Background: an optimization exercise with open tools, aiming at small area. Do not read the settings as production practice. Only simulation tests tie the RTL to the original design; equivalence was not proved. Not every run is shown, and edits may drop behaviour that the tests do not exercise. The clock cells of run 11 come from the design's own scripts or RTL, not from TritonCTS. The clock port is modelled as an ideal driver, which makes a skipped or thinned clock tree look cheaper than it is; a real chip needs a root buffer or a tree.

Figure 1. A small window of the routed layout (run 1).
Region (29, 29) to (69, 69) µm. Cells in gray, sequential cells in the stronger gray; small squares are vias.
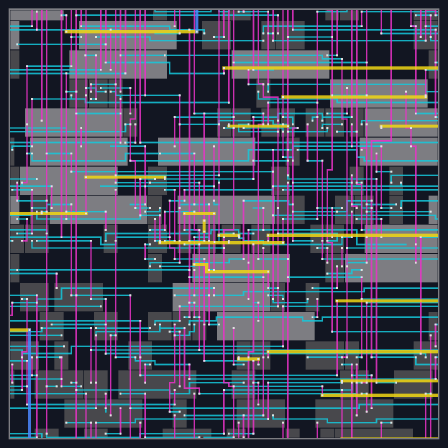
Figure 2. Register map, names as in the netlist (run 1).
Scale bar: 50 µm. Other sequential cells in the stronger gray, the rest of the logic in the fainter gray.
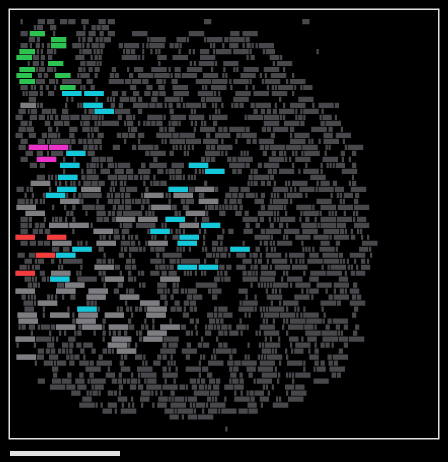
Figure 3. Port wiring (run 1).
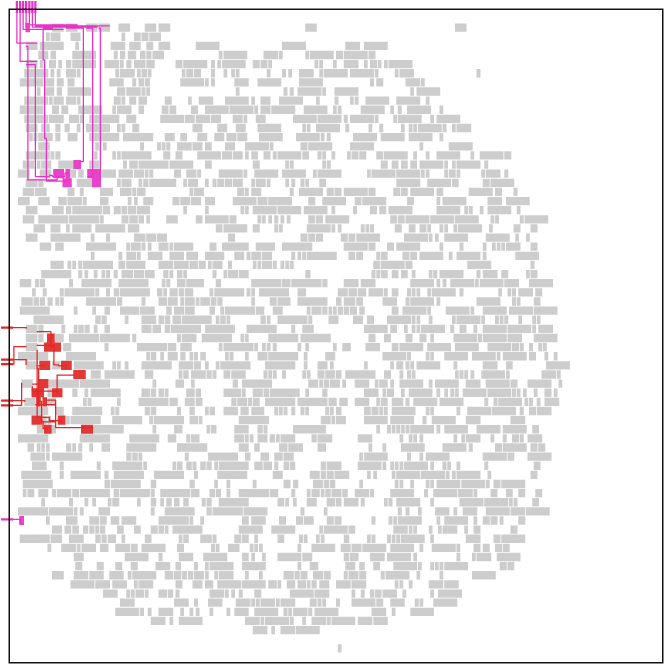
Figure 4. CTS result over the die (run 1).
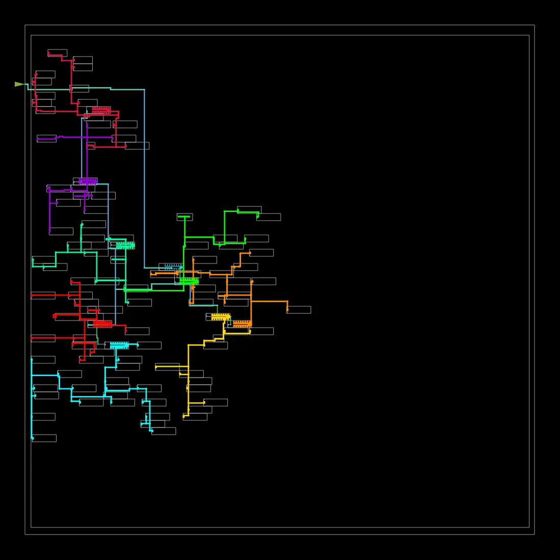
File: design/flow/design.v
module hex2seg (
   input [3:0] number,            
   output reg [6:0] pattern );    
   always @ (number)
      case(number)
         4'h0:  pattern = 7'b0000001;   
         4'h1:  pattern = 7'b1001111;   
         4'h2:  pattern = 7'b0010010;
         4'h3:  pattern = 7'b0000110;
         4'h4:  pattern = 7'b1001100;
         4'h5:  pattern = 7'b0100100;
         4'h6:  pattern = 7'b0100000;
         4'h7:  pattern = 7'b0001111;
         4'h8:  pattern = 7'b0000000;
         4'h9:  pattern = 7'b0000100;
         4'hA:  pattern = 7'b0001000;
         4'hB:  pattern = 7'b1100000;
         4'hC:  pattern = 7'b0110001;
         4'hD:  pattern = 7'b1000010;
         4'hE:  pattern = 7'b0110000;
         4'hF:  pattern = 7'b0111000;   
      endcase   
endmodule 
module displayInterface (
    input clock,  
    input reset,  
    input [23:0] value,
    input [5:0] dots,
    output reg [7:0] digit,  
    output [7:0] segment     
);
    reg [2:0] count;  
    reg [3:0] hexNumber;  
    reg dot;  
    wire [6:0] pattern;  
    reg clock_slow;  
    reg [10:0] slowedCounter;  
    hex2seg hex2segModule (
        .number (hexNumber),
        .pattern (pattern)
    );
    always @ (posedge clock) begin
        if ( reset == 1'b1 ) begin  
            clock_slow <= 0;
            slowedCounter <= 0;
        end
        else begin
            slowedCounter <= slowedCounter + 11'd1;
            if (slowedCounter == 11'd1000) begin
                slowedCounter <= 0;
                clock_slow <= ~clock_slow;  
            end
        end
    end
    wire slow_tick = (slowedCounter == 11'd1000) && (clock_slow == 1'b0);
    always @ (posedge clock or posedge reset) begin
        if ( reset == 1'b1 ) begin
            count <= 3'd0;
        end
        else if (slow_tick) begin  
            count <= count + 3'd1;
            if (count == 3'd5) begin
                count <= 3'd0;
            end
        end
    end
    always @ (count, value, dots) begin
        case (count)
            3'd0 : begin
                digit <= 8'b11111110;
                hexNumber <= value[3:0];
                dot <= ~dots[0];
            end
            3'd1 : begin
                digit <= 8'b11111101;
                hexNumber <= value[7:4];
                dot <= ~dots[1];
            end
            3'd2 : begin
                digit <= 8'b11111011;
                hexNumber <= value[11:8];
                dot <= ~dots[2];
            end
            3'd3 : begin
                digit <= 8'b11110111;
                hexNumber <= value[15:12];
                dot <= ~dots[3];
            end
            3'd4 : begin
                digit <= 8'b11101111;
                hexNumber <= value[19:16];
                dot <= ~dots[4];
            end
            3'd5 : begin
                digit <= 8'b11011111;
                hexNumber <= value[23:20];
                dot <= ~dots[5];
            end
            default: begin  
                digit <= 8'b11111111;
                hexNumber <= 4'h0;
                dot <= 1'b1;
            end
        endcase
    end
    assign segment = {pattern, dot};  
endmodule
module InputProcessor (
    input new_key,  
    input [4: 0] key_code,  
    output [3: 0] code,  
    output new_value,  
    output new_op,  
    output equal_pressed  
);
localparam [4: 0] EQUAL_CODE = 5'b00001;
wire select;
wire is_op;
assign equal_pressed = (key_code == EQUAL_CODE) ? new_key : 1'b0;
assign select = (key_code[4] == 1'b1);
assign {new_value, is_op} = select ? {new_key, 1'b0} : {1'b0, new_key};
assign new_op = is_op & ~equal_pressed;
assign code = key_code[3: 0];
endmodule
module DisplayUpdate (
    input clock,
    input reset,  
    input load,  
    input [23: 0] load_val,  
    input new_digit,  
    input [3: 0] code,  
    input new_op,
    output reg [23: 0] X,  
    output reg [2: 0] digit_count  
);
wire [23: 0] new_X;
wire [23: 0] shifted_X;
wire [23: 0] proc_X;
reg [2: 0] new_digit_count;
wire max_digits;
wire value_to_add;
always @ (posedge clock or posedge reset) begin
    if (reset == 1'b1)
        X <= 0;
    else
        X <= new_X;
end
assign shifted_X = {X[19: 0], code};
assign proc_X = (new_digit == 1'b1 && max_digits == 1'b0) ? shifted_X : X;
assign new_X = (new_op == 1'b1) ? 24'd0 : (load == 1'b1) ? load_val : proc_X;
always @ (posedge clock or posedge reset) begin
    if (reset == 1'b1)
        digit_count <= 0;
    else
        digit_count <= new_digit_count;
end
always @ (load, value_to_add, digit_count) begin
    if (load == 1'b1) begin
        new_digit_count = 3'd0;
    end
    else begin
        new_digit_count = digit_count + value_to_add;
    end
end
assign max_digits = (digit_count == 3'd6);
assign value_to_add = (new_digit == 1'b1) ? (max_digits == 1'b1 ? 1'b0 : 1'b1) : 0;
endmodule
module Y_Update (
    input wire clk,              
    input wire reset,            
    input wire load,  
  input wire [23:0] X,  
  output reg [23:0] Y  
);
    always @(posedge clk or posedge reset) begin
        if (reset) begin
            Y <= 24'b0;  
        end else if (load) begin
            Y <= X;  
        end
    end
endmodule
module Operation_Update (
    input wire clk,       
    input wire reset,         
    input wire new_op,  
  input wire [3:0] code, 
  output reg [3:0] OP  
);
  wire [3:0] selected_op; 
    assign selected_op = (new_op) ? code : OP;
    always @(posedge clk or posedge reset) begin
        if (reset) begin
          OP <= 4'b00;  
        end else begin
            OP <= selected_op;  
        end
    end
endmodule
module Arithmetic_Block (
    input wire clk,    
    input wire reset,  
  input wire [23:0] X,  
  input wire [23:0] Y, 
  input wire [3:0] OP, 
  output reg [23:0] result,  
    output wire overflow  
);
  localparam [3: 0] MULTIPLY_CODE = 4'b0010;
  localparam [3: 0] PLUS_CODE = 4'b1010;
  wire [23:0] add_result, mul_result;  
  wire [23:0] selected_result; 
    assign add_result = X + Y;
    assign mul_result = X * Y;
    assign selected_result = (OP == PLUS_CODE) ? add_result : 
                             (OP == MULTIPLY_CODE) ? mul_result : 
                             24'b0;  
    always @(posedge clk or posedge reset) begin
        if (reset) begin
            result <= 24'b0;  
        end else begin
            result <= selected_result;  
        end
    end
    assign overflow = (selected_result > 24'hFFFFFF);
endmodule
module calculator (
    input         clk,       
    input         reset,     
    input         newkey,    
    input  [4:0]  keycode,   
    output [23:0] value,     
    output [7:0]  digit,     
    output [7:0]  segment    
);
    wire [3:0] code, OP;
    wire new_value, new_op, equal_pressed;
    wire [23:0] X, Y, R;
    assign value = X;
    InputProcessor inputProc (
        .new_key(newkey),
        .key_code(keycode),
        .code(code),
        .new_value(new_value),
        .new_op(new_op),
        .equal_pressed(equal_pressed)
    );
    DisplayUpdate dispUp (
        .clock(clk),
        .reset(reset),
        .load(equal_pressed),
        .load_val(R),
        .new_digit(new_value),
        .code(code),
        .new_op(new_op),
        .X(X),
        .digit_count()
    );
    Y_Update YReg (
        .clk(clk),
        .reset(reset),
        .load(new_op),
        .X(X),
        .Y(Y)
    );
    Operation_Update OpReg (
        .clk(clk),
        .reset(reset),
        .new_op(new_op),
        .code(code),
        .OP(OP)
    );
    Arithmetic_Block arithmetic (
        .clk(clk),
        .reset(reset),
        .X(X),
        .Y(Y),
        .OP(OP),
        .result(R),
        .overflow()
    );
    displayInterface disp (
        .clock(clk),
        .reset(reset),
        .value(X),
        .dots(6'b0),
        .digit(digit),
        .segment(segment)
    );
endmodule
File: design/flow/run.sh
#!/bin/bash
# synth_recipe.tcl (not shown) runs the flow's synth.tcl, then flattens the netlist and writes it again
# the make line also repeats each setting of config.mk as NAME=value (left out here)
make -C /OpenROAD-flow-scripts/flow DESIGN_CONFIG=/design/flow/config.mk WORK_HOME=/design/flow/orfs CLKGATE_MAP_FILE= SYNTH_SCRIPT=/design/flow/synth_recipe.tcl finish
File: design/flow/config.mk
export PLATFORM = sky130hd
export DESIGN_NAME = calculator
export DESIGN_NICKNAME = calculator
export VERILOG_FILES = /design/flow/design.v
export SDC_FILE = /design/flow/constraint.sdc
export NUM_CORES = 4
export LEC_CHECK = 0
export CAP_MARGIN = 20
export CORE_MARGIN = 2
export CORE_UTILIZATION = 40
export SLEW_MARGIN = 20
File: design/flow/constraint.sdc
create_clock -name core_clock -period 10.0 [get_ports {clk}]
set_input_delay 2.0000 -clock core_clock [delete_from_list [all_inputs] [get_ports {clk}]]
set_output_delay 2.0000 -clock core_clock [all_outputs]
set_load 0.01 [all_outputs]
==> flow_summary.yaml, run 1 <==
run_status:
  outcome: "complete, no violations"
worst_setup_path:
  cp-endpoint: "arithmetic.result[22]"
  reg2reg_depth: 24
  cpPeakStageDelay_ns: 1.07
  cp-start-kind: "flop"
  reg2reg_slack_ns: 2.78
  crit_fanout: 24
  startpoint: "dispUp.X[5]"
  endpoint_kind: "flop"
  cp_cell_sequence: "ha_1 > inv_1 > fa_1 > inv_1 > fa_1 > inv_1 > fa_1 > inv_1 > ha_1 > fa_1 > fa_1 > inv_1 > fa_1 > inv_1 > ha_1 > a21o_1 > a21oi_1 > nor3b_1 > a31oi_1 > a21o_1 > o21ba_2 > xor2_1 > o21ai_0 > a21oi_1"
  path_class: "reg2reg"
  crit-reg2reg-capture: "arithmetic.result[22]"
  cp.arrival_ns: 7.44
  slowest_stage: "dfrtp_1"
  cp.required_ns: 10.22
clocking:
  postCtsSetupBuffers: 0
  hold_buffers: 0
  cts_tree: "built"
  insertion_delay_ns: 0.36
  clockBufferDepth: 2
  numCtsBuffers: 9
die:
  core_mm2: 0.0357
  initial_core_util: 0.406
  die_w_um: 194
  die_h_um: 194
  placementRows: 69
  io_pins: 48
  fp.dieArea_mm2: 0.0378
timing:
  slew-limit-headroom: 0.271
  fin_crit_ns: 7.22
  rsz0062_at_grt: "false"
  tns_ns: 0
  finalCritPeriodShare: 0.722
  hold_viol_final: 0
  setup_ws_ns: 2.78
  clock_skew_ns: 0.00810
  timing.final.max_slew_violations: 0
placement:
  portBuffers: 44
  routabilityCongestion: 0.863
  hpwl_um: 30500
  dp.cells: 2135
  place_ws_ns: 2.83
grt:
  grt_overflow_total: 0
  antenna_found_initial: 1
  grt_pass1_vias: 11800
  grt_max_degree: 75
  grt_use_total: 0.226
  grt_pass1_wl_um: 66000
layout:
  nets: 2029
  multi_input_area_mm2: 0.0107
  final_cells: 2152
  register_area_mm2: 0.00229
  fill_cells: 3489
  final_common_cell: "inv_1"
  layout_common_cells: "inv_1, nand2_1, fa_1"
  layout-drive-gt1-share: 0.0378
  area_growth_pct: 8.27
  num_antenna_cells: 0
drt:
  routed_wl_um: 41000
  first_pass_iters: 5
  vias_per_cell: 5.23
  dr_total_vias: 11300
  routedWlPerCell_um: 19.0
  drtIter0Drc: 921
  route.detailed.drc: 0
logic_synthesis:
  netlist_instances: 1687
  synthFlopType: "dfrtp_1"
  yosysTopAreaCellShare: 0.296
  yosys_warnings: 6
  ys_seq_area_frac: 0.158
  async_reset_ff_frac: 0.872
  ys_top_cells_by_area: "fa_1, dfrtp_1, ha_1"
  syn_area_per_cell_um2: 8.59
  synth_top_cell_by_area: "fa_1"
  synth-edff-count: 0
  yosysUniqueCellTypes: 69
  ys_seq_elements: 94
  syn-cell-area_mm2: 0.0145
min_path:
  hp-class: "reg2reg"
  hold_depth: 2
  hp-start: "arithmetic.result[1]"
job:
  maxCapViolCount: 0
About Figure 1:
[M1] cyan
[M3] yellow
[M4] blue
[M2] magenta
most frequent: dfrtp_1 (17), nor2_1 (14)
netlist names of flops here include: `arithmetic.result` (8), `dispUp.X` (8)
sequential cells in the window: 17
cells with their middle in the window: 84

About Figure 2:
[`disp.count`] magenta | sequential cells: 3
[`OpReg.OP`] red | sequential cells: 4 | where: middle left
[`disp.slowedCounter`] green | sequential cells: 11 | where: upper left
[`YReg.Y`] cyan | sequential cells: 24 | where: middle left
not colored: 52

About Figure 3:
[`keycode`] red | direction: input | edge: left | end cells: 15 | buffers: 5 | wire: 167 µm
[`digit`] magenta | direction: output | edge: 7 top, 1 left | end cells: 8 | buffers: 6 | wire: 423 µm

About Figure 4:
CTS H-Tree Depth: 3
FFs & Latches: 94
Root Buffer: clkbuf_16

run 1: Yosys cell counts, types with 4 or more instances:
cell type / instances
inv_1: 306
nand2_1: 248
fa_1: 214
and2_1: 166
ha_1: 121
nor2_1: 103
dfrtp_1: 82
clkbuf_1: 71
xnor2_1: 62
a21oi_1: 61
o21ai_0: 47
xor2_1: 24
dfxtp_1: 12
a21o_1: 11
nor2b_1: 11
o21a_1: 11
mux2i_1: 10
nand3_1: 9
nor3_1: 8
a211oi_1: 7
a22oi_1: 5
a31oi_1: 5
buf_2: 5
o22ai_1: 5
o31ai_1: 5
or3_1: 5
and3_1: 4
mux2_2: 4
nand2b_1: 4
o211ai_1: 4
run 1: sequential cells by signal, indices dropped and copies added (netlist names):
register,flops
OpReg.OP,4
YReg.Y,24
arithmetic.result,24
disp.clock_slow,1
dispUp.X,24
disp.slowedCounter,11
disp.count,3
dispUp.digit_count,3
run 1: final cells by class:
| class | instances | share of cell area |
|---|---|---|
| Timing Repair Buffer | 67 | 0.0389 |
| Clock inverter | 7 | 0.00551 |
| Tap cell | 461 | 0.0368 |
| Sequential cell | 94 | 0.146 |
| Multi-Input combinational cell | 1208 | 0.685 |
| Clock buffer | 9 | 0.0144 |
| Inverter | 306 | 0.0733 |
run 1: through the flow:
stage	instance area, µm²	hold WS, ns	util
5_1_grt	15700	0.499	0.440
3_3_place_gp	15400	0.464	0.431
3_5_place_dp	15400	0.473	0.431
2_1_floorplan	14500	0.426	-
4_1_cts	15700	0.495	0.440
6_report	15700	0.485	0.440
run 1: worst min path at each step:
stage	to	slack, ns
after floorplan	dispUp.X[1]	0.43
after global placement	disp.slowedCounter[0]	0.46
after detailed placement	dispUp.X[1]	0.47
after CTS	OpReg.OP[0]	0.50
after global routing	OpReg.OP[0]	0.50
final	dispUp.X[1]	0.48
run 1: worst max-delay path, delay by kind of cell (launching register included):
family / cells / cell delay, ns
compound gates: 7 / 1.36
xor+xnor: 1 / 0.13
fa+ha+maj: 9 / 3.69
buf+inv: 6 / 0.36
flops: 1 / 1.07
simple gates: 1 / 0.46
run 1: metal layers:
metal  share of wire  wire length (µm)  GRT usage  vias to the layer above
met5               0                 0          0                        -
met4           0.026              1050     0.0655                        0
met1            0.44             18100      0.319                     5585
li1                -                 -          -                     5151
met3           0.070              2850     0.0248                       76
met2            0.46             18900      0.367                      446
run 1: cells by family (layout without fill, tap and decap cells):
family,after synthesis,count (layout),share of synthesized area
AO/OA/AOI/OAI,196,196,0.0872
XOR/XNOR,90,90,0.0569
adder cells (fa/ha/maj),335,335,0.400
buffers and inverters,387,389,0.101
flip-flops,94,94,0.158
multiplexers,15,15,0.0116
other,1,3,0.000259
AND/OR/NAND/NOR,569,569,0.184
==> run 2, diff against run 1 <==
==> design/flow/design.v (replaced) <==
module hex2seg (
   input [3:0] number,            
   output reg [6:0] pattern );    
   always @ (number)
      case(number)
         4'h0:  pattern = 7'b0000001;   
         4'h1:  pattern = 7'b1001111;   
         4'h2:  pattern = 7'b0010010;
         4'h3:  pattern = 7'b0000110;
         4'h4:  pattern = 7'b1001100;
         4'h5:  pattern = 7'b0100100;
         4'h6:  pattern = 7'b0100000;
         4'h7:  pattern = 7'b0001111;
         4'h8:  pattern = 7'b0000000;
         4'h9:  pattern = 7'b0000100;
         4'hA:  pattern = 7'b0001000;
         4'hB:  pattern = 7'b1100000;
         4'hC:  pattern = 7'b0110001;
         4'hD:  pattern = 7'b1000010;
         4'hE:  pattern = 7'b0110000;
         4'hF:  pattern = 7'b0111000;   
      endcase   
endmodule 
module calculator (
    input         clk,       
    input         reset,     
    input         newkey,    
    input  [4:0]  keycode,   
    output [23:0] value,     
    output [7:0]  digit,     
    output [7:0]  segment    
);
    wire key_digit = newkey & keycode[4];
    wire key_eq    = newkey & (keycode == 5'h01);
    wire key_op    = newkey & ~keycode[4] & (keycode[3:0] != 4'h1);
    reg [23:0] X;        
    reg [23:0] Y;        
    reg [23:0] R;        
    reg        op_add;   
    reg        op_mul;   
    reg [2:0]  dcnt;     
    reg [4:0]  step;     
    assign value = X;
    wire full = (dcnt == 3'd6);
    always @(posedge clk or posedge reset) begin
        if (reset)
            X <= 24'd0;
        else if (key_op)
            X <= 24'd0;
        else if (key_eq)
            X <= R;
        else if (key_digit & ~full)
            X <= {X[19:0], keycode[3:0]};
    end
    always @(posedge clk or posedge reset) begin
        if (reset)
            dcnt <= 3'd0;
        else if (key_eq)
            dcnt <= 3'd0;
        else if (key_digit & ~full)
            dcnt <= dcnt + 3'd1;
    end
    always @(posedge clk or posedge reset) begin
        if (reset) begin
            op_add <= 1'b0;
            op_mul <= 1'b0;
        end else if (key_op) begin
            op_add <= (keycode[3:0] == 4'hA);
            op_mul <= (keycode[3:0] == 4'h2);
        end
    end
    always @(posedge clk)
        if (key_op)
            Y <= X;
    wire run = ~(step[4] & step[3]);
    always @(posedge clk or posedge reset) begin
        if (reset)
            step <= 5'd0;
        else if (newkey)
            step <= 5'd0;
        else if (run)
            step <= step + 5'd1;
    end
    wire ybit = Y[5'd23 - step];
    wire [23:0] opa = op_add ? Y : {R[22:0], 1'b0};
    wire [23:0] opb = (op_add | (op_mul & ybit)) ? X : 24'd0;
    always @(posedge clk)
        if (run)
            R <= opa + opb;
    reg [10:0] div;      
    reg [2:0]  dsel;     
    wire tick = (div == 11'd1000);
    always @(posedge clk or posedge reset) begin
        if (reset)
            div <= 11'd0;
        else if (div == 11'd2001)
            div <= 11'd0;
        else
            div <= div + 11'd1;
    end
    always @(posedge clk or posedge reset) begin
        if (reset)
            dsel <= 3'd0;
        else if (tick)
            dsel <= (dsel == 3'd5) ? 3'd0 : dsel + 3'd1;
    end
    reg [3:0] nib;
    reg [7:0] dig;
    always @* begin
        case (dsel)
            3'd0: begin dig = 8'b11111110; nib = X[3:0];   end
            3'd1: begin dig = 8'b11111101; nib = X[7:4];   end
            3'd2: begin dig = 8'b11111011; nib = X[11:8];  end
            3'd3: begin dig = 8'b11110111; nib = X[15:12]; end
            3'd4: begin dig = 8'b11101111; nib = X[19:16]; end
            3'd5: begin dig = 8'b11011111; nib = X[23:20]; end
            default: begin dig = 8'b11111111; nib = 4'h0; end
        endcase
    end
    assign digit = dig;
    wire [6:0] pattern;
    hex2seg h2s (.number(nib), .pattern(pattern));
    assign segment = {pattern, 1'b1};
endmodule
==> flow_summary.yaml, run 2 <==
clocking:
  numCtsBuffers: 9
  clockBufferDepth: 2
  hold_buffers: 0
  insertion_delay_ns: 0.35
  postCtsSetupBuffers: 0
  cts_tree: "built"
  cts_max_level: 3
placement:
  portBuffers: 44
  routabilityCongestion: 0.893
logic_synthesis:
  async_reset_ff_frac: 0.500
  synth_top_cell_by_area: "edfxtp_1"
  syn_area_per_cell_um2: 10.8
  synth_common_cells: "dfrtp_1, edfxtp_1, inv_1"
  netlist_instances: 563
  yosys_warnings: 2
  syn-cell-area_mm2: 0.00606
  ys_seq_area_frac: 0.436
  yosysTopAreaCellShare: 0.238
timing:
  rsz0062_at_grt: "false"
  finalCritPeriodShare: 0.552
  fin_crit_ns: 5.52
  slew-limit-headroom: 0.267
  whs_ns: 0.494
  timing.final.max_slew_violations: 0
worst_setup_path:
  reg2reg_depth: 14
  crit_fanout: 14
  cp.arrival_ns: 3.52
  cp-start-kind: "flop"
  endpoint_kind: "output port"
drt:
  vias_per_cell: 5.84
  routedWlPerCell_um: 20.2
  routed_wl_um: 15900
grt:
  grt_pass1_wl_um: 25200
min_path:
  hold_depth: 2
layout:
  area_growth_pct: 14.4
  layout_common_cells: "edfxtp_1, dfrtp_1, clkdlybuf4s50_1"
die:
  placementRows: 44
run_status:
  outcome: "complete, no violations"
-- run 2: changes by cell type after synthesis, moves of 49 or more --
cell,before,now
nor2_1,103,35
and2_1,166,4
fa_1,214,1
inv_1,306,42
nand2_1,248,29
ha_1,121,37
xnor2_1,62,13
clkbuf_1,71,9
-- run 2: cells by family (layout without fill, tap and decap cells) --
group | after synthesis | in the layout | share of synthesized area
other | 1 | 3 | 0.000619
and+or+nand+nor | 154 | 154 | 0.140
DFF | 96 | 96 | 0.436
buffers and inverters | 68 | 105 | 0.0500
xor gates and xnor gates | 30 | 30 | 0.0434
adders and majority gates | 38 | 38 | 0.0798
muxes | 39 | 39 | 0.0833
AOI/OAI and AO/OA | 137 | 137 | 0.167
-- run 2: path summary, 6_finish.rpt --
| check | from | to |
|---|---|---|
| max | dsel[0] | segment[2] |
| min | R[23] | X[23] |
| max reg2reg | step[0] | R[20] |
| min reg2reg | R[23] | X[23] |
| max in group asynchronous | reset | dcnt[1] |
| min in group asynchronous | reset | X[12] |
-- run 2: through the flow --
| stage | instances | instance area (µm²) | setup slack, ns | util |
|---|---|---|---|---|
| 2_1_floorplan | 565 | 6060 | 5.53 | - |
| 3_3_place_gp | 770 | 6620 | 4.97 | 0.452 |
| 3_5_place_dp | 770 | 6620 | 4.84 | 0.452 |
| 4_1_cts | 786 | 6930 | 4.44 | 0.473 |
| 5_1_grt | 786 | 6930 | 4.15 | 0.473 |
| 6_report | 786 | 6930 | 4.48 | 0.473 |
-- run 2: per-layer routing --
metal  track usage  vias to the layer above  part of all wire
met5             0                        -                 0
met4        0.0595                        0             0.017
met3        0.0436                       25             0.061
met2         0.315                      144              0.46
met1         0.287                     2273              0.46
li1              -                     2145                 -
-- run 2: critical path, stage by stage, from the launching register on --
cell and delay (ns):
dfrtp_1 0.54, and2_1 0.22, ha_1 0.27, a22o_1 0.26, a211oi_1 0.56, inv_1 0.18, ha_1 0.25, nand2b_1 0.11
a21boi_0 0.18, o22ai_1 0.10, clkdlybuf4s50_1 0.49
-- run 2: final cells by class --
| class | count | area, µm² |
|---|---|---|
| clock inverter | 4 | 51.3 |
| sequential | 96 | 2640 |
| tap | 184 | 230 |
| clock buffer | 12 | 256 |
| multi-input combinational | 401 | 3120 |
| timing repair buffer | 47 | 463 |
| inverter | 42 | 160 |
| fill | 1349 | 7720 |
Figure 5. Port wiring (run 2).
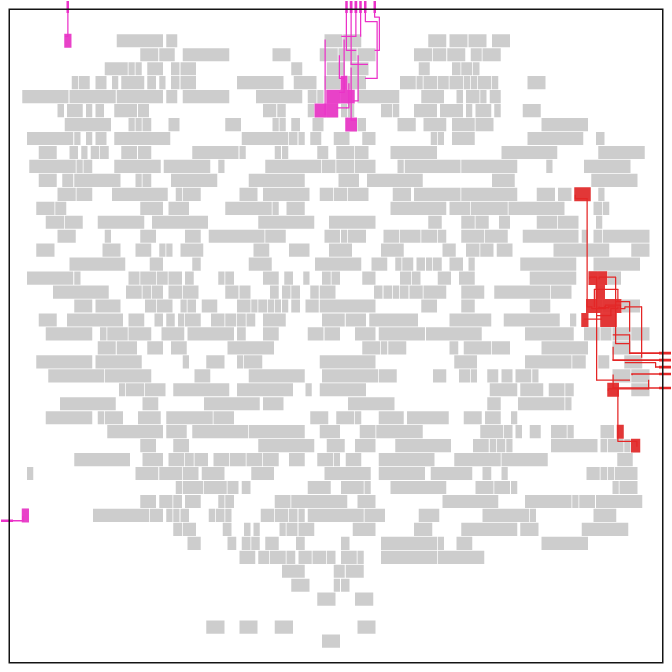
[`digit`] magenta | direction: output | edge: 7 top, 1 left | end cells: 8 | buffers: 6 | wire: 130 µm
[`keycode`] red | direction: input | edge: right | end cells: 11 | buffers: 5 | wire: 200 µm

Figure 6. A small window of the routed layout (run 2).
Region (12, 12) to (52, 52) µm. Cells in gray, sequential cells in the stronger gray; small squares are vias.
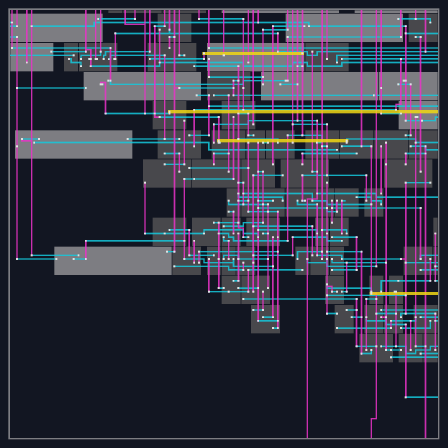
[M1] cyan
[M2] magenta
[M3] yellow
sequential cells in the window: 8
most frequent: edfxtp_1 (7), nor2_1 (6)
netlist names of flops here include: `R` (4), `Y` (3)
cells with their middle in the window: 61

Figure 7. Gate families picked out (run 2).
Scale bar: 50 µm.
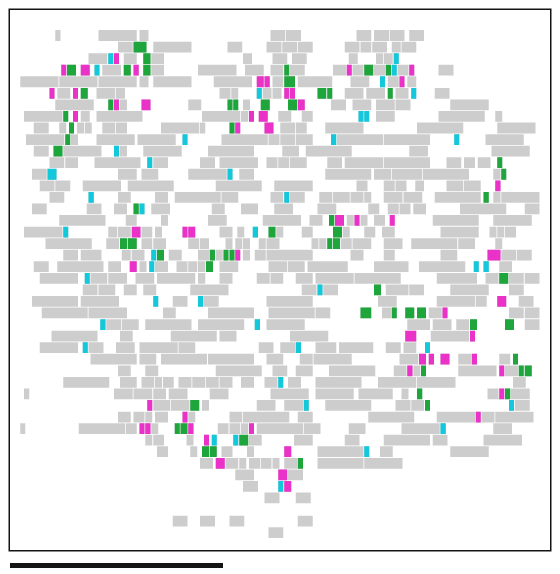
[inv cells] cyan | cells: 42 | most used: inv_1 | where: widely spread
[nor cells] magenta | cells: 54 | most used: nor2_1 | where: widely spread
[nand cells] green | cells: 61 | most used: nand2_1 | where: widely spread
fin cells: 786
fraction of area in multi-input gates: 0.451

Figure 8. Register map, names as in the netlist (run 2).
Scale bar: 50 µm. Other sequential cells in the stronger gray, the rest of the logic in the fainter gray.
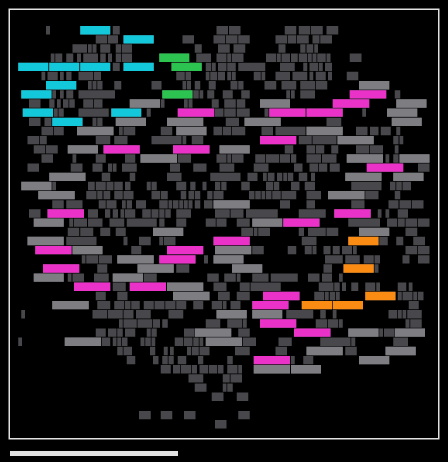
sequential cell area: 0.00264 mm²
Util after Layout: 0.473
Seq/total area: 0.382

==> run 3, diff against run 2 <==
--- a/design/flow/design.v
+++ b/design/flow/design.v
@@ -72,48 +72,69 @@
     always @(posedge clk)
         if (key_op)
             Y <= X;
-    wire run = ~(step[4] & step[3]);
+    wire done  = step[4] & step[3];
+    wire first = (step == 5'd0);
+    wire [23:0] yrev;
+    genvar gr;
+    generate
+        for (gr = 0; gr < 24; gr = gr + 1) begin : rev
+            assign yrev[gr] = Y[23 - gr];
+        end
+    endgenerate
+    wire ybit  = yrev[step];
     always @(posedge clk or posedge reset) begin
         if (reset)
             step <= 5'd0;
         else if (newkey)
             step <= 5'd0;
-        else if (run)
+        else if (~done)
             step <= step + 5'd1;
     end
-    wire ybit = Y[5'd23 - step];
-    wire [23:0] opa = op_add ? Y : {R[22:0], 1'b0};
-    wire [23:0] opb = (op_add | (op_mul & ybit)) ? X : 24'd0;
+    wire a_sh = ~op_add & ~first & ~done;         
+    wire a_hd = op_add ? ~first : done;           
+    wire b_x  = op_add ? first : (~done & op_mul & ybit);
+    wire b_y  = op_add & (step == 5'd1);
+    wire [23:0] opa = ({24{a_sh}} & {R[22:0], 1'b0}) | ({24{a_hd}} & R);
+    wire [23:0] opb = ({24{b_x}} & X) | ({24{b_y}} & Y);
+    wire [23:0] sum;
+    wire [24:0] cy;
+    assign cy[0] = 1'b0;
+    genvar gi;
+    generate
+        for (gi = 0; gi < 24; gi = gi + 1) begin : rca
+            assign sum[gi]  = opa[gi] ^ opb[gi] ^ cy[gi];
+            assign cy[gi+1] = (opa[gi] & opb[gi]) | (cy[gi] & (opa[gi] ^ opb[gi]));
+        end
+    endgenerate
     always @(posedge clk)
-        if (run)
-            R <= opa + opb;
-    reg [10:0] div;      
+        R <= sum;
+    localparam [10:0] DIV_RESET = 11'd298;
+    localparam [10:0] DIV_TICK  = 11'd438;
+    reg [10:0] div;
     reg [2:0]  dsel;     
-    wire tick = (div == 11'd1000);
+    wire tick = (div == DIV_TICK);
     always @(posedge clk or posedge reset) begin
         if (reset)
-            div <= 11'd0;
-        else if (div == 11'd2001)
-            div <= 11'd0;
+            div <= DIV_RESET;
         else
-            div <= div + 11'd1;
+            div <= {div[9:0], ~(div[10] ^ div[1] ^ tick)};
     end
     always @(posedge clk or posedge reset) begin
         if (reset)
-            dsel <= 3'd0;
+            dsel <= 3'b000;
         else if (tick)
-            dsel <= (dsel == 3'd5) ? 3'd0 : dsel + 3'd1;
+            dsel <= {dsel[1:0], ~dsel[2]};
     end
     reg [3:0] nib;
     reg [7:0] dig;
     always @* begin
         case (dsel)
-            3'd0: begin dig = 8'b11111110; nib = X[3:0];   end
-            3'd1: begin dig = 8'b11111101; nib = X[7:4];   end
-            3'd2: begin dig = 8'b11111011; nib = X[11:8];  end
-            3'd3: begin dig = 8'b11110111; nib = X[15:12]; end
-            3'd4: begin dig = 8'b11101111; nib = X[19:16]; end
-            3'd5: begin dig = 8'b11011111; nib = X[23:20]; end
+            3'b000: begin dig = 8'b11111110; nib = X[3:0];   end
+            3'b001: begin dig = 8'b11111101; nib = X[7:4];   end
+            3'b011: begin dig = 8'b11111011; nib = X[11:8];  end
+            3'b111: begin dig = 8'b11110111; nib = X[15:12]; end
+            3'b110: begin dig = 8'b11101111; nib = X[19:16]; end
+            3'b100: begin dig = 8'b11011111; nib = X[23:20]; end
             default: begin dig = 8'b11111111; nib = 4'h0; end
         endcase
     end
==> flow_summary.yaml, run 3 <==
run_status:
  outcome: "complete, but fails checks"
  so_faults: "negative setup slack"
drt:
  dr_wl_met3_um: 645
  vias_per_cell: 5.66
  routed.top_layer: "met4"
  wl_met1_um: 6050
  first_pass_iters: 5
  dr_wl_met2_um: 6980
  routed_wl_um: 13900
  drtIter0Drc: 324
logic_synthesis:
  synthFlopType: "dfrtp_1"
  synth_xor_area_frac: 0.0115
  synth_top_family_by_area: "compound AO/OA/AOI/OAI gates"
  ys_seq_area_frac: 0.452
  synth_compound_area_frac: 0.218
  ys_top_cells_by_area: "dfrtp_1, edfxtp_1, dfxtp_1"
  synthAdderAreaFrac: 0.111
  yosys_warnings: 2
  synth_top_cell_by_area: "dfrtp_1"
  synth_mux_area_frac: 0.0639
  synth-simple-area-share: 0.0789
  async_reset_ff_frac: 0.500
  yosysTopAreaCellShare: 0.207
  synth.most_common_cell: "dfrtp_1"
  syn-cell-area_mm2: 0.00533
  synth_common_cells: "dfrtp_1, inv_1, a21oi_1"
  netlist_instances: 470
  syn_area_per_cell_um2: 11.3
timing:
  slew-limit-headroom: 0.336
  worst_pin_slew_ns: 0.990
  rsz0062_at_grt: "true"
  setup_ws_ns: -0.0616
  timing.final.max_slew_violations: 0
  finalSetupViolCount: 1
  finalCritPeriodShare: 1.01
  fin_crit_ns: 10.06
clocking:
  cts_tree: "built"
  clockBufferDepth: 2
  hold_buffers: 0
  insertion_delay_ns: 0.34
  cts_max_level: 3
worst_setup_path:
  cpMostUsedCell: "fa_2"
  cp-start-kind: "flop"
  cpPeakStageDelay_ns: 0.48
  crit_buf_inv: 2
  crit-reg2reg-capture: "R[23]"
  endpoint_kind: "flop"
  reg2reg_depth: 30
  cp.arrival_ns: 10.28
  cp_top_family: "adder cells"
grt:
  grt_pass1_wl_um: 22700
  grt_max_degree: 49
placement:
  portBuffers: 44
  place_area_mm2: 0.00605
  place_ws_ns: -0.141
  routabilityCongestion: 0.887
die:
  placementRows: 42
min_path:
  hold_end: "div[8]"
  hold_depth: 0
  hp-start: "div[7]"
layout:
  layout_common_cells: "clkdlybuf4s50_1, dfrtp_1, inv_1"
  nets: 563
  fin_area_mm2: 0.00640
  area_growth_pct: 20.2
  final_util: 0.487
run 3: changes by cell type after synthesis, sizes merged, moves of 11 or more:
cell / delta
mux2i: +11
fa: +21
a22o: +18
a221oi: +19
dfxtp: +24
ha: -25
and2: -24
mux2: -18
xor2: -15
a222oi: -22
a22oi: +20
nand2: -12
nor2: -25
edfxtp: -24
run 3: stage by stage:
step / std cells / TNS [ns] / hold WS [ns]
after global routing: 702 / -0.319 / 0.386
after detailed placement: 681 / -0.141 / 0.366
after global placement: 681 / -0.0533 / 0.358
after floorplan: 472 / 0 / 0.347
after CTS: 698 / -0.0217 / 0.377
final: 702 / -0.0616 / 0.375
run 3: layout make-up:
cell class                 instances  area, µm²
sequential                        96       2410
timing repair buffer              75        689
clock inverter                     4       45.0
clock buffer                      12        236
fill                            1181       6740
multi-input combinational        303       2670
tap                              176        220
inverter                          36        135
run 3: kinds of logic after synthesis:
group / Yosys count
AOI/OAI and AO/OA: 154
xor gates and xnor gates: 7
adders and majority gates: 34
buffers and inverters: 73
DFF: 96
muxes: 29
other: 1
and+or+nand+nor: 76
run 3: worst max path at each step:
stage,depth (start not counted),start,to
floorplan,32,step[0],R[23]
global placement,31,step[0],R[23]
detailed placement,31,step[0],R[23]
CTS,31,step[1],R[23]
global route,31,step[1],R[23]
finish,30,step[0],R[23]
run 3: repair_timing:
item / CTS / global route
buffers inserted: 1 / 4
gates resized for setup: 6 / 2
pin swaps: 2 / 2
setup endpoints to repair: 2 / 2
run 3: metal layers:
metal  vias to the layer above  track usage
met5                         -            0
met4                         0       0.0559
met3                        12       0.0330
met2                       110        0.346
met1                      2011        0.277
li1                       1840            -
Figure 9. Port wiring (run 3).
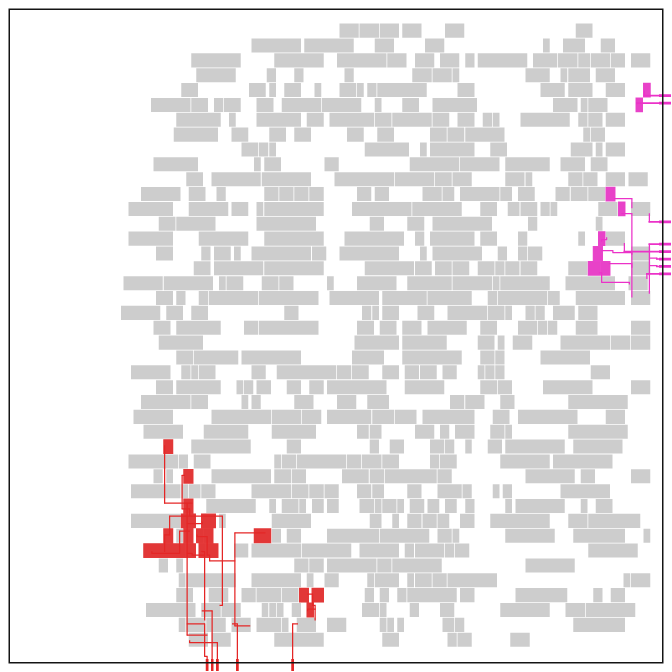
[`keycode`] red | direction: input | edge: bottom | end cells: 17 | buffers: 5 | wire: 207 µm
[`digit`] magenta | direction: output | edge: right | end cells: 8 | buffers: 6 | wire: 81.4 µm

Figure 10. CTS result over the die (run 3).
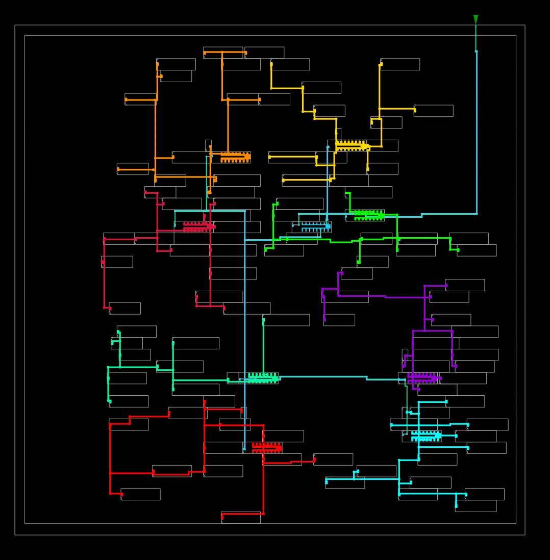
FFs & Latches: 96
CTS Buf Count: 9
clock sinks: 96

Figure 11. Register map, names as in the netlist (run 3).
Scale bar: 20 µm. Other sequential cells in the stronger gray, the rest of the logic in the fainter gray.
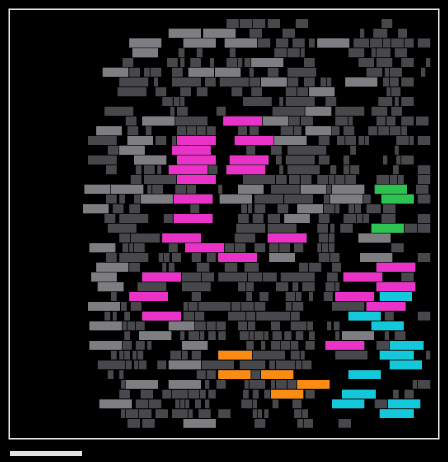
[`dsel`] green | sequential cells: 3
[`div`] cyan | sequential cells: 11 | where: lower right
[`step`] orange | sequential cells: 5
[`Y`] magenta | sequential cells: 24
not colored: 53

Figure 12. A small window of the routed layout (run 3).
Region (10, 10) to (50, 50) µm. Cells in gray, sequential cells in the stronger gray; small squares are vias.
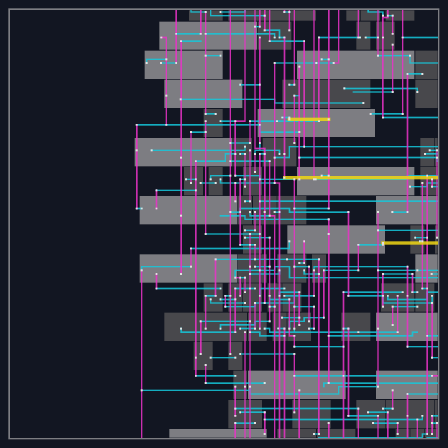

==> run 4, diff against run 3 <==
--- a/design/flow/design.v
+++ b/design/flow/design.v
@@ -1,26 +1,13 @@
-module hex2seg (
-   input [3:0] number,            
-   output reg [6:0] pattern );    
-   always @ (number)
-      case(number)
-         4'h0:  pattern = 7'b0000001;   
-         4'h1:  pattern = 7'b1001111;   
-         4'h2:  pattern = 7'b0010010;
-         4'h3:  pattern = 7'b0000110;
-         4'h4:  pattern = 7'b1001100;
-         4'h5:  pattern = 7'b0100100;
-         4'h6:  pattern = 7'b0100000;
-         4'h7:  pattern = 7'b0001111;
-         4'h8:  pattern = 7'b0000000;
-         4'h9:  pattern = 7'b0000100;
-         4'hA:  pattern = 7'b0001000;
-         4'hB:  pattern = 7'b1100000;
-         4'hC:  pattern = 7'b0110001;
-         4'hD:  pattern = 7'b1000010;
-         4'hE:  pattern = 7'b0110000;
-         4'hF:  pattern = 7'b0111000;   
-      endcase   
-endmodule 
+module hex2seg (input [3:0] number, output [6:0] pattern);
+    wire [3:0] n = number;
+    assign pattern[6] = (n[0]&~n[1]&~n[2]&~n[3]) | (~n[0]&~n[1]&n[2]&~n[3]) | (n[0]&n[1]&~n[2]&n[3]) | (n[0]&~n[1]&n[2]&n[3]);
+    assign pattern[5] = (n[0]&~n[1]&n[2]&~n[3]) | (~n[0]&n[1]&n[2]&~n[3]) | (n[0]&n[1]&~n[2]&n[3]) | (~n[0]&~n[1]&n[2]&n[3]) | (~n[0]&n[1]&n[2]&n[3]) | (n[0]&n[1]&n[2]&n[3]);
+    assign pattern[4] = (~n[0]&n[1]&~n[2]&~n[3]) | (~n[0]&~n[1]&n[2]&n[3]) | (~n[0]&n[1]&n[2]&n[3]) | (n[0]&n[1]&n[2]&n[3]);
+    assign pattern[3] = (n[0]&~n[1]&~n[2]&~n[3]) | (~n[0]&~n[1]&n[2]&~n[3]) | (n[0]&n[1]&n[2]&~n[3]) | (~n[0]&n[1]&~n[2]&n[3]) | (n[0]&n[1]&n[2]&n[3]);
+    assign pattern[2] = (n[0]&~n[1]&~n[2]&~n[3]) | (n[0]&n[1]&~n[2]&~n[3]) | (~n[0]&~n[1]&n[2]&~n[3]) | (n[0]&~n[1]&n[2]&~n[3]) | (n[0]&n[1]&n[2]&~n[3]) | (n[0]&~n[1]&~n[2]&n[3]);
+    assign pattern[1] = (n[0]&~n[1]&~n[2]&~n[3]) | (~n[0]&n[1]&~n[2]&~n[3]) | (n[0]&n[1]&~n[2]&~n[3]) | (n[0]&n[1]&n[2]&~n[3]) | (n[0]&~n[1]&n[2]&n[3]);
+    assign pattern[0] = (~n[0]&~n[1]&~n[2]&~n[3]) | (n[0]&~n[1]&~n[2]&~n[3]) | (n[0]&n[1]&n[2]&~n[3]) | (~n[0]&~n[1]&n[2]&n[3]);
+endmodule
 module calculator (
     input         clk,       
     input         reset,     
@@ -39,7 +26,6 @@
     reg        op_add;   
     reg        op_mul;   
     reg [2:0]  dcnt;     
-    reg [4:0]  step;     
     assign value = X;
     wire full = (dcnt == 3'd6);
     always @(posedge clk or posedge reset) begin
@@ -72,6 +58,8 @@
     always @(posedge clk)
         if (key_op)
             Y <= X;
+    reg  [4:0] step;
+    reg        a_sh, a_hd, b_x, b_y;
     wire done  = step[4] & step[3];
     wire first = (step == 5'd0);
     wire [23:0] yrev;
@@ -90,10 +78,12 @@
         else if (~done)
             step <= step + 5'd1;
     end
-    wire a_sh = ~op_add & ~first & ~done;         
-    wire a_hd = op_add ? ~first : done;           
-    wire b_x  = op_add ? first : (~done & op_mul & ybit);
-    wire b_y  = op_add & (step == 5'd1);
+    always @(posedge clk) begin
+        a_sh <= ~op_add & ~first & ~done;
+        a_hd <= op_add ? ~first : done;
+        b_x  <= op_add ? first : (~done & op_mul & ybit);
+        b_y  <= op_add & (step == 5'd1);
+    end
     wire [23:0] opa = ({24{a_sh}} & {R[22:0], 1'b0}) | ({24{a_hd}} & R);
     wire [23:0] opb = ({24{b_x}} & X) | ({24{b_y}} & Y);
     wire [23:0] sum;
==> flow_summary.yaml, run 4 <==
run_status:
  outcome: "complete, no violations"
clocking:
  postCtsSetupBuffers: 0
  cts_tree: "built"
  hold_buffers: 0
  insertion_delay_ns: 0.35
  cts_sinks: 100
  cts_max_level: 3
  numCtsBuffers: 9
layout:
  fill_cells: 1110
  multi_input_area_mm2: 0.00233
  final_util: 0.486
logic_synthesis:
  ys_seq_area_frac: 0.498
  async_reset_ff_frac: 0.480
  yosys_warnings: 1
  ys_top_cells_by_area: "dfrtp_1, edfxtp_1, dfxtp_1"
  synth_common_cells: "a22o_1, dfrtp_1, nand2_1"
  netlist_instances: 424
  synth_top_cell_by_area: "dfrtp_1"
  synthFlopType: "dfrtp_1"
worst_setup_path:
  cp_top_family: "adder cells"
  endpoint_kind: "flop"
  cpMostUsedCell: "fa_1"
  reg2reg_depth: 26
  crit-reg2reg-capture: "R[23]"
timing:
  worst_pin_slew_ns: 1.08
  finalCritPeriodShare: 0.972
  fin_crit_ns: 9.72
  rsz0062_at_grt: "false"
  slew-limit-headroom: 0.278
  finalSetupViolCount: 0
placement:
  dp.cells: 617
  portBuffers: 44
grt:
  grt_pass1_wl_um: 21100
min_path:
  hold_end: "div[8]"
  hp-start: "div[7]"
  hold_depth: 0
drt:
  routed_wl_um: 12600
==> run 4: cell families (layout without fill, tap and decap cells) <==
group | Yosys count | after routing | share of synthesized area
AO/OA/AOI/OAI | 133 | 133 | 0.202
XOR/XNOR | 7 | 7 | 0.0123
adder cells (fa/ha/maj) | 29 | 29 | 0.106
buffers and inverters | 42 | 81 | 0.0404
flip-flops | 100 | 100 | 0.498
multiplexers | 20 | 20 | 0.0509
other | 1 | 3 | 0.000752
AND/OR/NAND/NOR | 92 | 92 | 0.0898
==> run 4: how the worst max path moves through the flow <==
stage	slack, ns	depth (start not counted)	startpoint	to
global route	0.03	26	Y[0]	R[23]
detailed placement	0.14	26	Y[0]	R[23]
finish	0.28	26	Y[0]	R[23]
global placement	0.31	26	Y[0]	R[23]
floorplan	0.34	27	b_x	R[23]
CTS	0.10	26	Y[0]	R[23]
==> run 4: repair_timing <==
item,4_1_cts,5_1_grt
endpoints found under the setup margin,0,1
resized for setup,0,5
endpoints found under the hold margin,0,0
==> run 4: cell type report <==
type / instances / area share
Clock inverter: 7 / 0.0136
Timing Repair Buffer: 54 / 0.0876
Inverter: 11 / 0.00723
Clock buffer: 9 / 0.0383
Multi-Input combinational cell: 284 / 0.395
Sequential cell: 100 / 0.423
Tap cell: 168 / 0.0357
==> run 4: routing by layer <==
metal | part of all wire | track usage | vias up
met5 | 0 | 0 | -
met4 | 0.014 | 0.0460 | 0
li1 | - | - | 1640
met3 | 0.057 | 0.0612 | 15
met1 | 0.45 | 0.280 | 1771
met2 | 0.48 | 0.339 | 96
==> run 4: metrics by stage <==
step / setup WS, ns / hold slack [ns] / cell area [µm²]
after floorplan: 0.336 / 0.347 / 5000
after global placement: 0.311 / 0.361 / 5560
after detailed placement: 0.137 / 0.362 / 5560
after CTS: 0.103 / 0.388 / 5870
after global routing: 0.0333 / 0.398 / 5890
final: 0.284 / 0.387 / 5890
Figure 13. Gate families picked out (run 4).
Scale bar: 20 µm.
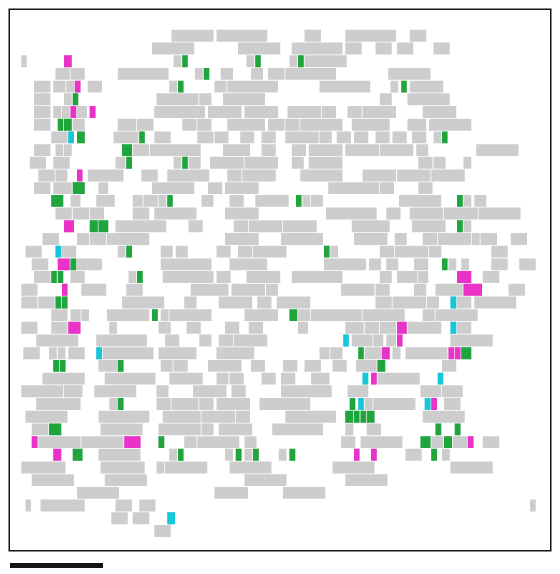
fraction of area in multi-input gates: 0.395
fin cells: 633
commonest non-fill, non-tap cell in the layout: a22o_1

Figure 14. A small window of the routed layout (run 4).
Region (9, 9) to (49, 49) µm. Cells in gray, sequential cells in the stronger gray; small squares are vias.
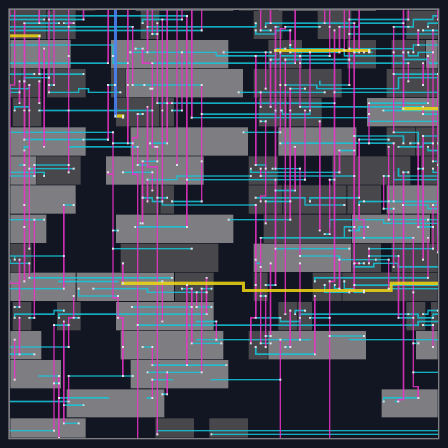
[M3] yellow
[M2] magenta
[M1] cyan
[M4] blue
netlist names of flops here include: `div` (9), `R` (5), `Y` (4)
most frequent: dfrtp_1 (11)
cells with their middle in the window: 73
sequential cells in the window: 23

Figure 15. Port wiring (run 4).
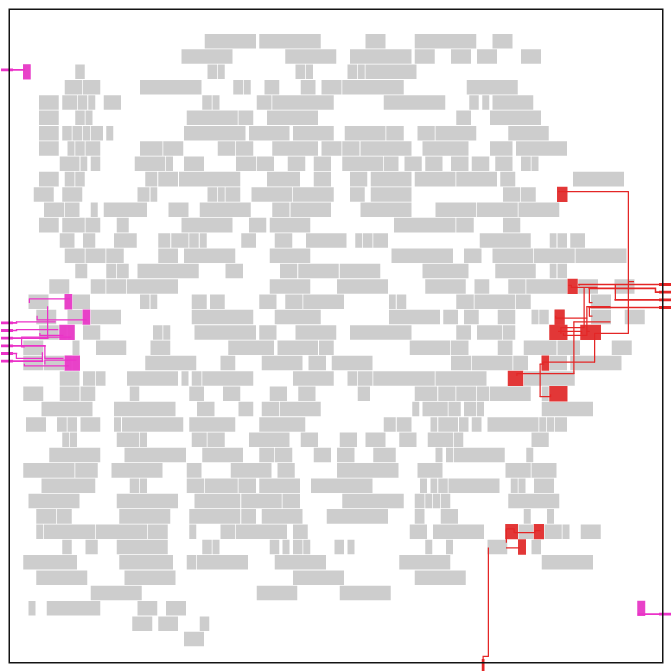
[`digit`] magenta | direction: output | edge: 7 left, 1 right | end cells: 8 | buffers: 6 | wire: 105 µm
[`keycode`] red | direction: input | edge: 4 right, 1 bottom | end cells: 11 | buffers: 5 | wire: 225 µm

Figure 16. Register map, names as in the netlist (run 4).
Scale bar: 20 µm. Other sequential cells in the stronger gray, the rest of the logic in the fainter gray.
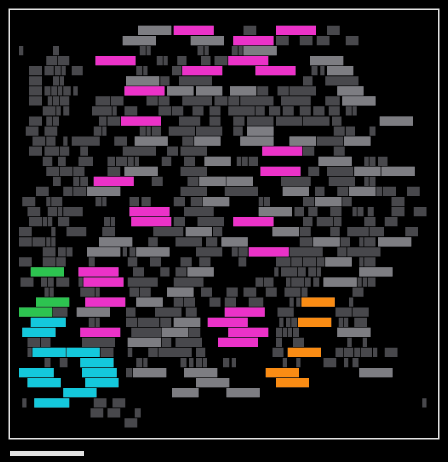
[`dsel`] green | sequential cells: 3
[`step`] orange | sequential cells: 5
[`Y`] magenta | sequential cells: 24
[`div`] cyan | sequential cells: 11 | where: lower left
not colored: 57

==> run 5, diff against run 4 <==
--- a/design/flow/config.mk
+++ b/design/flow/config.mk
@@ -8,4 +8,5 @@
 export CAP_MARGIN = 20
 export CORE_MARGIN = 2
 export CORE_UTILIZATION = 40
+export CTS_BUF_LIST = sky130_fd_sc_hd__clkbuf_8
 export SLEW_MARGIN = 20
==> flow_summary.yaml, run 5 <==
run_status:
  outcome: "complete, no violations"
worst_setup_path:
  cp.depth: 26
  cpMostUsedCell: "fa_1"
  cp_top_family: "adder cells"
  slowest_stage: "edfxtp_1"
  endpoint_kind: "flop"
  reg2reg_depth: 26
placement:
  hpwl_um: 8600
  place_area_mm2: 0.00556
clocking:
  numCtsBuffers: 9
  cts_max_level: 3
  cts_tree: "built"
  postCtsSetupBuffers: 0
  insertion_delay_ns: 0.38
layout:
  fill_cells: 1124
  fin_area_mm2: 0.00579
  num_antenna_cells: 0
  largestRegisters: "R (24), X (24), Y (24)"
  final_common_cell: "a22o_1"
  layout-drive-gt1-share: 0.114
  multi_input_area_mm2: 0.00233
  area_growth_pct: 15.9
logic_synthesis:
  synthFlopType: "dfrtp_1"
  ys_seq_area_frac: 0.498
  netlist_instances: 424
  ys_top_cells_by_area: "dfrtp_1, edfxtp_1, dfxtp_1"
  async_reset_ff_frac: 0.480
  synth-edff-count: 24
  synth_top_cell_by_area: "dfrtp_1"
  synth_common_cells: "a22o_1, dfrtp_1, nand2_1"
  yosys_warnings: 1
die:
  die_h_um: 116
timing:
  finalCritPeriodShare: 0.972
  fmax_ghz: 0.103
  hold_viol_final: 0
  finalSetupViolCount: 0
  worst_pin_slew_ns: 1.08
  rsz0062_at_grt: "false"
  fin_crit_ns: 9.72
  slew-limit-headroom: 0.278
grt:
  grt_max_degree: 49
  antenna_found_initial: 0
  grt_pass1_wl_um: 21200
  grt_use_total: 0.209
drt:
  routed_wl_um: 12600
job:
  maxCapViolCount: 0
min_path:
  hold_depth: 0
[run 5: routing by layer]
layer	share of wire	global-route usage	up-vias
met1	0.46	0.280	1786
li1	-	-	1639
met2	0.48	0.338	94
met3	0.053	0.0591	8
met5	0	0	-
met4	0.0092	0.0500	0
[run 5: path summary, 6_finish.rpt]
path	start	to	slack (ns)
max	Y[0]	R[23]	0.28
min	div[7]	div[8]	0.39
max reg2reg	Y[0]	R[23]	0.28
min reg2reg	div[7]	div[8]	0.39
max in group asynchronous	reset	X[12]	7.38
min in group asynchronous	reset	div[4]	2.10
[run 5: worst register-to-register path, delay by kind of cell (launching register included)]
kind / cells / cell delay (ns)
fa+ha+maj: 23 / 8.71
flops: 1 / 0.41
xor+xnor: 2 / 0.27
compound gates: 1 / 0.22
[run 5: kinds of logic after synthesis]
| logic type | after synthesis | synth area share |
|---|---|---|
| AO/OA/AOI/OAI | 133 | 0.202 |
| XOR/XNOR | 7 | 0.0123 |
| adder cells (fa/ha/maj) | 29 | 0.106 |
| buffers and inverters | 42 | 0.0404 |
| flip-flops | 100 | 0.498 |
| multiplexers | 20 | 0.0509 |
| other | 1 | 0.000752 |
| AND/OR/NAND/NOR | 92 | 0.0898 |
[run 5: what timing repair did]
| item | CTS | global route |
|---|---|---|
| resized for setup | 0 | 5 |
| hold buffers | 0 | 0 |
| setup endpoints to repair | 0 | 1 |
[run 5: area by class of cell]
| type | count | share of cell area |
|---|---|---|
| sequential | 100 | 0.430 |
| multi-input combinational | 284 | 0.402 |
| timing repair buffer | 54 | 0.0891 |
| tap | 168 | 0.0363 |
| clock buffer | 9 | 0.0214 |
| clock inverter | 7 | 0.0138 |
| inverter | 11 | 0.00735 |
[run 5: through the flow]
stage                     hold slack [ns]  setup WS (ns)  cells  utilization
after floorplan                     0.347          0.336    426            -
after global placement              0.361          0.311    617        0.459
after detailed placement            0.362          0.137    617        0.459
after CTS                           0.395         0.0953    633        0.476
after global routing                0.404         0.0297    633        0.478
final                               0.393          0.283    633        0.478
Figure 17. Port wiring (run 5).
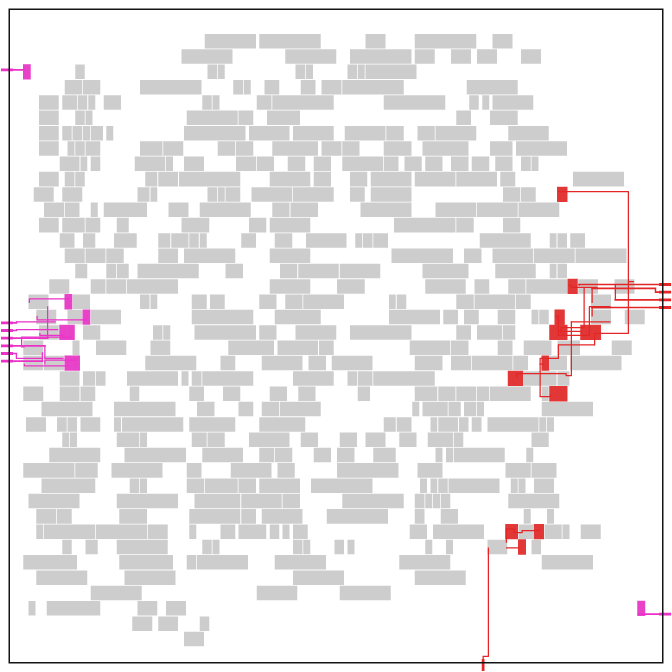
[`keycode`] red | direction: input | edge: 4 right, 1 bottom | end cells: 11 | buffers: 5 | wire: 223 µm
[`digit`] magenta | direction: output | edge: 7 left, 1 right | end cells: 8 | buffers: 6 | wire: 105 µm
PortBufs: 44
IO Pins: 48

Figure 18. Register map, names as in the netlist (run 5).
Scale bar: 20 µm. Other sequential cells in the stronger gray, the rest of the logic in the fainter gray.
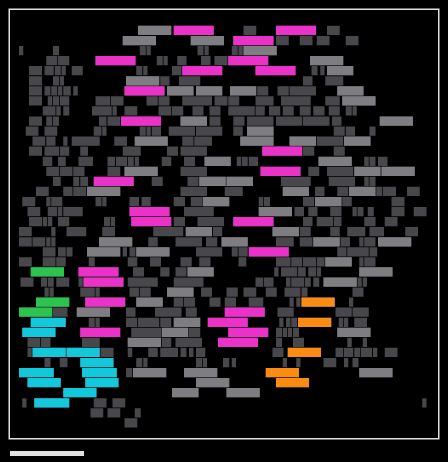
[`Y`] magenta | sequential cells: 24
[`div`] cyan | sequential cells: 11 | where: lower left
[`step`] orange | sequential cells: 5
[`dsel`] green | sequential cells: 3
not colored: 57
Util after Layout: 0.478
sequential cell area: 0.00249 mm²

Figure 19. Gate families picked out (run 5).
Scale bar: 20 µm.
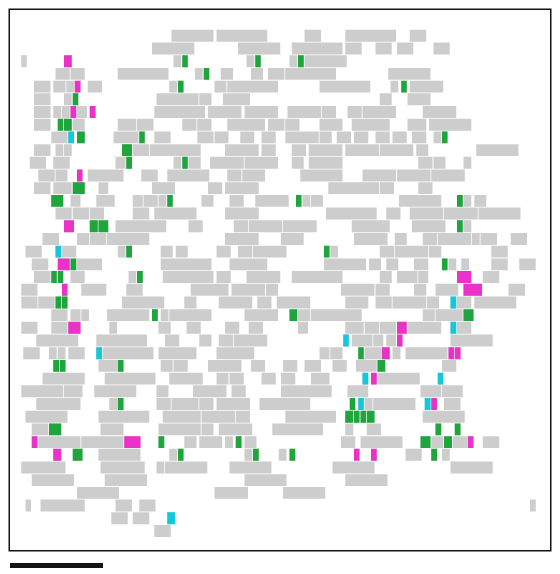
[inv cells] cyan | cells: 11 | most used: inv_1
[nand cells] green | cells: 58 | most used: nand2_1 | where: widely spread
[nor cells] magenta | cells: 24 | most used: nor2_1 | where: widely spread
fraction of area in multi-input gates: 0.402

Figure 20. CTS result over the die (run 5).
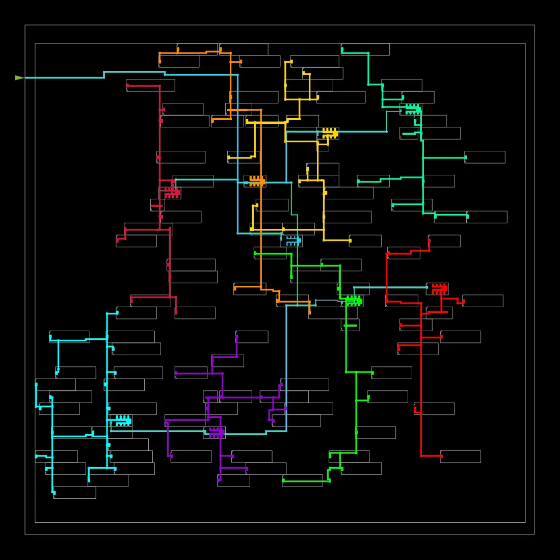
FFs & Latches: 100
clock sinks: 100
Root Buffer: clkbuf_8

==> run 6, diff against run 5 <==
--- a/design/flow/design.v
+++ b/design/flow/design.v
@@ -59,9 +59,8 @@
         if (key_op)
             Y <= X;
     reg  [4:0] step;
-    reg        a_sh, a_hd, b_x, b_y;
+    reg        a_sh, inj, b_x;
     wire done  = step[4] & step[3];
-    wire first = (step == 5'd0);
     wire [23:0] yrev;
     genvar gr;
     generate
@@ -69,7 +68,7 @@
             assign yrev[gr] = Y[23 - gr];
         end
     endgenerate
-    wire ybit  = yrev[step];
+    wire yb = yrev[step];
     always @(posedge clk or posedge reset) begin
         if (reset)
             step <= 5'd0;
@@ -79,13 +78,12 @@
             step <= step + 5'd1;
     end
     always @(posedge clk) begin
-        a_sh <= ~op_add & ~first & ~done;
-        a_hd <= op_add ? ~first : done;
-        b_x  <= op_add ? first : (~done & op_mul & ybit);
-        b_y  <= op_add & (step == 5'd1);
+        a_sh <= ~done;
+        inj  <= ~done & op_add & yb;
+        b_x  <= ~done & (op_mul ? yb : (op_add & (step == 5'd23)));
     end
-    wire [23:0] opa = ({24{a_sh}} & {R[22:0], 1'b0}) | ({24{a_hd}} & R);
-    wire [23:0] opb = ({24{b_x}} & X) | ({24{b_y}} & Y);
+    wire [23:0] opa = ({24{a_sh}} & {R[22:0], inj}) | ({24{~a_sh}} & R);
+    wire [23:0] opb = {24{b_x}} & X;
     wire [23:0] sum;
     wire [24:0] cy;
     assign cy[0] = 1'b0;
==> design/flow/flow/run.sh (new file) <==
#!/bin/bash
# The standard layout with three changes:
#  - synthesis maps the logic with an area-oriented ABC script (flow/area.abc)
#    instead of ORFS's speed script; everything else in synthesis, including
#    the flip-flop mapping, is the standard synthesis unchanged;
#  - the port buffers are made from the smallest buffer cell;
#  - the clock tree is built from clkbuf_8 without dummy balancing loads.
set -euo pipefail
here=$PWD
# ORFS synth.tcl with only the ABC script replaced
sed "s#^source \$::env(SCRIPTS_DIR)/synth_preamble.tcl#&\nset abc_args [lreplace \$abc_args 1 1 $here/flow/area.abc]#" \
    "$FLOW_HOME/scripts/synth.tcl" > "$here/area_synth.tcl"
grep -q "area.abc" "$here/area_synth.tcl"
# The standard flow's synthesis wrapper, sourcing it
sed "s#^source \$::env(SCRIPTS_DIR)/synth.tcl#source $here/area_synth.tcl#" \
    "$here/synth_recipe.tcl" > "$here/area_synth_recipe.tcl"
grep -q "area_synth.tcl" "$here/area_synth_recipe.tcl"
sed "s#SYNTH_SCRIPT=[^ ]*#SYNTH_SCRIPT=$here/area_synth_recipe.tcl#" "$here/standard.sh" > "$here/area_standard.sh"
grep -q "area_synth_recipe.tcl" "$here/area_standard.sh"
export BUFFER_PORTS_ARGS="-buffer_cell sky130_fd_sc_hd__buf_1"
export CTS_ARGS="-sink_clustering_enable -repair_clock_nets -buf_list sky130_fd_sc_hd__clkbuf_8 -dont_use_dummy_load"
bash "$here/area_standard.sh" > "$here/flow.log" 2>&1
==> design/flow/flow/area.abc (new file) <==
strash
&get -n
&st
&syn2
&synch2
&dch -f
&put
amap
==> design/flow/standard.sh (new file) <==
#!/bin/bash
# synth_recipe.tcl (not shown) runs the flow's synth.tcl, then flattens the netlist and writes it again
# the make line also repeats each setting of config.mk as NAME=value (left out here)
make -C /OpenROAD-flow-scripts/flow DESIGN_CONFIG=/design/flow/config.mk WORK_HOME=/design/flow/orfs CLKGATE_MAP_FILE= SYNTH_SCRIPT=/design/flow/synth_recipe.tcl "${@:-finish}"
--- a/design/flow/config.mk
+++ b/design/flow/config.mk
@@ -8,5 +8,4 @@
 export CAP_MARGIN = 20
 export CORE_MARGIN = 2
 export CORE_UTILIZATION = 40
-export CTS_BUF_LIST = sky130_fd_sc_hd__clkbuf_8
 export SLEW_MARGIN = 20
removed: design/flow/run.sh
==> flow_summary.yaml, run 6 <==
placement:
  hpwl_um: 8380
  place_area_mm2: 0.00492
  dp.cells: 598
  portBuffers: 44
logic_synthesis:
  ys_top_cells_by_area: "dfrtp_1, edfxtp_1, dfxtp_1"
  syn-cell-area_mm2: 0.00454
  synthFlopType: "dfrtp_1"
  yosysUniqueCellTypes: 38
  synth_top_cell_by_area: "dfrtp_1"
  netlist_instances: 410
  synth_common_cells: "nor2_1, clkinv_1, dfrtp_1"
  ys_seq_area_frac: 0.543
  yosysTopAreaCellShare: 0.242
  async_reset_ff_frac: 0.485
  yosys_warnings: 1
  synth-edff-count: 24
grt:
  grt_pass1_wl_um: 18300
  grt_use_total: 0.189
  grt_max_degree: 49
  antenna_found_initial: 0
clocking:
  insertion_delay_ns: 0.37
  clockBufferDepth: 2
  cts_max_level: 3
  cts_tree: "built"
  hold_buffers: 0
  cts-root-buf: "clkbuf_8"
  numCtsBuffers: 9
drt:
  routed_wl_um: 11100
  first_pass_iters: 5
  route.detailed.drc: 0
worst_setup_path:
  endpoint_kind: "flop"
  cp.required_ns: 10.26
  slowest_stage: "fa_1"
  cpMostUsedCell: "fa_1"
  path_class: "reg2reg"
layout:
  fin_area_mm2: 0.00507
  area_growth_pct: 11.7
  final_cells: 607
  final_common_cell: "nor2_1"
  largestRegisters: "R (24), X (24), Y (24)"
  multi_input_area_mm2: 0.00190
  register_area_mm2: 0.00247
  fill_cells: 1060
  layout-drive-gt1-share: 0.0600
  num_antenna_cells: 0
timing:
  rsz0062_at_grt: "false"
  finalSetupViolCount: 0
  fin_crit_ns: 9.71
  hold_viol_final: 0
  worst_pin_slew_ns: 0.985
  whs_ns: 0.375
  slew-limit-headroom: 0.342
  finalCritPeriodShare: 0.971
  fmax_ghz: 0.103
job:
  maxCapViolCount: 0
die:
  die_w_um: 111
  io_pins: 48
  die_h_um: 111
  initial_core_util: 0.415
  placementRows: 38
run_status:
  outcome: "complete, no violations"
min_path:
  hp-class: "reg2reg"
run 6: path summary, 6_finish.rpt:
kind                        start      end  slack (ns)  cells past startpoint
hold / removal             div[9]  div[10]        0.38                      0
hold reg to reg            div[9]  div[10]        0.38                      0
setup / recovery             a_sh    R[23]        0.29                     29
max in group asynchronous   reset   div[9]        7.71                      2
setup reg to reg             a_sh    R[23]        0.29                     29
min in group asynchronous   reset  step[3]        1.76                      2
run 6: metal layers:
metal / GRT usage / vias to the layer above / share of wire
li1: - / 1637 / -
met1: 0.262 / 1702 / 0.46
met2: 0.301 / 91 / 0.48
met3: 0.0362 / 12 / 0.046
met4: 0.0625 / 0 / 0.013
met5: 0 / - / 0
run 6: repair_timing:
item	in CTS	in global routing
endpoints found under the setup margin	0	1
buffers inserted	0	0
resized for setup	0	7
run 6: worst max-delay path: cells and delay by family, from the launching register on:
kind	cells	cell delay (ns)
AO/OA/AOI/OAI	4	0.41
flip-flops	1	0.38
AND/OR/NAND/NOR	1	0.05
buffers and inverters	1	0.05
adder cells (fa/ha/maj)	23	8.69
run 6: through the flow:
stage | setup WS [ns] | utilization
2_1_floorplan | 0.0640 | -
3_3_place_gp | 0.228 | 0.450
3_5_place_dp | 0.0710 | 0.450
4_1_cts | 0.0544 | 0.461
5_1_grt | 0.00921 | 0.464
6_report | 0.293 | 0.464
run 6: logic make-up (layout without fill, tap and decap cells):
group | after synthesis | after routing | share of synthesized area
buffers and inverters | 54 | 109 | 0.0471
other | 1 | 3 | 0.000826
AND/OR/NAND/NOR | 106 | 106 | 0.0973
AO/OA/AOI/OAI | 124 | 124 | 0.203
flip-flops | 99 | 99 | 0.543
adder cells (fa/ha/maj) | 26 | 26 | 0.108
run 6: area by class of cell:
cell class,count,share of cell area
Clock buffer,9,0.0244
Inverter,51,0.0390
Multi-Input combinational cell,259,0.375
Sequential cell,99,0.487
Tap cell,140,0.0345
Timing Repair Buffer,49,0.0400
Figure 21. Gate families picked out (run 6).
Scale bar: 20 µm.
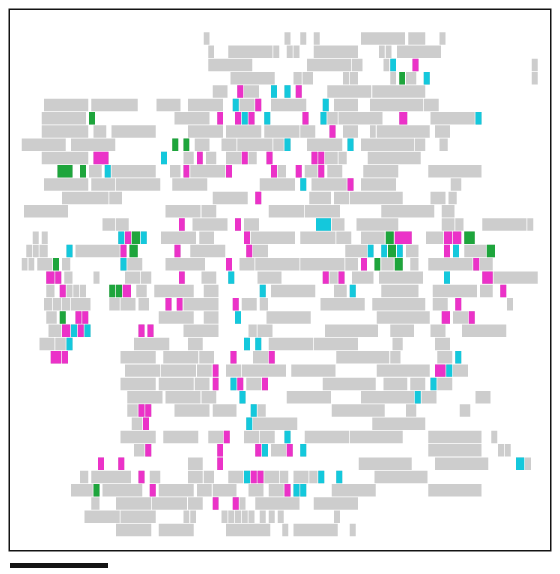
[nor cells] magenta | cells: 85 | most used: nor2_1 | where: widely spread
[nand cells] green | cells: 19 | most used: nand2_1
[inv cells] cyan | cells: 51 | most used: clkinv_1 | where: widely spread

Figure 22. A small window of the routed layout (run 6).
Region (8, 8) to (48, 48) µm. Cells in gray, sequential cells in the stronger gray; small squares are vias.
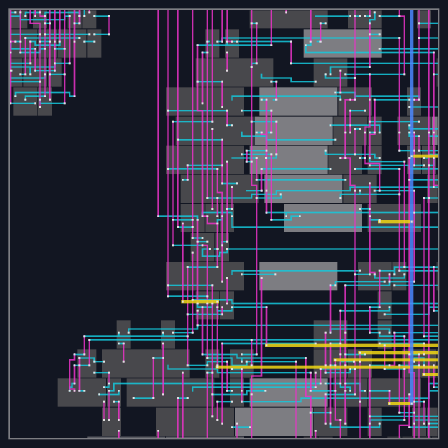

Figure 23. CTS result over the die (run 6).
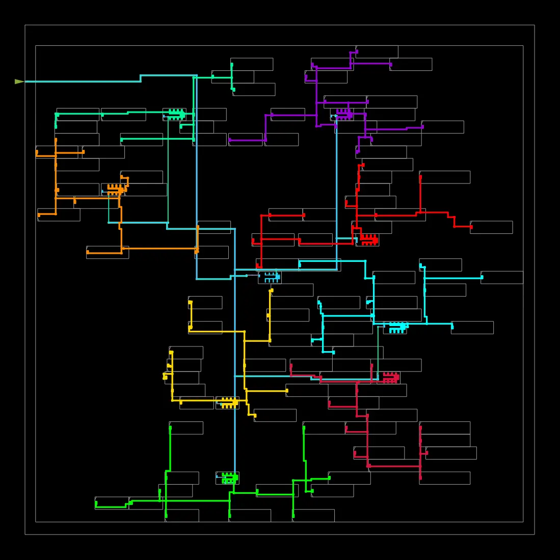
clock sinks: 99
FFs & Latches: 99

Figure 24. Register map, names as in the netlist (run 6).
Scale bar: 20 µm. Other sequential cells in the stronger gray, the rest of the logic in the fainter gray.
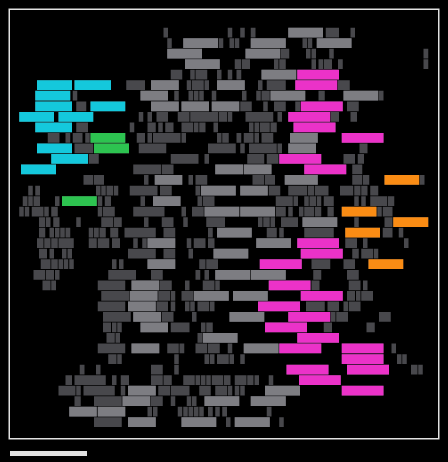
[`Y`] magenta | sequential cells: 24
[`div`] cyan | sequential cells: 11 | where: upper left
[`dsel`] green | sequential cells: 3
[`step`] orange | sequential cells: 5 | where: middle right

==> run 7, diff against run 6 <==
--- a/design/flow/design.v
+++ b/design/flow/design.v
@@ -34,7 +34,7 @@
         else if (key_op)
             X <= 24'd0;
         else if (key_eq)
-            X <= R;
+            X <= (op_add | op_mul) ? R : 24'd0;
         else if (key_digit & ~full)
             X <= {X[19:0], keycode[3:0]};
     end
@@ -69,10 +69,8 @@
         end
     endgenerate
     wire yb = yrev[step];
-    always @(posedge clk or posedge reset) begin
-        if (reset)
-            step <= 5'd0;
-        else if (newkey)
+    always @(posedge clk) begin
+        if (newkey)
             step <= 5'd0;
         else if (~done)
             step <= step + 5'd1;
@@ -82,7 +80,7 @@
         inj  <= ~done & op_add & yb;
         b_x  <= ~done & (op_mul ? yb : (op_add & (step == 5'd23)));
     end
-    wire [23:0] opa = ({24{a_sh}} & {R[22:0], inj}) | ({24{~a_sh}} & R);
+    wire [23:0] opa = {R[22:0], inj};
     wire [23:0] opb = {24{b_x}} & X;
     wire [23:0] sum;
     wire [24:0] cy;
@@ -95,7 +93,8 @@
         end
     endgenerate
     always @(posedge clk)
-        R <= sum;
+        if (a_sh)
+            R <= sum;
     localparam [10:0] DIV_RESET = 11'd298;
     localparam [10:0] DIV_TICK  = 11'd438;
     reg [10:0] div;
==> flow_summary.yaml, run 7 <==
drt:
  first_pass_iters: 5
  routed_wl_um: 11200
clocking:
  cts-root-buf: "clkbuf_8"
  cts_max_level: 3
  cts_tree: "built"
  insertion_delay_ns: 0.36
  clockBufferDepth: 2
  cts_sinks: 99
  numCtsBuffers: 9
logic_synthesis:
  yosysUniqueCellTypes: 36
  netlist_instances: 375
  yosys_warnings: 1
  yosysTopAreaCellShare: 0.316
  synth-edff-count: 48
  synth_top_cell_by_area: "edfxtp_1"
  synthFlopType: "edfxtp_1"
  synth_common_cells: "clkinv_1, edfxtp_1, nor2_1"
  ys_seq_area_frac: 0.587
layout:
  largestRegisters: "R (24), X (24), Y (24)"
  fill_cells: 1066
  area_growth_pct: 10.9
  layout-drive-gt1-share: 0.0557
  num_antenna_cells: 0
  multi_input_area_mm2: 0.00169
die:
  placementRows: 39
  io_pins: 48
  die_w_um: 111
  initial_core_util: 0.405
timing:
  finalSetupViolCount: 0
  finalCritPeriodShare: 0.971
  worst_pin_slew_ns: 1.07
  fin_crit_ns: 9.71
  rsz0062_at_grt: "false"
  fmax_ghz: 0.103
  slew-limit-headroom: 0.287
placement:
  portBuffers: 44
  hpwl_um: 7890
  dp.cells: 564
worst_setup_path:
  endpoint_kind: "flop"
  path_class: "reg2reg"
  slowest_stage: "dfrtp_1"
  cp.required_ns: 10.10
run_status:
  outcome: "complete, no violations"
job:
  maxCapViolCount: 0
grt:
  grt_max_degree: 44
  grt_pass1_wl_um: 17900
run 7: worst max-delay path: cells and delay by family (launching register included):
kind / cells / cell delay (ns)
AO/OA/AOI/OAI: 2 / 0.11
adder cells (fa/ha/maj): 23 / 8.48
buffers and inverters: 3 / 0.21
flip-flops: 1 / 0.42
AND/OR/NAND/NOR: 3 / 0.25
run 7: layout make-up:
| cell class | instances | share of cell area |
|---|---|---|
| clock buffers | 9 | 0.0245 |
| well taps | 143 | 0.0353 |
| inverters | 51 | 0.0378 |
| flip-flops and latches | 99 | 0.530 |
| repair buffers | 48 | 0.0385 |
| multi-input cells | 224 | 0.334 |
run 7: kinds of logic after synthesis:
family / synth area share
compound gates: 0.181
buf+inv: 0.0468
other cells: 0.000821
simple gates: 0.0762
fa+ha+maj: 0.107
flops: 0.587
run 7: what timing repair did:
| item | in CTS | in global routing |
|---|---|---|
| gates resized for setup | 0 | 4 |
| setup buffers | 0 | 1 |
| setup endpoints to repair | 0 | 1 |
| hold buffers | 0 | 0 |
run 7: final timing paths:
check	start	end	slack (ns)	depth (start not counted)
worst max-delay path	X[0]	R[23]	0.29	31
worst min-delay path	div[0]	div[1]	0.36	0
worst max register to register	X[0]	R[23]	0.29	31
worst min register to register	div[0]	div[1]	0.36	0
max in group asynchronous	reset	div[4]	7.55	2
min in group asynchronous	reset	X[17]	1.83	2
run 7: metal layers:
metal,GRT usage,part of all wire,up-vias
li1,-,-,1537
met1,0.263,0.45,1698
met2,0.281,0.47,120
met3,0.0350,0.054,29
met4,0.0833,0.032,0
met5,0,0,-
run 7: per-stage QoR:
step	instance area [µm²]	hold WS (ns)	setup slack [ns]	util
3_5_place_dp	4920	0.359	0.165	0.437
5_1_grt	5060	0.382	0.0226	0.449
3_3_place_gp	4920	0.354	0.331	0.437
4_1_cts	5040	0.365	0.126	0.448
2_1_floorplan	4570	0.347	0.464	-
6_report	5060	0.364	0.289	0.449
Figure 25. A small window of the routed layout (run 7).
Region (8, 8) to (48, 48) µm. Cells in gray, sequential cells in the stronger gray; small squares are vias.
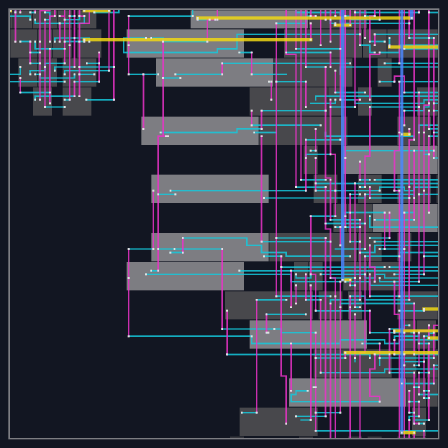
[M1] cyan
[M3] yellow
[M2] magenta
[M4] blue
netlist names of flops here include: `R` (9), `X` (2)
sequential cells in the window: 11
most frequent: nor2_1 (11), o22ai_1 (10), edfxtp_1 (9)
cells with their middle in the window: 61

Figure 26. Gate families picked out (run 7).
Scale bar: 20 µm.
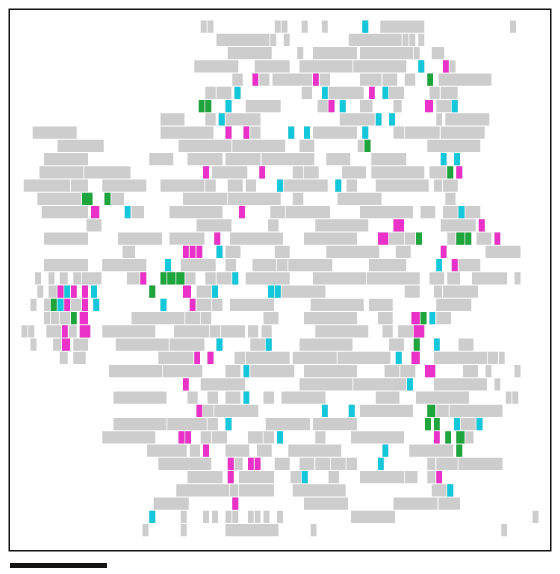
[nor cells] magenta | cells: 53 | most used: nor2_1 | where: widely spread
[nand cells] green | cells: 24 | most used: nand2_1
[inv cells] cyan | cells: 51 | most used: clkinv_1
commonest non-fill, non-tap cell in the layout: clkinv_1
fin cells: 574
fraction of area in multi-input gates: 0.334

Figure 27. CTS result over the die (run 7).
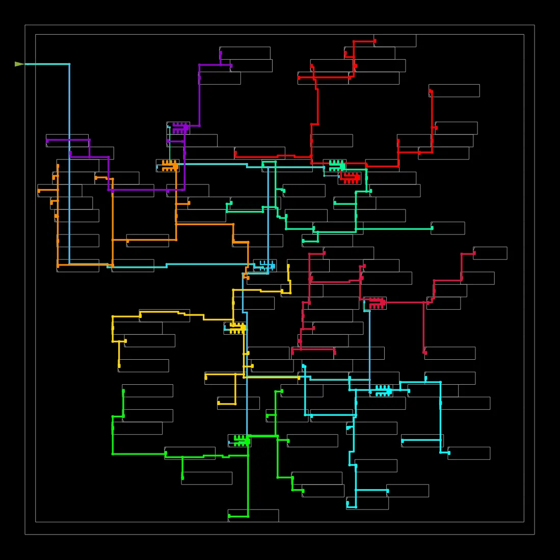

Figure 28. Register map, names as in the netlist (run 7).
Scale bar: 20 µm. Other sequential cells in the stronger gray, the rest of the logic in the fainter gray.
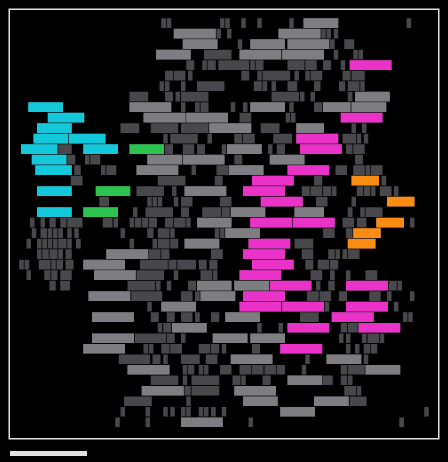
[`Y`] magenta | sequential cells: 24
[`dsel`] green | sequential cells: 3
[`div`] cyan | sequential cells: 11
[`step`] orange | sequential cells: 5 | where: middle right
not colored: 56
Seq/total area: 0.530
sequential cell area: 0.00268 mm²
Util after Layout: 0.449

==> run 8, diff against run 7 <==
==> design/flow/flow/area.abc (replaced) <==
strash
&get -n
&st
&deepsyn -I 20 -J 50
&dch -f
&put
amap
==> flow_summary.yaml, run 8 <==
layout:
  area_growth_pct: 11.1
  num_antenna_cells: 0
  layout-drive-gt1-share: 0.0591
  final_common_cell: "clkinv_1"
drt:
  routed_wl_um: 10200
  dr_wl_met2_um: 4780
  first_pass_iters: 5
  dr_wl_met3_um: 595
  routed.top_layer: "met4"
worst_setup_path:
  slowest_stage: "dfrtp_1"
  endpoint_kind: "flop"
  crit-reg2reg-capture: "R[23]"
  r2r_start: "X[0]"
  reg2reg_depth: 31
  path_class: "reg2reg"
  reg2reg_slack_ns: 0.42
clocking:
  cts_sinks: 99
  hold_buffers: 0
  cts_tree: "built"
  clockBufferDepth: 2
  cts-root-buf: "clkbuf_8"
placement:
  place_ws_ns: 0.110
  dp.cells: 571
  hpwl_um: 7620
  portBuffers: 44
timing:
  rsz0062_at_grt: "false"
  slew-limit-headroom: 0.395
  fmax_ghz: 0.104
  finalCritPeriodShare: 0.958
  whs_ns: 0.375
  setup_ws_ns: 0.423
  finalSetupViolCount: 0
  worst_pin_slew_ns: 0.906
  fin_crit_ns: 9.58
logic_synthesis:
  synth_top_cell_by_area: "edfxtp_1"
  yosysTopAreaCellShare: 0.322
  synth-simple-area-share: 0.111
  ys_seq_area_frac: 0.600
  synth_common_cells: "clkinv_1, nor2_1, edfxtp_1"
  synth_top_family_by_area: "compound AO/OA/AOI/OAI gates"
  synth_mux_area_frac: 0
  synth_compound_area_frac: 0.123
  yosysUniqueCellTypes: 31
die:
  io_pins: 48
  die_w_um: 110
  placementRows: 38
run_status:
  outcome: "complete, no violations"
min_path:
  hp-start: "div[6]"
  hold_depth: 0
grt:
  grt_max_degree: 44
-- run 8: cell types whose count changed in the layout (fill, tap and decap cells not counted), moves of 10 or more --
cell,before,now
a221oi_1,12,2
a32oi_1,20,2
nand2_1,18,36
o221ai_1,0,22
o22ai_1,38,23
-- run 8: stage by stage --
stage	util	cell area (µm²)
after floorplan	-	4480
after global placement	0.443	4820
after detailed placement	0.443	4820
after CTS	0.454	4950
after global routing	0.456	4970
final	0.456	4970
-- run 8: how the worst max path moves through the flow --
stage	slack, ns	end	cells past startpoint	from
after global placement	0.32	R[23]	31	X[0]
final	0.42	R[23]	31	X[0]
after CTS	0.11	R[23]	31	X[0]
after detailed placement	0.11	R[23]	31	X[0]
after global routing	0.03	R[23]	31	X[0]
after floorplan	0.46	R[23]	31	b_x
-- run 8: cell families (layout without fill, tap and decap cells) --
logic type,Yosys count,after routing
AO/OA/AOI/OAI,79,79
flip-flops,99,99
AND/OR/NAND/NOR,117,117
adder cells (fa/ha/maj),26,26
other,1,3
buffers and inverters,63,116
-- run 8: final cells by class --
class / instances / area, µm²
clock buffer: 9 / 124
fill: 1018 / 5920
inverter: 60 / 225
multi-input combinational: 225 / 1570
sequential: 99 / 2680
tap: 140 / 175
timing repair buffer: 47 / 188
-- run 8: critical path, delay by kind of cell (launching register included) --
kind	cells	cell delay [ns]
AOI/OAI and AO/OA	2	0.11
DFF	1	0.40
buffers and inverters	3	0.21
adders and majority gates	23	8.31
and+or+nand+nor	3	0.28
-- run 8: routing by layer --
metal | global-route usage | vias to the layer above
li1 | - | 1471
met4 | 0.0416 | 0
met1 | 0.267 | 1536
met2 | 0.282 | 124
met5 | 0 | -
met3 | 0.0439 | 20
-- run 8: timing repair --
item,in CTS,in global routing
resized for setup,0,8
endpoints found under the setup margin,0,1
endpoints found under the hold margin,0,0
Figure 29. Port wiring (run 8).
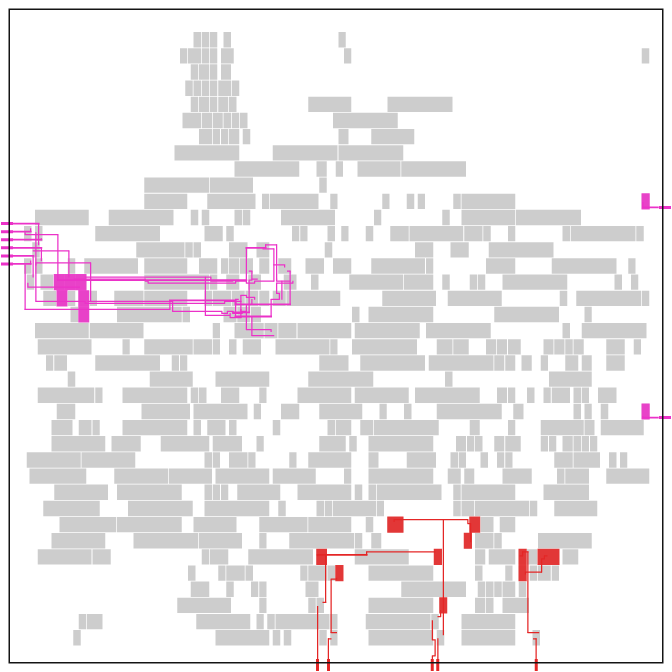
[`digit`] magenta | direction: output | edge: 6 left, 2 right | end cells: 8 | buffers: 6 | wire: 419 µm
[`keycode`] red | direction: input | edge: bottom | end cells: 10 | buffers: 5 | wire: 130 µm

Figure 30. CTS result over the die (run 8).
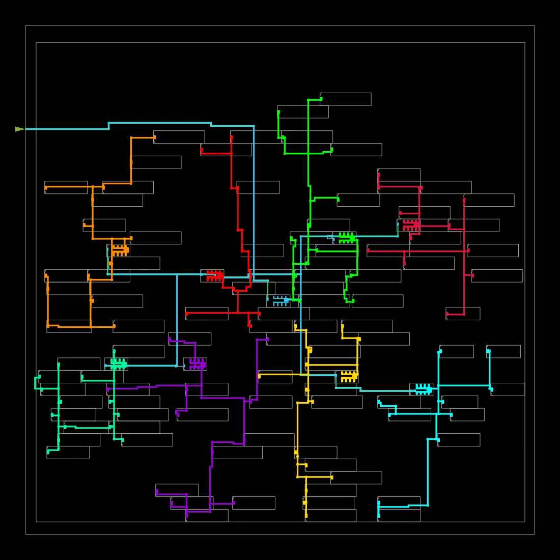

Figure 31. A small window of the routed layout (run 8).
Region (7, 7) to (47, 47) µm. Cells in gray, sequential cells in the stronger gray; small squares are vias.
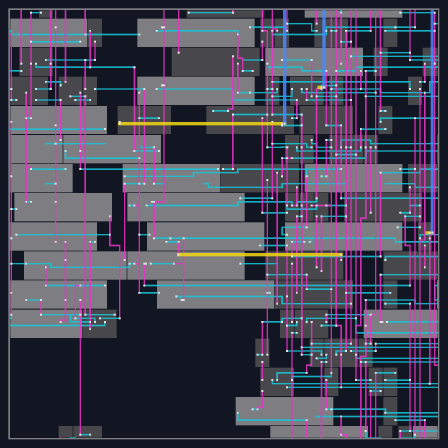

Figure 32. Gate families picked out (run 8).
Scale bar: 20 µm.
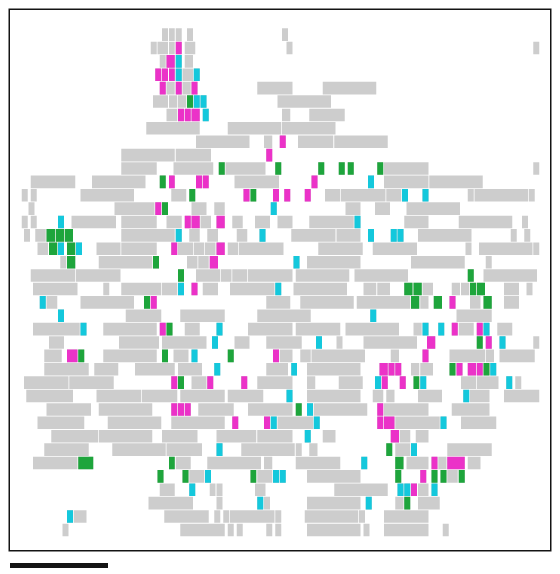
[nand cells] green | cells: 50 | most used: nand2_1
[nor cells] magenta | cells: 63 | most used: nor2_1
[inv cells] cyan | cells: 60 | most used: clkinv_1

==> run 9, diff against run 8 <==
--- a/design/flow/design.v
+++ b/design/flow/design.v
@@ -55,30 +55,27 @@
             op_mul <= (keycode[3:0] == 4'h2);
         end
     end
-    always @(posedge clk)
-        if (key_op)
-            Y <= X;
+    localparam [4:0] STEP_LAST = 5'd26;     
+    localparam [4:0] STEP_DONE = 5'd20;     
     reg  [4:0] step;
     reg        a_sh, inj, b_x;
-    wire done  = step[4] & step[3];
-    wire [23:0] yrev;
-    genvar gr;
-    generate
-        for (gr = 0; gr < 24; gr = gr + 1) begin : rev
-            assign yrev[gr] = Y[23 - gr];
-        end
-    endgenerate
-    wire yb = yrev[step];
+    wire done = (step == STEP_DONE);
+    wire yb = Y[23];
+    wire y_ld  = key_op;
+    wire y_rot = ~key_op & ~done;
+    wire y_hd  = ~key_op & done;
+    always @(posedge clk)
+        Y <= ({24{y_ld}} & X) | ({24{y_rot}} & {Y[22:0], Y[23]}) | ({24{y_hd}} & Y);
     always @(posedge clk) begin
         if (newkey)
             step <= 5'd0;
         else if (~done)
-            step <= step + 5'd1;
+            step <= {step[3:0], ~(step[4] ^ step[2])};
     end
     always @(posedge clk) begin
         a_sh <= ~done;
         inj  <= ~done & op_add & yb;
-        b_x  <= ~done & (op_mul ? yb : (op_add & (step == 5'd23)));
+        b_x  <= ~done & (op_mul ? yb : (op_add & (step == STEP_LAST)));
     end
     wire [23:0] opa = {R[22:0], inj};
     wire [23:0] opb = {24{b_x}} & X;
==> flow_summary.yaml, run 9 <==
clocking:
  cts_sinks: 99
  cts_tree: "built"
  cts-root-buf: "clkbuf_8"
  numCtsBuffers: 9
logic_synthesis:
  synth_common_cells: "clkinv_1, nor2_1, o21ai_0"
  ys_seq_area_frac: 0.564
  yosysTopAreaCellShare: 0.225
  syn_area_per_cell_um2: 11.0
  synth_top_cell_by_area: "dfrtp_1"
  synth-edff-count: 24
  yosysUniqueCellTypes: 29
layout:
  fill_cells: 999
  final_util: 0.463
  area_growth_pct: 11.4
  layout-drive-gt1-share: 0.0557
  num_antenna_cells: 0
  final_common_cell: "clkinv_1"
worst_setup_path:
  path_class: "reg2reg"
  endpoint_kind: "flop"
  reg2reg_depth: 29
  slowest_stage: "dfrtp_1"
  cp-start-kind: "flop"
placement:
  portBuffers: 44
  hpwl_um: 7350
timing:
  fmax_ghz: 0.103
  slew-limit-headroom: 0.340
  finalCritPeriodShare: 0.968
  timing.final.max_slew_violations: 0
  rsz0062_at_grt: "false"
  fin_crit_ns: 9.68
  worst_pin_slew_ns: 0.990
  finalSetupViolCount: 0
drt:
  vias_per_cell: 5.58
  routed_wl_um: 10400
  first_pass_iters: 5
grt:
  grt_max_degree: 44
die:
  die_w_um: 108
  io_pins: 48
  placementRows: 37
min_path:
  hold_depth: 0
run_status:
  outcome: "complete, no violations"
==> run 9: metrics by stage <==
stage,hold slack (ns),instances,worst slack [ns],cell area (µm²)
final,0.372,585,0.322,4830
after global routing,0.379,585,0.0138,4830
after CTS,0.375,584,0.159,4800
after detailed placement,0.360,575,0.234,4680
after global placement,0.353,575,0.314,4680
after floorplan,0.345,394,0.464,4340
==> run 9: path summary, 6_finish.rpt <==
check                             from  slack [ns]  endpoint
worst min register to register  div[9]        0.37   div[10]
min in group asynchronous        reset        1.81    div[4]
worst max-delay path              X[0]        0.32     R[23]
worst max register to register    X[0]        0.32     R[23]
max in group asynchronous        reset        7.58     X[13]
worst min-delay path            div[9]        0.37   div[10]
==> run 9: logic make-up (layout without fill, tap and decap cells) <==
family | Yosys count | count (layout) | synth area share
fa+ha+maj | 25 | 25 | 0.110
flops | 99 | 99 | 0.564
other cells | 1 | 3 | 0.000866
compound gates | 119 | 119 | 0.182
simple gates | 80 | 80 | 0.0812
buf+inv | 68 | 123 | 0.0615
==> run 9: what timing repair did <==
action	4_1_cts	5_1_grt
gates resized for setup	0	5
setup buffers	0	1
setup endpoints to repair	0	1
==> run 9: area by class of cell <==
class | count | area [µm²] | share of cell area
Clock buffer | 9 | 124 | 0.0257
Inverter | 65 | 244 | 0.0506
Multi-Input combinational cell | 227 | 1640 | 0.340
Sequential cell | 99 | 2440 | 0.506
Tap cell | 136 | 170 | 0.0353
Timing Repair Buffer | 49 | 203 | 0.0420
==> run 9: critical path: cells and delay by family (launching register included) <==
family / cells / cell delay [ns]
adder cells (fa/ha/maj): 23 / 8.44
AND/OR/NAND/NOR: 1 / 0.05
buffers and inverters: 3 / 0.22
flip-flops: 1 / 0.42
AO/OA/AOI/OAI: 2 / 0.30
==> run 9: per-layer routing <==
metal	share of wire	global-route usage	up-vias
met4	0.013	0.0659	0
met5	0	0	-
met2	0.46	0.296	139
met1	0.44	0.266	1608
li1	-	-	1506
met3	0.078	0.0458	10
Figure 33. Register map, names as in the netlist (run 9).
Scale bar: 20 µm. Other sequential cells in the stronger gray, the rest of the logic in the fainter gray.
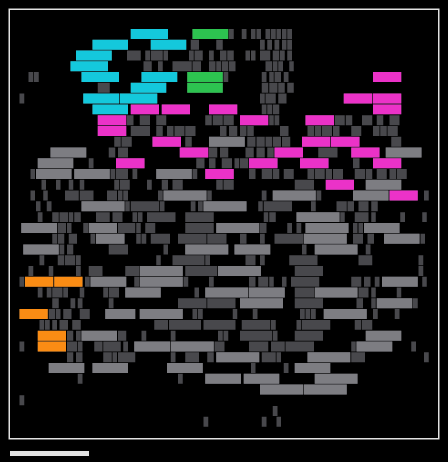
[`dsel`] green | sequential cells: 3
[`div`] cyan | sequential cells: 11 | where: upper left
[`step`] orange | sequential cells: 5
[`Y`] magenta | sequential cells: 24
not colored: 56

Figure 34. Port wiring (run 9).
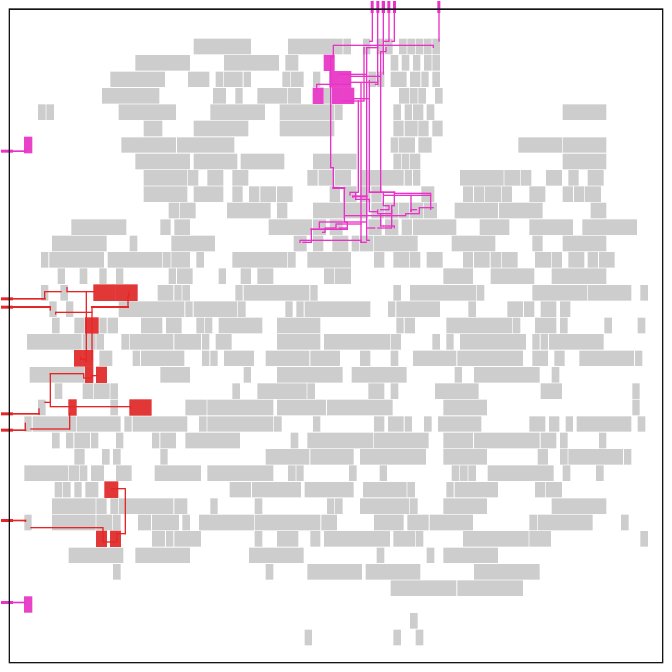
[`digit`] magenta | direction: output | edge: 6 top, 2 left | end cells: 8 | buffers: 6 | wire: 371 µm
[`keycode`] red | direction: input | edge: left | end cells: 12 | buffers: 5 | wire: 136 µm

Figure 35. Gate families picked out (run 9).
Scale bar: 20 µm.
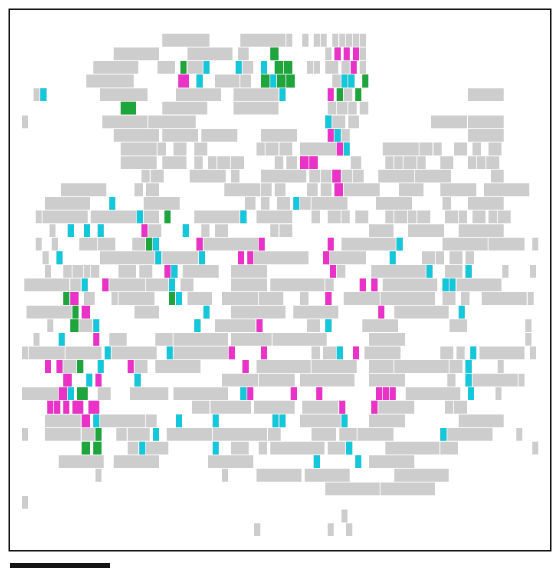
fin cells: 585
fraction of area in multi-input gates: 0.340

Figure 36. CTS result over the die (run 9).
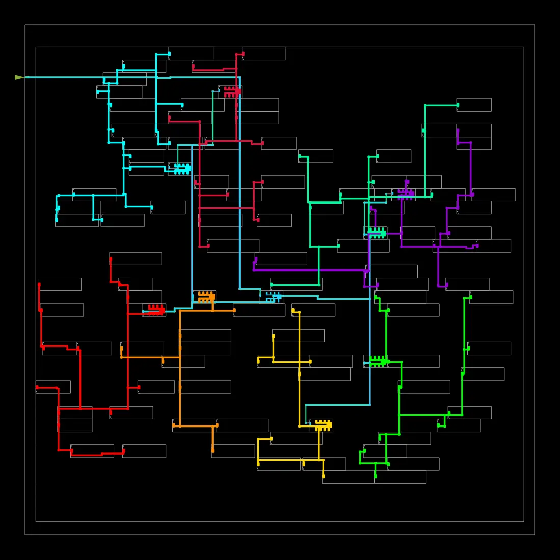

==> run 10, diff against run 9 <==
--- a/design/flow/design.v
+++ b/design/flow/design.v
@@ -55,17 +55,44 @@
             op_mul <= (keycode[3:0] == 4'h2);
         end
     end
+    always @(posedge clk)
+        if (key_op)
+            Y <= X;
     localparam [4:0] STEP_LAST = 5'd26;     
     localparam [4:0] STEP_DONE = 5'd20;     
     reg  [4:0] step;
     reg        a_sh, inj, b_x;
     wire done = (step == STEP_DONE);
-    wire yb = Y[23];
-    wire y_ld  = key_op;
-    wire y_rot = ~key_op & ~done;
-    wire y_hd  = ~key_op & done;
-    always @(posedge clk)
-        Y <= ({24{y_ld}} & X) | ({24{y_rot}} & {Y[22:0], Y[23]}) | ({24{y_hd}} & Y);
+    reg  yb;
+    always @* begin
+        case (step)
+            5'd0: yb = Y[23];
+            5'd1: yb = Y[22];
+            5'd3: yb = Y[21];
+            5'd7: yb = Y[20];
+            5'd14: yb = Y[19];
+            5'd28: yb = Y[18];
+            5'd25: yb = Y[17];
+            5'd18: yb = Y[16];
+            5'd4: yb = Y[15];
+            5'd8: yb = Y[14];
+            5'd17: yb = Y[13];
+            5'd2: yb = Y[12];
+            5'd5: yb = Y[11];
+            5'd10: yb = Y[10];
+            5'd21: yb = Y[9];
+            5'd11: yb = Y[8];
+            5'd23: yb = Y[7];
+            5'd15: yb = Y[6];
+            5'd30: yb = Y[5];
+            5'd29: yb = Y[4];
+            5'd27: yb = Y[3];
+            5'd22: yb = Y[2];
+            5'd13: yb = Y[1];
+            5'd26: yb = Y[0];
+            default: yb = 1'b0;
+        endcase
+    end
     always @(posedge clk) begin
         if (newkey)
             step <= 5'd0;
==> flow_summary.yaml, run 10 <==
die:
  io_pins: 48
  placementRows: 38
  die_w_um: 109
timing:
  fmax_ghz: 0.104
  slew-limit-headroom: 0.438
  finalSetupViolCount: 0
  fin_crit_ns: 9.61
  rsz0062_at_grt: "false"
  timing.final.max_slew_violations: 0
  finalCritPeriodShare: 0.961
placement:
  place_area_mm2: 0.00478
  hpwl_um: 7540
  portBuffers: 44
logic_synthesis:
  synth_top_cell_by_area: "edfxtp_1"
  yosysTopAreaCellShare: 0.326
  synth_common_cells: "clkinv_1, edfxtp_1, nor2_1"
  ys_seq_area_frac: 0.606
  yosysUniqueCellTypes: 34
  syn_area_per_cell_um2: 11.9
layout:
  num_antenna_cells: 0
  final_common_cell: "clkinv_1"
  area_growth_pct: 11.0
  layout-drive-gt1-share: 0.0493
  fin_area_mm2: 0.00491
worst_setup_path:
  path_class: "reg2reg"
  endpoint_kind: "flop"
  slowest_stage: "dfrtp_1"
  cp-start-kind: "flop"
clocking:
  numCtsBuffers: 9
  cts_tree: "built"
  cts_sinks: 99
  cts-root-buf: "clkbuf_8"
run_status:
  outcome: "complete, no violations"
drt:
  routed_wl_um: 10000
  vias_per_cell: 5.39
  first_pass_iters: 4
grt:
  grt_max_degree: 44
[run 10: changes by cell type after synthesis, moves of 8 or more]
cell	previous run	this run
clkinv_1	65	57
o221ai_1	2	25
a222oi_1	12	1
o21ai_0	41	4
nand2_1	11	39
a22oi_1	35	2
edfxtp_1	24	48
dfxtp_1	32	8
[run 10: routing by layer]
metal	GRT usage	wire length [µm]
met5	0	0
met4	0.0814	272
met3	0.0341	400
met2	0.263	4520
met1	0.266	4850
[run 10: critical path: cells and delay by family (launching register included)]
kind / cells / cell delay [ns]
fa+ha+maj: 23 / 8.42
flops: 1 / 0.40
buf+inv: 3 / 0.21
compound gates: 2 / 0.10
simple gates: 3 / 0.26
[run 10: layout make-up]
| cell class | instances | area (µm²) |
|---|---|---|
| fillers | 1003 | 5930 |
| flip-flops and latches | 99 | 2680 |
| multi-input cells | 214 | 1530 |
| inverters | 57 | 214 |
| repair buffers | 47 | 188 |
| well taps | 140 | 175 |
| clock buffers | 9 | 124 |
[run 10: worst paths after layout]
check	from	end	slack [ns]	cells past startpoint
min in group asynchronous	reset	div[7]	1.72	3
min	div[6]	div[7]	0.38	0
max reg2reg	X[0]	R[23]	0.39	31
max	X[0]	R[23]	0.39	31
max in group asynchronous	reset	X[3]	7.85	3
min reg2reg	div[6]	div[7]	0.38	0
[run 10: stage by stage]
step | hold WS, ns | cells | setup WS (ns)
finish | 0.381 | 566 | 0.394
CTS | 0.380 | 566 | 0.278
global placement | 0.355 | 557 | 0.351
floorplan | 0.345 | 373 | 0.448
detailed placement | 0.354 | 557 | 0.225
global route | 0.394 | 566 | 0.0264
[run 10: repair_timing]
| action | CTS | global route |
|---|---|---|
| gates resized for setup | 0 | 3 |
| setup endpoints to repair | 0 | 1 |
| hold buffers | 0 | 0 |
[run 10: cells by family after synthesis]
family	Yosys count	share of synthesized area
flops	99	0.606
compound gates	78	0.131
simple gates	108	0.101
other cells	1	0.000847
fa+ha+maj	25	0.108
buf+inv	60	0.0534
Figure 37. Gate families picked out (run 10).
Scale bar: 20 µm.
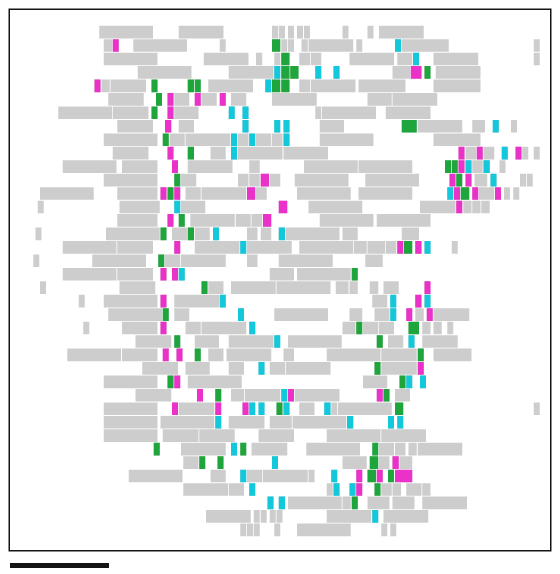
[inv cells] cyan | cells: 57 | most used: clkinv_1
[nand cells] green | cells: 52 | most used: nand2_1
[nor cells] magenta | cells: 53 | most used: nor2_1

Figure 38. CTS result over the die (run 10).
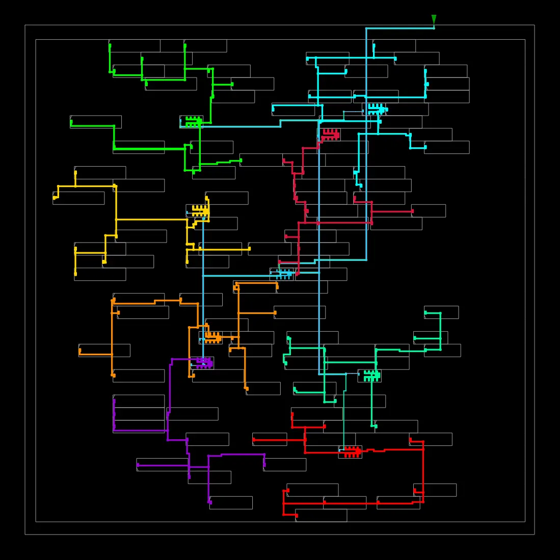

Figure 39. Register map, names as in the netlist (run 10).
Scale bar: 20 µm. Other sequential cells in the stronger gray, the rest of the logic in the fainter gray.
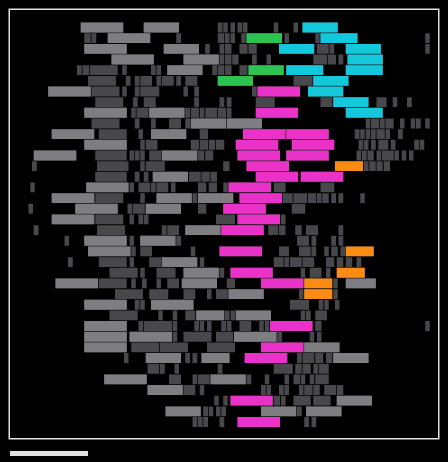
Util after Layout: 0.453
Seq/total area: 0.546

Figure 40. Port wiring (run 10).
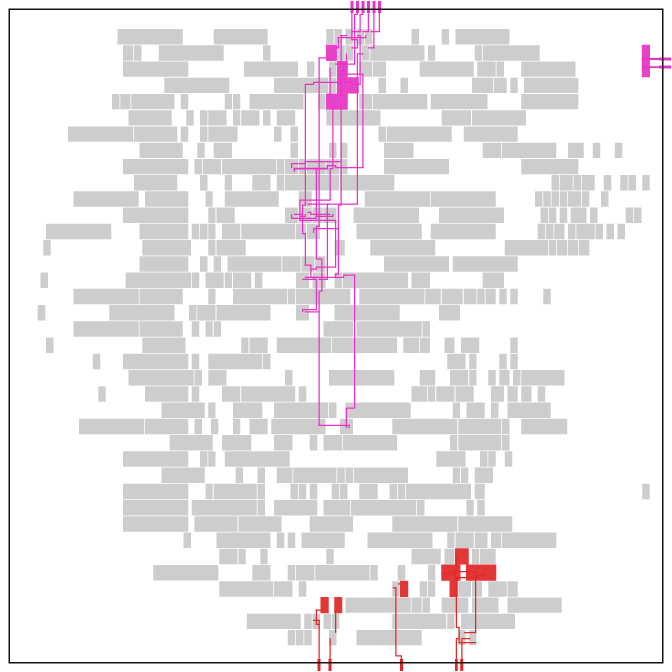
[`digit`] magenta | direction: output | edge: 6 top, 2 right | end cells: 8 | buffers: 6 | wire: 437 µm
[`keycode`] red | direction: input | edge: bottom | end cells: 9 | buffers: 5 | wire: 83.1 µm

==> run 11, diff against run 10 <==
--- a/design/flow/design.v
+++ b/design/flow/design.v
@@ -55,44 +55,17 @@
             op_mul <= (keycode[3:0] == 4'h2);
         end
     end
-    always @(posedge clk)
-        if (key_op)
-            Y <= X;
     localparam [4:0] STEP_LAST = 5'd26;     
     localparam [4:0] STEP_DONE = 5'd20;     
     reg  [4:0] step;
     reg        a_sh, inj, b_x;
     wire done = (step == STEP_DONE);
-    reg  yb;
-    always @* begin
-        case (step)
-            5'd0: yb = Y[23];
-            5'd1: yb = Y[22];
-            5'd3: yb = Y[21];
-            5'd7: yb = Y[20];
-            5'd14: yb = Y[19];
-            5'd28: yb = Y[18];
-            5'd25: yb = Y[17];
-            5'd18: yb = Y[16];
-            5'd4: yb = Y[15];
-            5'd8: yb = Y[14];
-            5'd17: yb = Y[13];
-            5'd2: yb = Y[12];
-            5'd5: yb = Y[11];
-            5'd10: yb = Y[10];
-            5'd21: yb = Y[9];
-            5'd11: yb = Y[8];
-            5'd23: yb = Y[7];
-            5'd15: yb = Y[6];
-            5'd30: yb = Y[5];
-            5'd29: yb = Y[4];
-            5'd27: yb = Y[3];
-            5'd22: yb = Y[2];
-            5'd13: yb = Y[1];
-            5'd26: yb = Y[0];
-            default: yb = 1'b0;
-        endcase
-    end
+    wire yb = Y[23];
+    wire y_ld  = key_op;
+    wire y_rot = ~key_op & ~done;
+    wire y_hd  = ~key_op & done;
+    always @(posedge clk)
+        Y <= ({24{y_ld}} & X) | ({24{y_rot}} & {Y[22:0], Y[23]}) | ({24{y_hd}} & Y);
     always @(posedge clk) begin
         if (newkey)
             step <= 5'd0;
--- a/design/flow/flow/run.sh
+++ b/design/flow/flow/run.sh
@@ -4,7 +4,8 @@
 #    instead of ORFS's speed script; everything else in synthesis, including
 #    the flip-flop mapping, is the standard synthesis unchanged;
 #  - the port buffers are made from the smallest buffer cell;
-#  - the clock tree is built from clkbuf_8 without dummy balancing loads.
+#  - the clock tree is built by flow/clock_tree.tcl: six clkbuf_8, each
+#    driving an equal share of the flip-flops, under one clkbuf_4 root.
 set -euo pipefail
 here=$PWD
 # ORFS synth.tcl with only the ABC script replaced
@@ -18,5 +19,5 @@
 sed "s#SYNTH_SCRIPT=[^ ]*#SYNTH_SCRIPT=$here/area_synth_recipe.tcl#" "$here/standard.sh" > "$here/area_standard.sh"
 grep -q "area_synth_recipe.tcl" "$here/area_standard.sh"
 export BUFFER_PORTS_ARGS="-buffer_cell sky130_fd_sc_hd__buf_1"
-export CTS_ARGS="-sink_clustering_enable -repair_clock_nets -buf_list sky130_fd_sc_hd__clkbuf_8 -dont_use_dummy_load"
+export PRE_CTS_TCL="$here/flow/clock_tree.tcl"
 bash "$here/area_standard.sh" > "$here/flow.log" 2>&1
==> design/flow/flow/clock_tree.tcl (new file) <==
# Balanced manual clock tree: split the clock sinks into NCOL columns by x
# and each column into NROW groups by y, all of (nearly) equal size; one
# leaf buffer per group at its centroid, and one root buffer driving the
# leaves, placed at their centroid.
proc bal_cts { ncol nrow leafcell rootcell } {
  set block [ord::get_db_block]
  set net [$block findNet clk]
  set sinks {}
  foreach it [$net getITerms] {
    if { [$it isInputSignal] } {
      set inst [$it getInst]
      set bb [$inst getBBox]
      lappend sinks [list "[$inst getName]/[[$it getMTerm] getName]" \
        [expr ([$bb xMin] + [$bb xMax]) / 2.0] [expr ([$bb yMin] + [$bb yMax]) / 2.0]]
    }
  }
  set n [llength $sinks]
  set byx [lsort -real -index 1 $sinks]
  set groups {}
  for {set c 0} {$c < $ncol} {incr c} {
    set col [lrange $byx [expr $c * $n / $ncol] [expr ($c + 1) * $n / $ncol - 1]]
    set m [llength $col]
    set byy [lsort -real -index 2 $col]
    for {set r 0} {$r < $nrow} {incr r} {
      lappend groups [lrange $byy [expr $r * $m / $nrow] [expr ($r + 1) * $m / $nrow - 1]]
    }
  }
  set dbu [$block getDbUnitsPerMicron]
  set k 0
  set lx 0; set ly 0
  foreach g $groups {
    set sx 0; set sy 0; set pins {}
    foreach s $g { set sx [expr $sx + [lindex $s 1]]; set sy [expr $sy + [lindex $s 2]]; lappend pins [get_pins [lindex $s 0]] }
    set x [expr $sx / [llength $g] / $dbu]; set y [expr $sy / [llength $g] / $dbu]
    set lx [expr $lx + $x]; set ly [expr $ly + $y]
    insert_buffer -buffer_cell $leafcell -net clk -load_pins $pins -location [list $x $y] \
      -buffer_name clkbuf_leaf_$k -net_name clknet_leaf_$k
    incr k
  }
  if { $rootcell == "none" } { return }
  set pins {}
  foreach it [$net getITerms] {
    if { [$it isInputSignal] } { lappend pins [get_pins "[[$it getInst] getName]/[[$it getMTerm] getName]"] }
  }
  insert_buffer -buffer_cell $rootcell -net clk -load_pins $pins \
    -location [list [expr $lx / $k] [expr $ly / $k]] -buffer_name clkbuf_root -net_name clknet_root
}

# Used as ORFS's PRE_CTS_TCL hook: build the tree here, then make the
# clock_tree_synthesis call that follows in cts.tcl do nothing. The rest of
# cts.tcl (placement legalisation, timing repair) runs as usual.
bal_cts 2 3 sky130_fd_sc_hd__clkbuf_8 sky130_fd_sc_hd__clkbuf_4
set_propagated_clock [all_clocks]
proc clock_tree_synthesis { args } {
  puts "clock tree already built by [info script]"
}
--- a/design/flow/config.mk
+++ b/design/flow/config.mk
@@ -7,5 +7,5 @@
 export LEC_CHECK = 0
 export CAP_MARGIN = 20
 export CORE_MARGIN = 2
-export CORE_UTILIZATION = 40
+export CORE_UTILIZATION = 65
 export SLEW_MARGIN = 20
==> flow_summary.yaml, run 11 <==
worst_setup_path:
  crit_buf_inv: 3
  path_class: "reg2reg"
  endpoint_kind: "flop"
  startpoint: "X[0]"
  r2r_start: "X[0]"
  cp-start-kind: "flop"
  crit-reg2reg-capture: "R[23]"
logic_synthesis:
  synth_top_family_by_area: "compound AO/OA/AOI/OAI gates"
  synth_mux_area_frac: 0
  ys_seq_area_frac: 0.564
  synth_compound_area_frac: 0.182
  synth_xor_area_frac: 0
  yosysTopAreaCellShare: 0.225
  synth-simple-area-share: 0.0812
  syn_area_per_cell_um2: 11.0
layout:
  area_growth_pct: 9.01
  final_common_cell: "clkinv_1"
min_path:
  hold_end: "div[7]"
  hold_depth: 0
timing:
  finalCritPeriodShare: 0.972
  fmax_ghz: 0.103
  finalSetupViolCount: 0
  setup_ws_ns: 0.280
  rsz0062_at_grt: "false"
grt:
  grt_max_degree: 44
  use_met1: 0.444
  grt_use_met2: 0.452
drt:
  routed_wl_um: 10200
  wl_met1_um: 4290
  vias_per_cell: 6.46
  routed.top_layer: "met4"
  dr_wl_met2_um: 4810
  first_pass_iters: 5
placement:
  hpwl_um: 7310
  portBuffers: 44
run_status:
  outcome: "complete, no violations"
==> run 11: changes by cell type after synthesis, moves of 6 or more <==
cell      change
a21oi_1       -6
a222oi_1     +11
a22oi_1      +33
clkinv_1      +8
dfxtp_1      +24
edfxtp_1     -24
nand2_1      -28
o21ai_0      +37
o221ai_1     -23
==> run 11: cell type report, without the clock buffers <==
cell class	instances	area [µm²]	share of cell area
flip-flops and latches	99	2440	0.518
repair buffers	50	210	0.0445
well taps	77	96.3	0.0204
inverters	65	244	0.0517
multi-input cells	227	1640	0.347
==> run 11: timing repair <==
action / CTS / global route
setup endpoints to repair: 0 / 1
buffers inserted: 0 / 1
gates resized for setup: 0 / 3
==> run 11: stage by stage <==
| step | cell area [µm²] |
|---|---|
| after global placement | 4610 |
| final | 4720 |
| after floorplan | 4340 |
| after global routing | 4720 |
| after CTS | 4700 |
| after detailed placement | 4610 |
==> run 11: cell families after synthesis <==
family                   Yosys count
AO/OA/AOI/OAI                    119
adder cells (fa/ha/maj)           25
buffers and inverters             68
flip-flops                        99
other                              1
AND/OR/NAND/NOR                   80
Figure 41. Register map, names as in the netlist (run 11).
Scale bar: 20 µm. Other sequential cells in the stronger gray, the rest of the logic in the fainter gray.
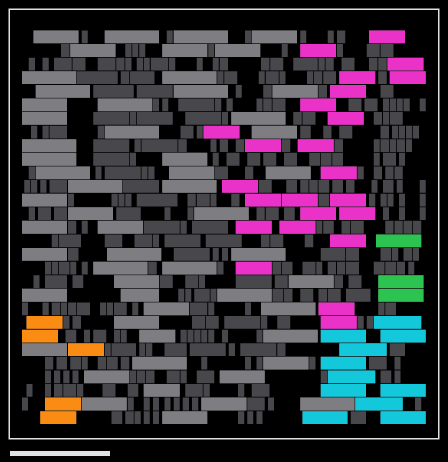
[`div`] cyan | sequential cells: 11 | where: lower right
[`Y`] magenta | sequential cells: 24
[`step`] orange | sequential cells: 5 | where: lower left
[`dsel`] green | sequential cells: 3
not colored: 56

Figure 42. Port wiring (run 11).
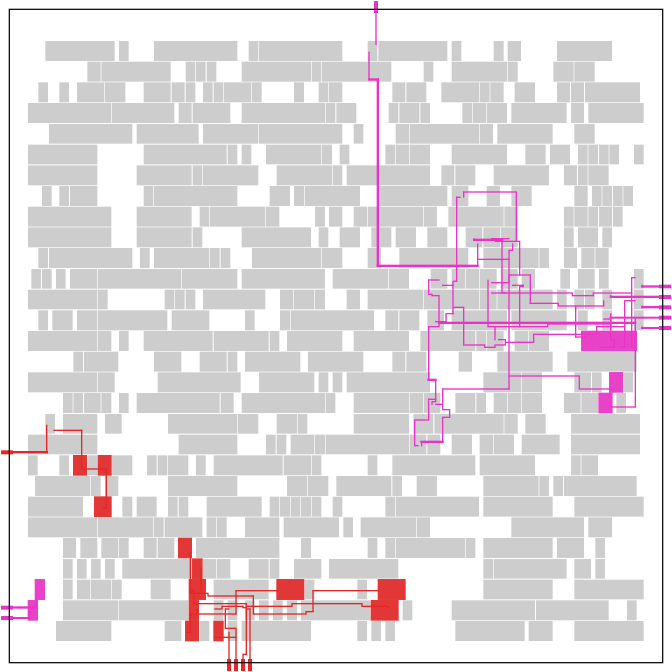
[`digit`] magenta | direction: output | edge: 5 right, 2 left, 1 top | end cells: 8 | buffers: 6 | wire: 399 µm
[`keycode`] red | direction: input | edge: 4 bottom, 1 left | end cells: 12 | buffers: 5 | wire: 146 µm

Figure 43. A small window of the routed layout (run 11).
Region (1, 1) to (41, 41) µm. Cells in gray, sequential cells in the stronger gray; small squares are vias.
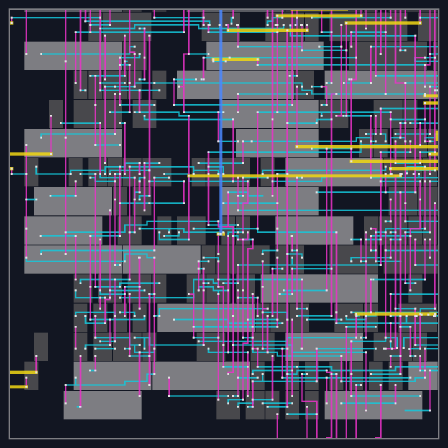
[M3] yellow
[M4] blue
[M1] cyan
[M2] magenta
most frequent: clkinv_1 (21), buf_1 (12), nor2_1 (11)
sequential cells in the window: 21
netlist names of flops here include: `step` (5), `R` (4), `X` (4)
cells with their middle in the window: 117

Figure 44. Gate families picked out (run 11).
Scale bar: 20 µm.
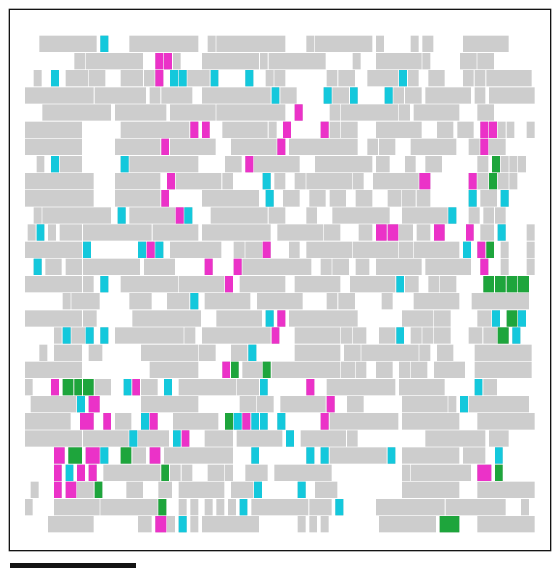
[inv cells] cyan | cells: 65 | most used: clkinv_1 | where: widely spread
[nand cells] green | cells: 22 | most used: nand2_1
[nor cells] magenta | cells: 54 | most used: nor2_1 | where: widely spread
fraction of area in multi-input gates: 0.347
fin cells: 525

==> port drivers added, routing unchanged <==
In the flow no input, the clock included, has a driving cell. The finished layouts below were timed again as built, in two steps.
Step 1, drivers: a clkbuf_16 drives clk and a buf_2 each remaining input, both assumed.
Step 2 moves the port delays by t, midway between the first and last clock arrival at a register: inputs arrive t later, outputs are due t later. That takes back most of the time a late clock gives input paths.
Three values: ideal ports, drivers, drivers and shift; two values: the first two.
run | t (ns) | setup slack, ns | worst setup path after step 2
run 1 | 0.399 | 2.782 / 2.782 / 2.782 | register to register
run 2 | 0.388 | 4.483 / 4.444 / 4.831 | register to output
run 3 | 0.374 | -0.062 / -0.062 / -0.062 | register to register
run 4 | 0.389 | 0.284 / 0.284 / 0.284 | register to register
run 5 | 0.410 | 0.283 / 0.283 / 0.283 | register to register
run 6 | 0.397 | 0.293 / 0.293 / 0.293 | register to register
run 7 | 0.382 | 0.289 / 0.289 / 0.289 | register to register
run 8 | 0.377 | 0.423 / 0.423 / 0.423 | register to register
run 9 | 0.384 | 0.322 / 0.322 / 0.322 | register to register
run 10 | 0.386 | 0.394 / 0.394 / 0.394 | register to register
run 11 | 0.454 | 0.280 / 0.280 / 0.280 | register to register
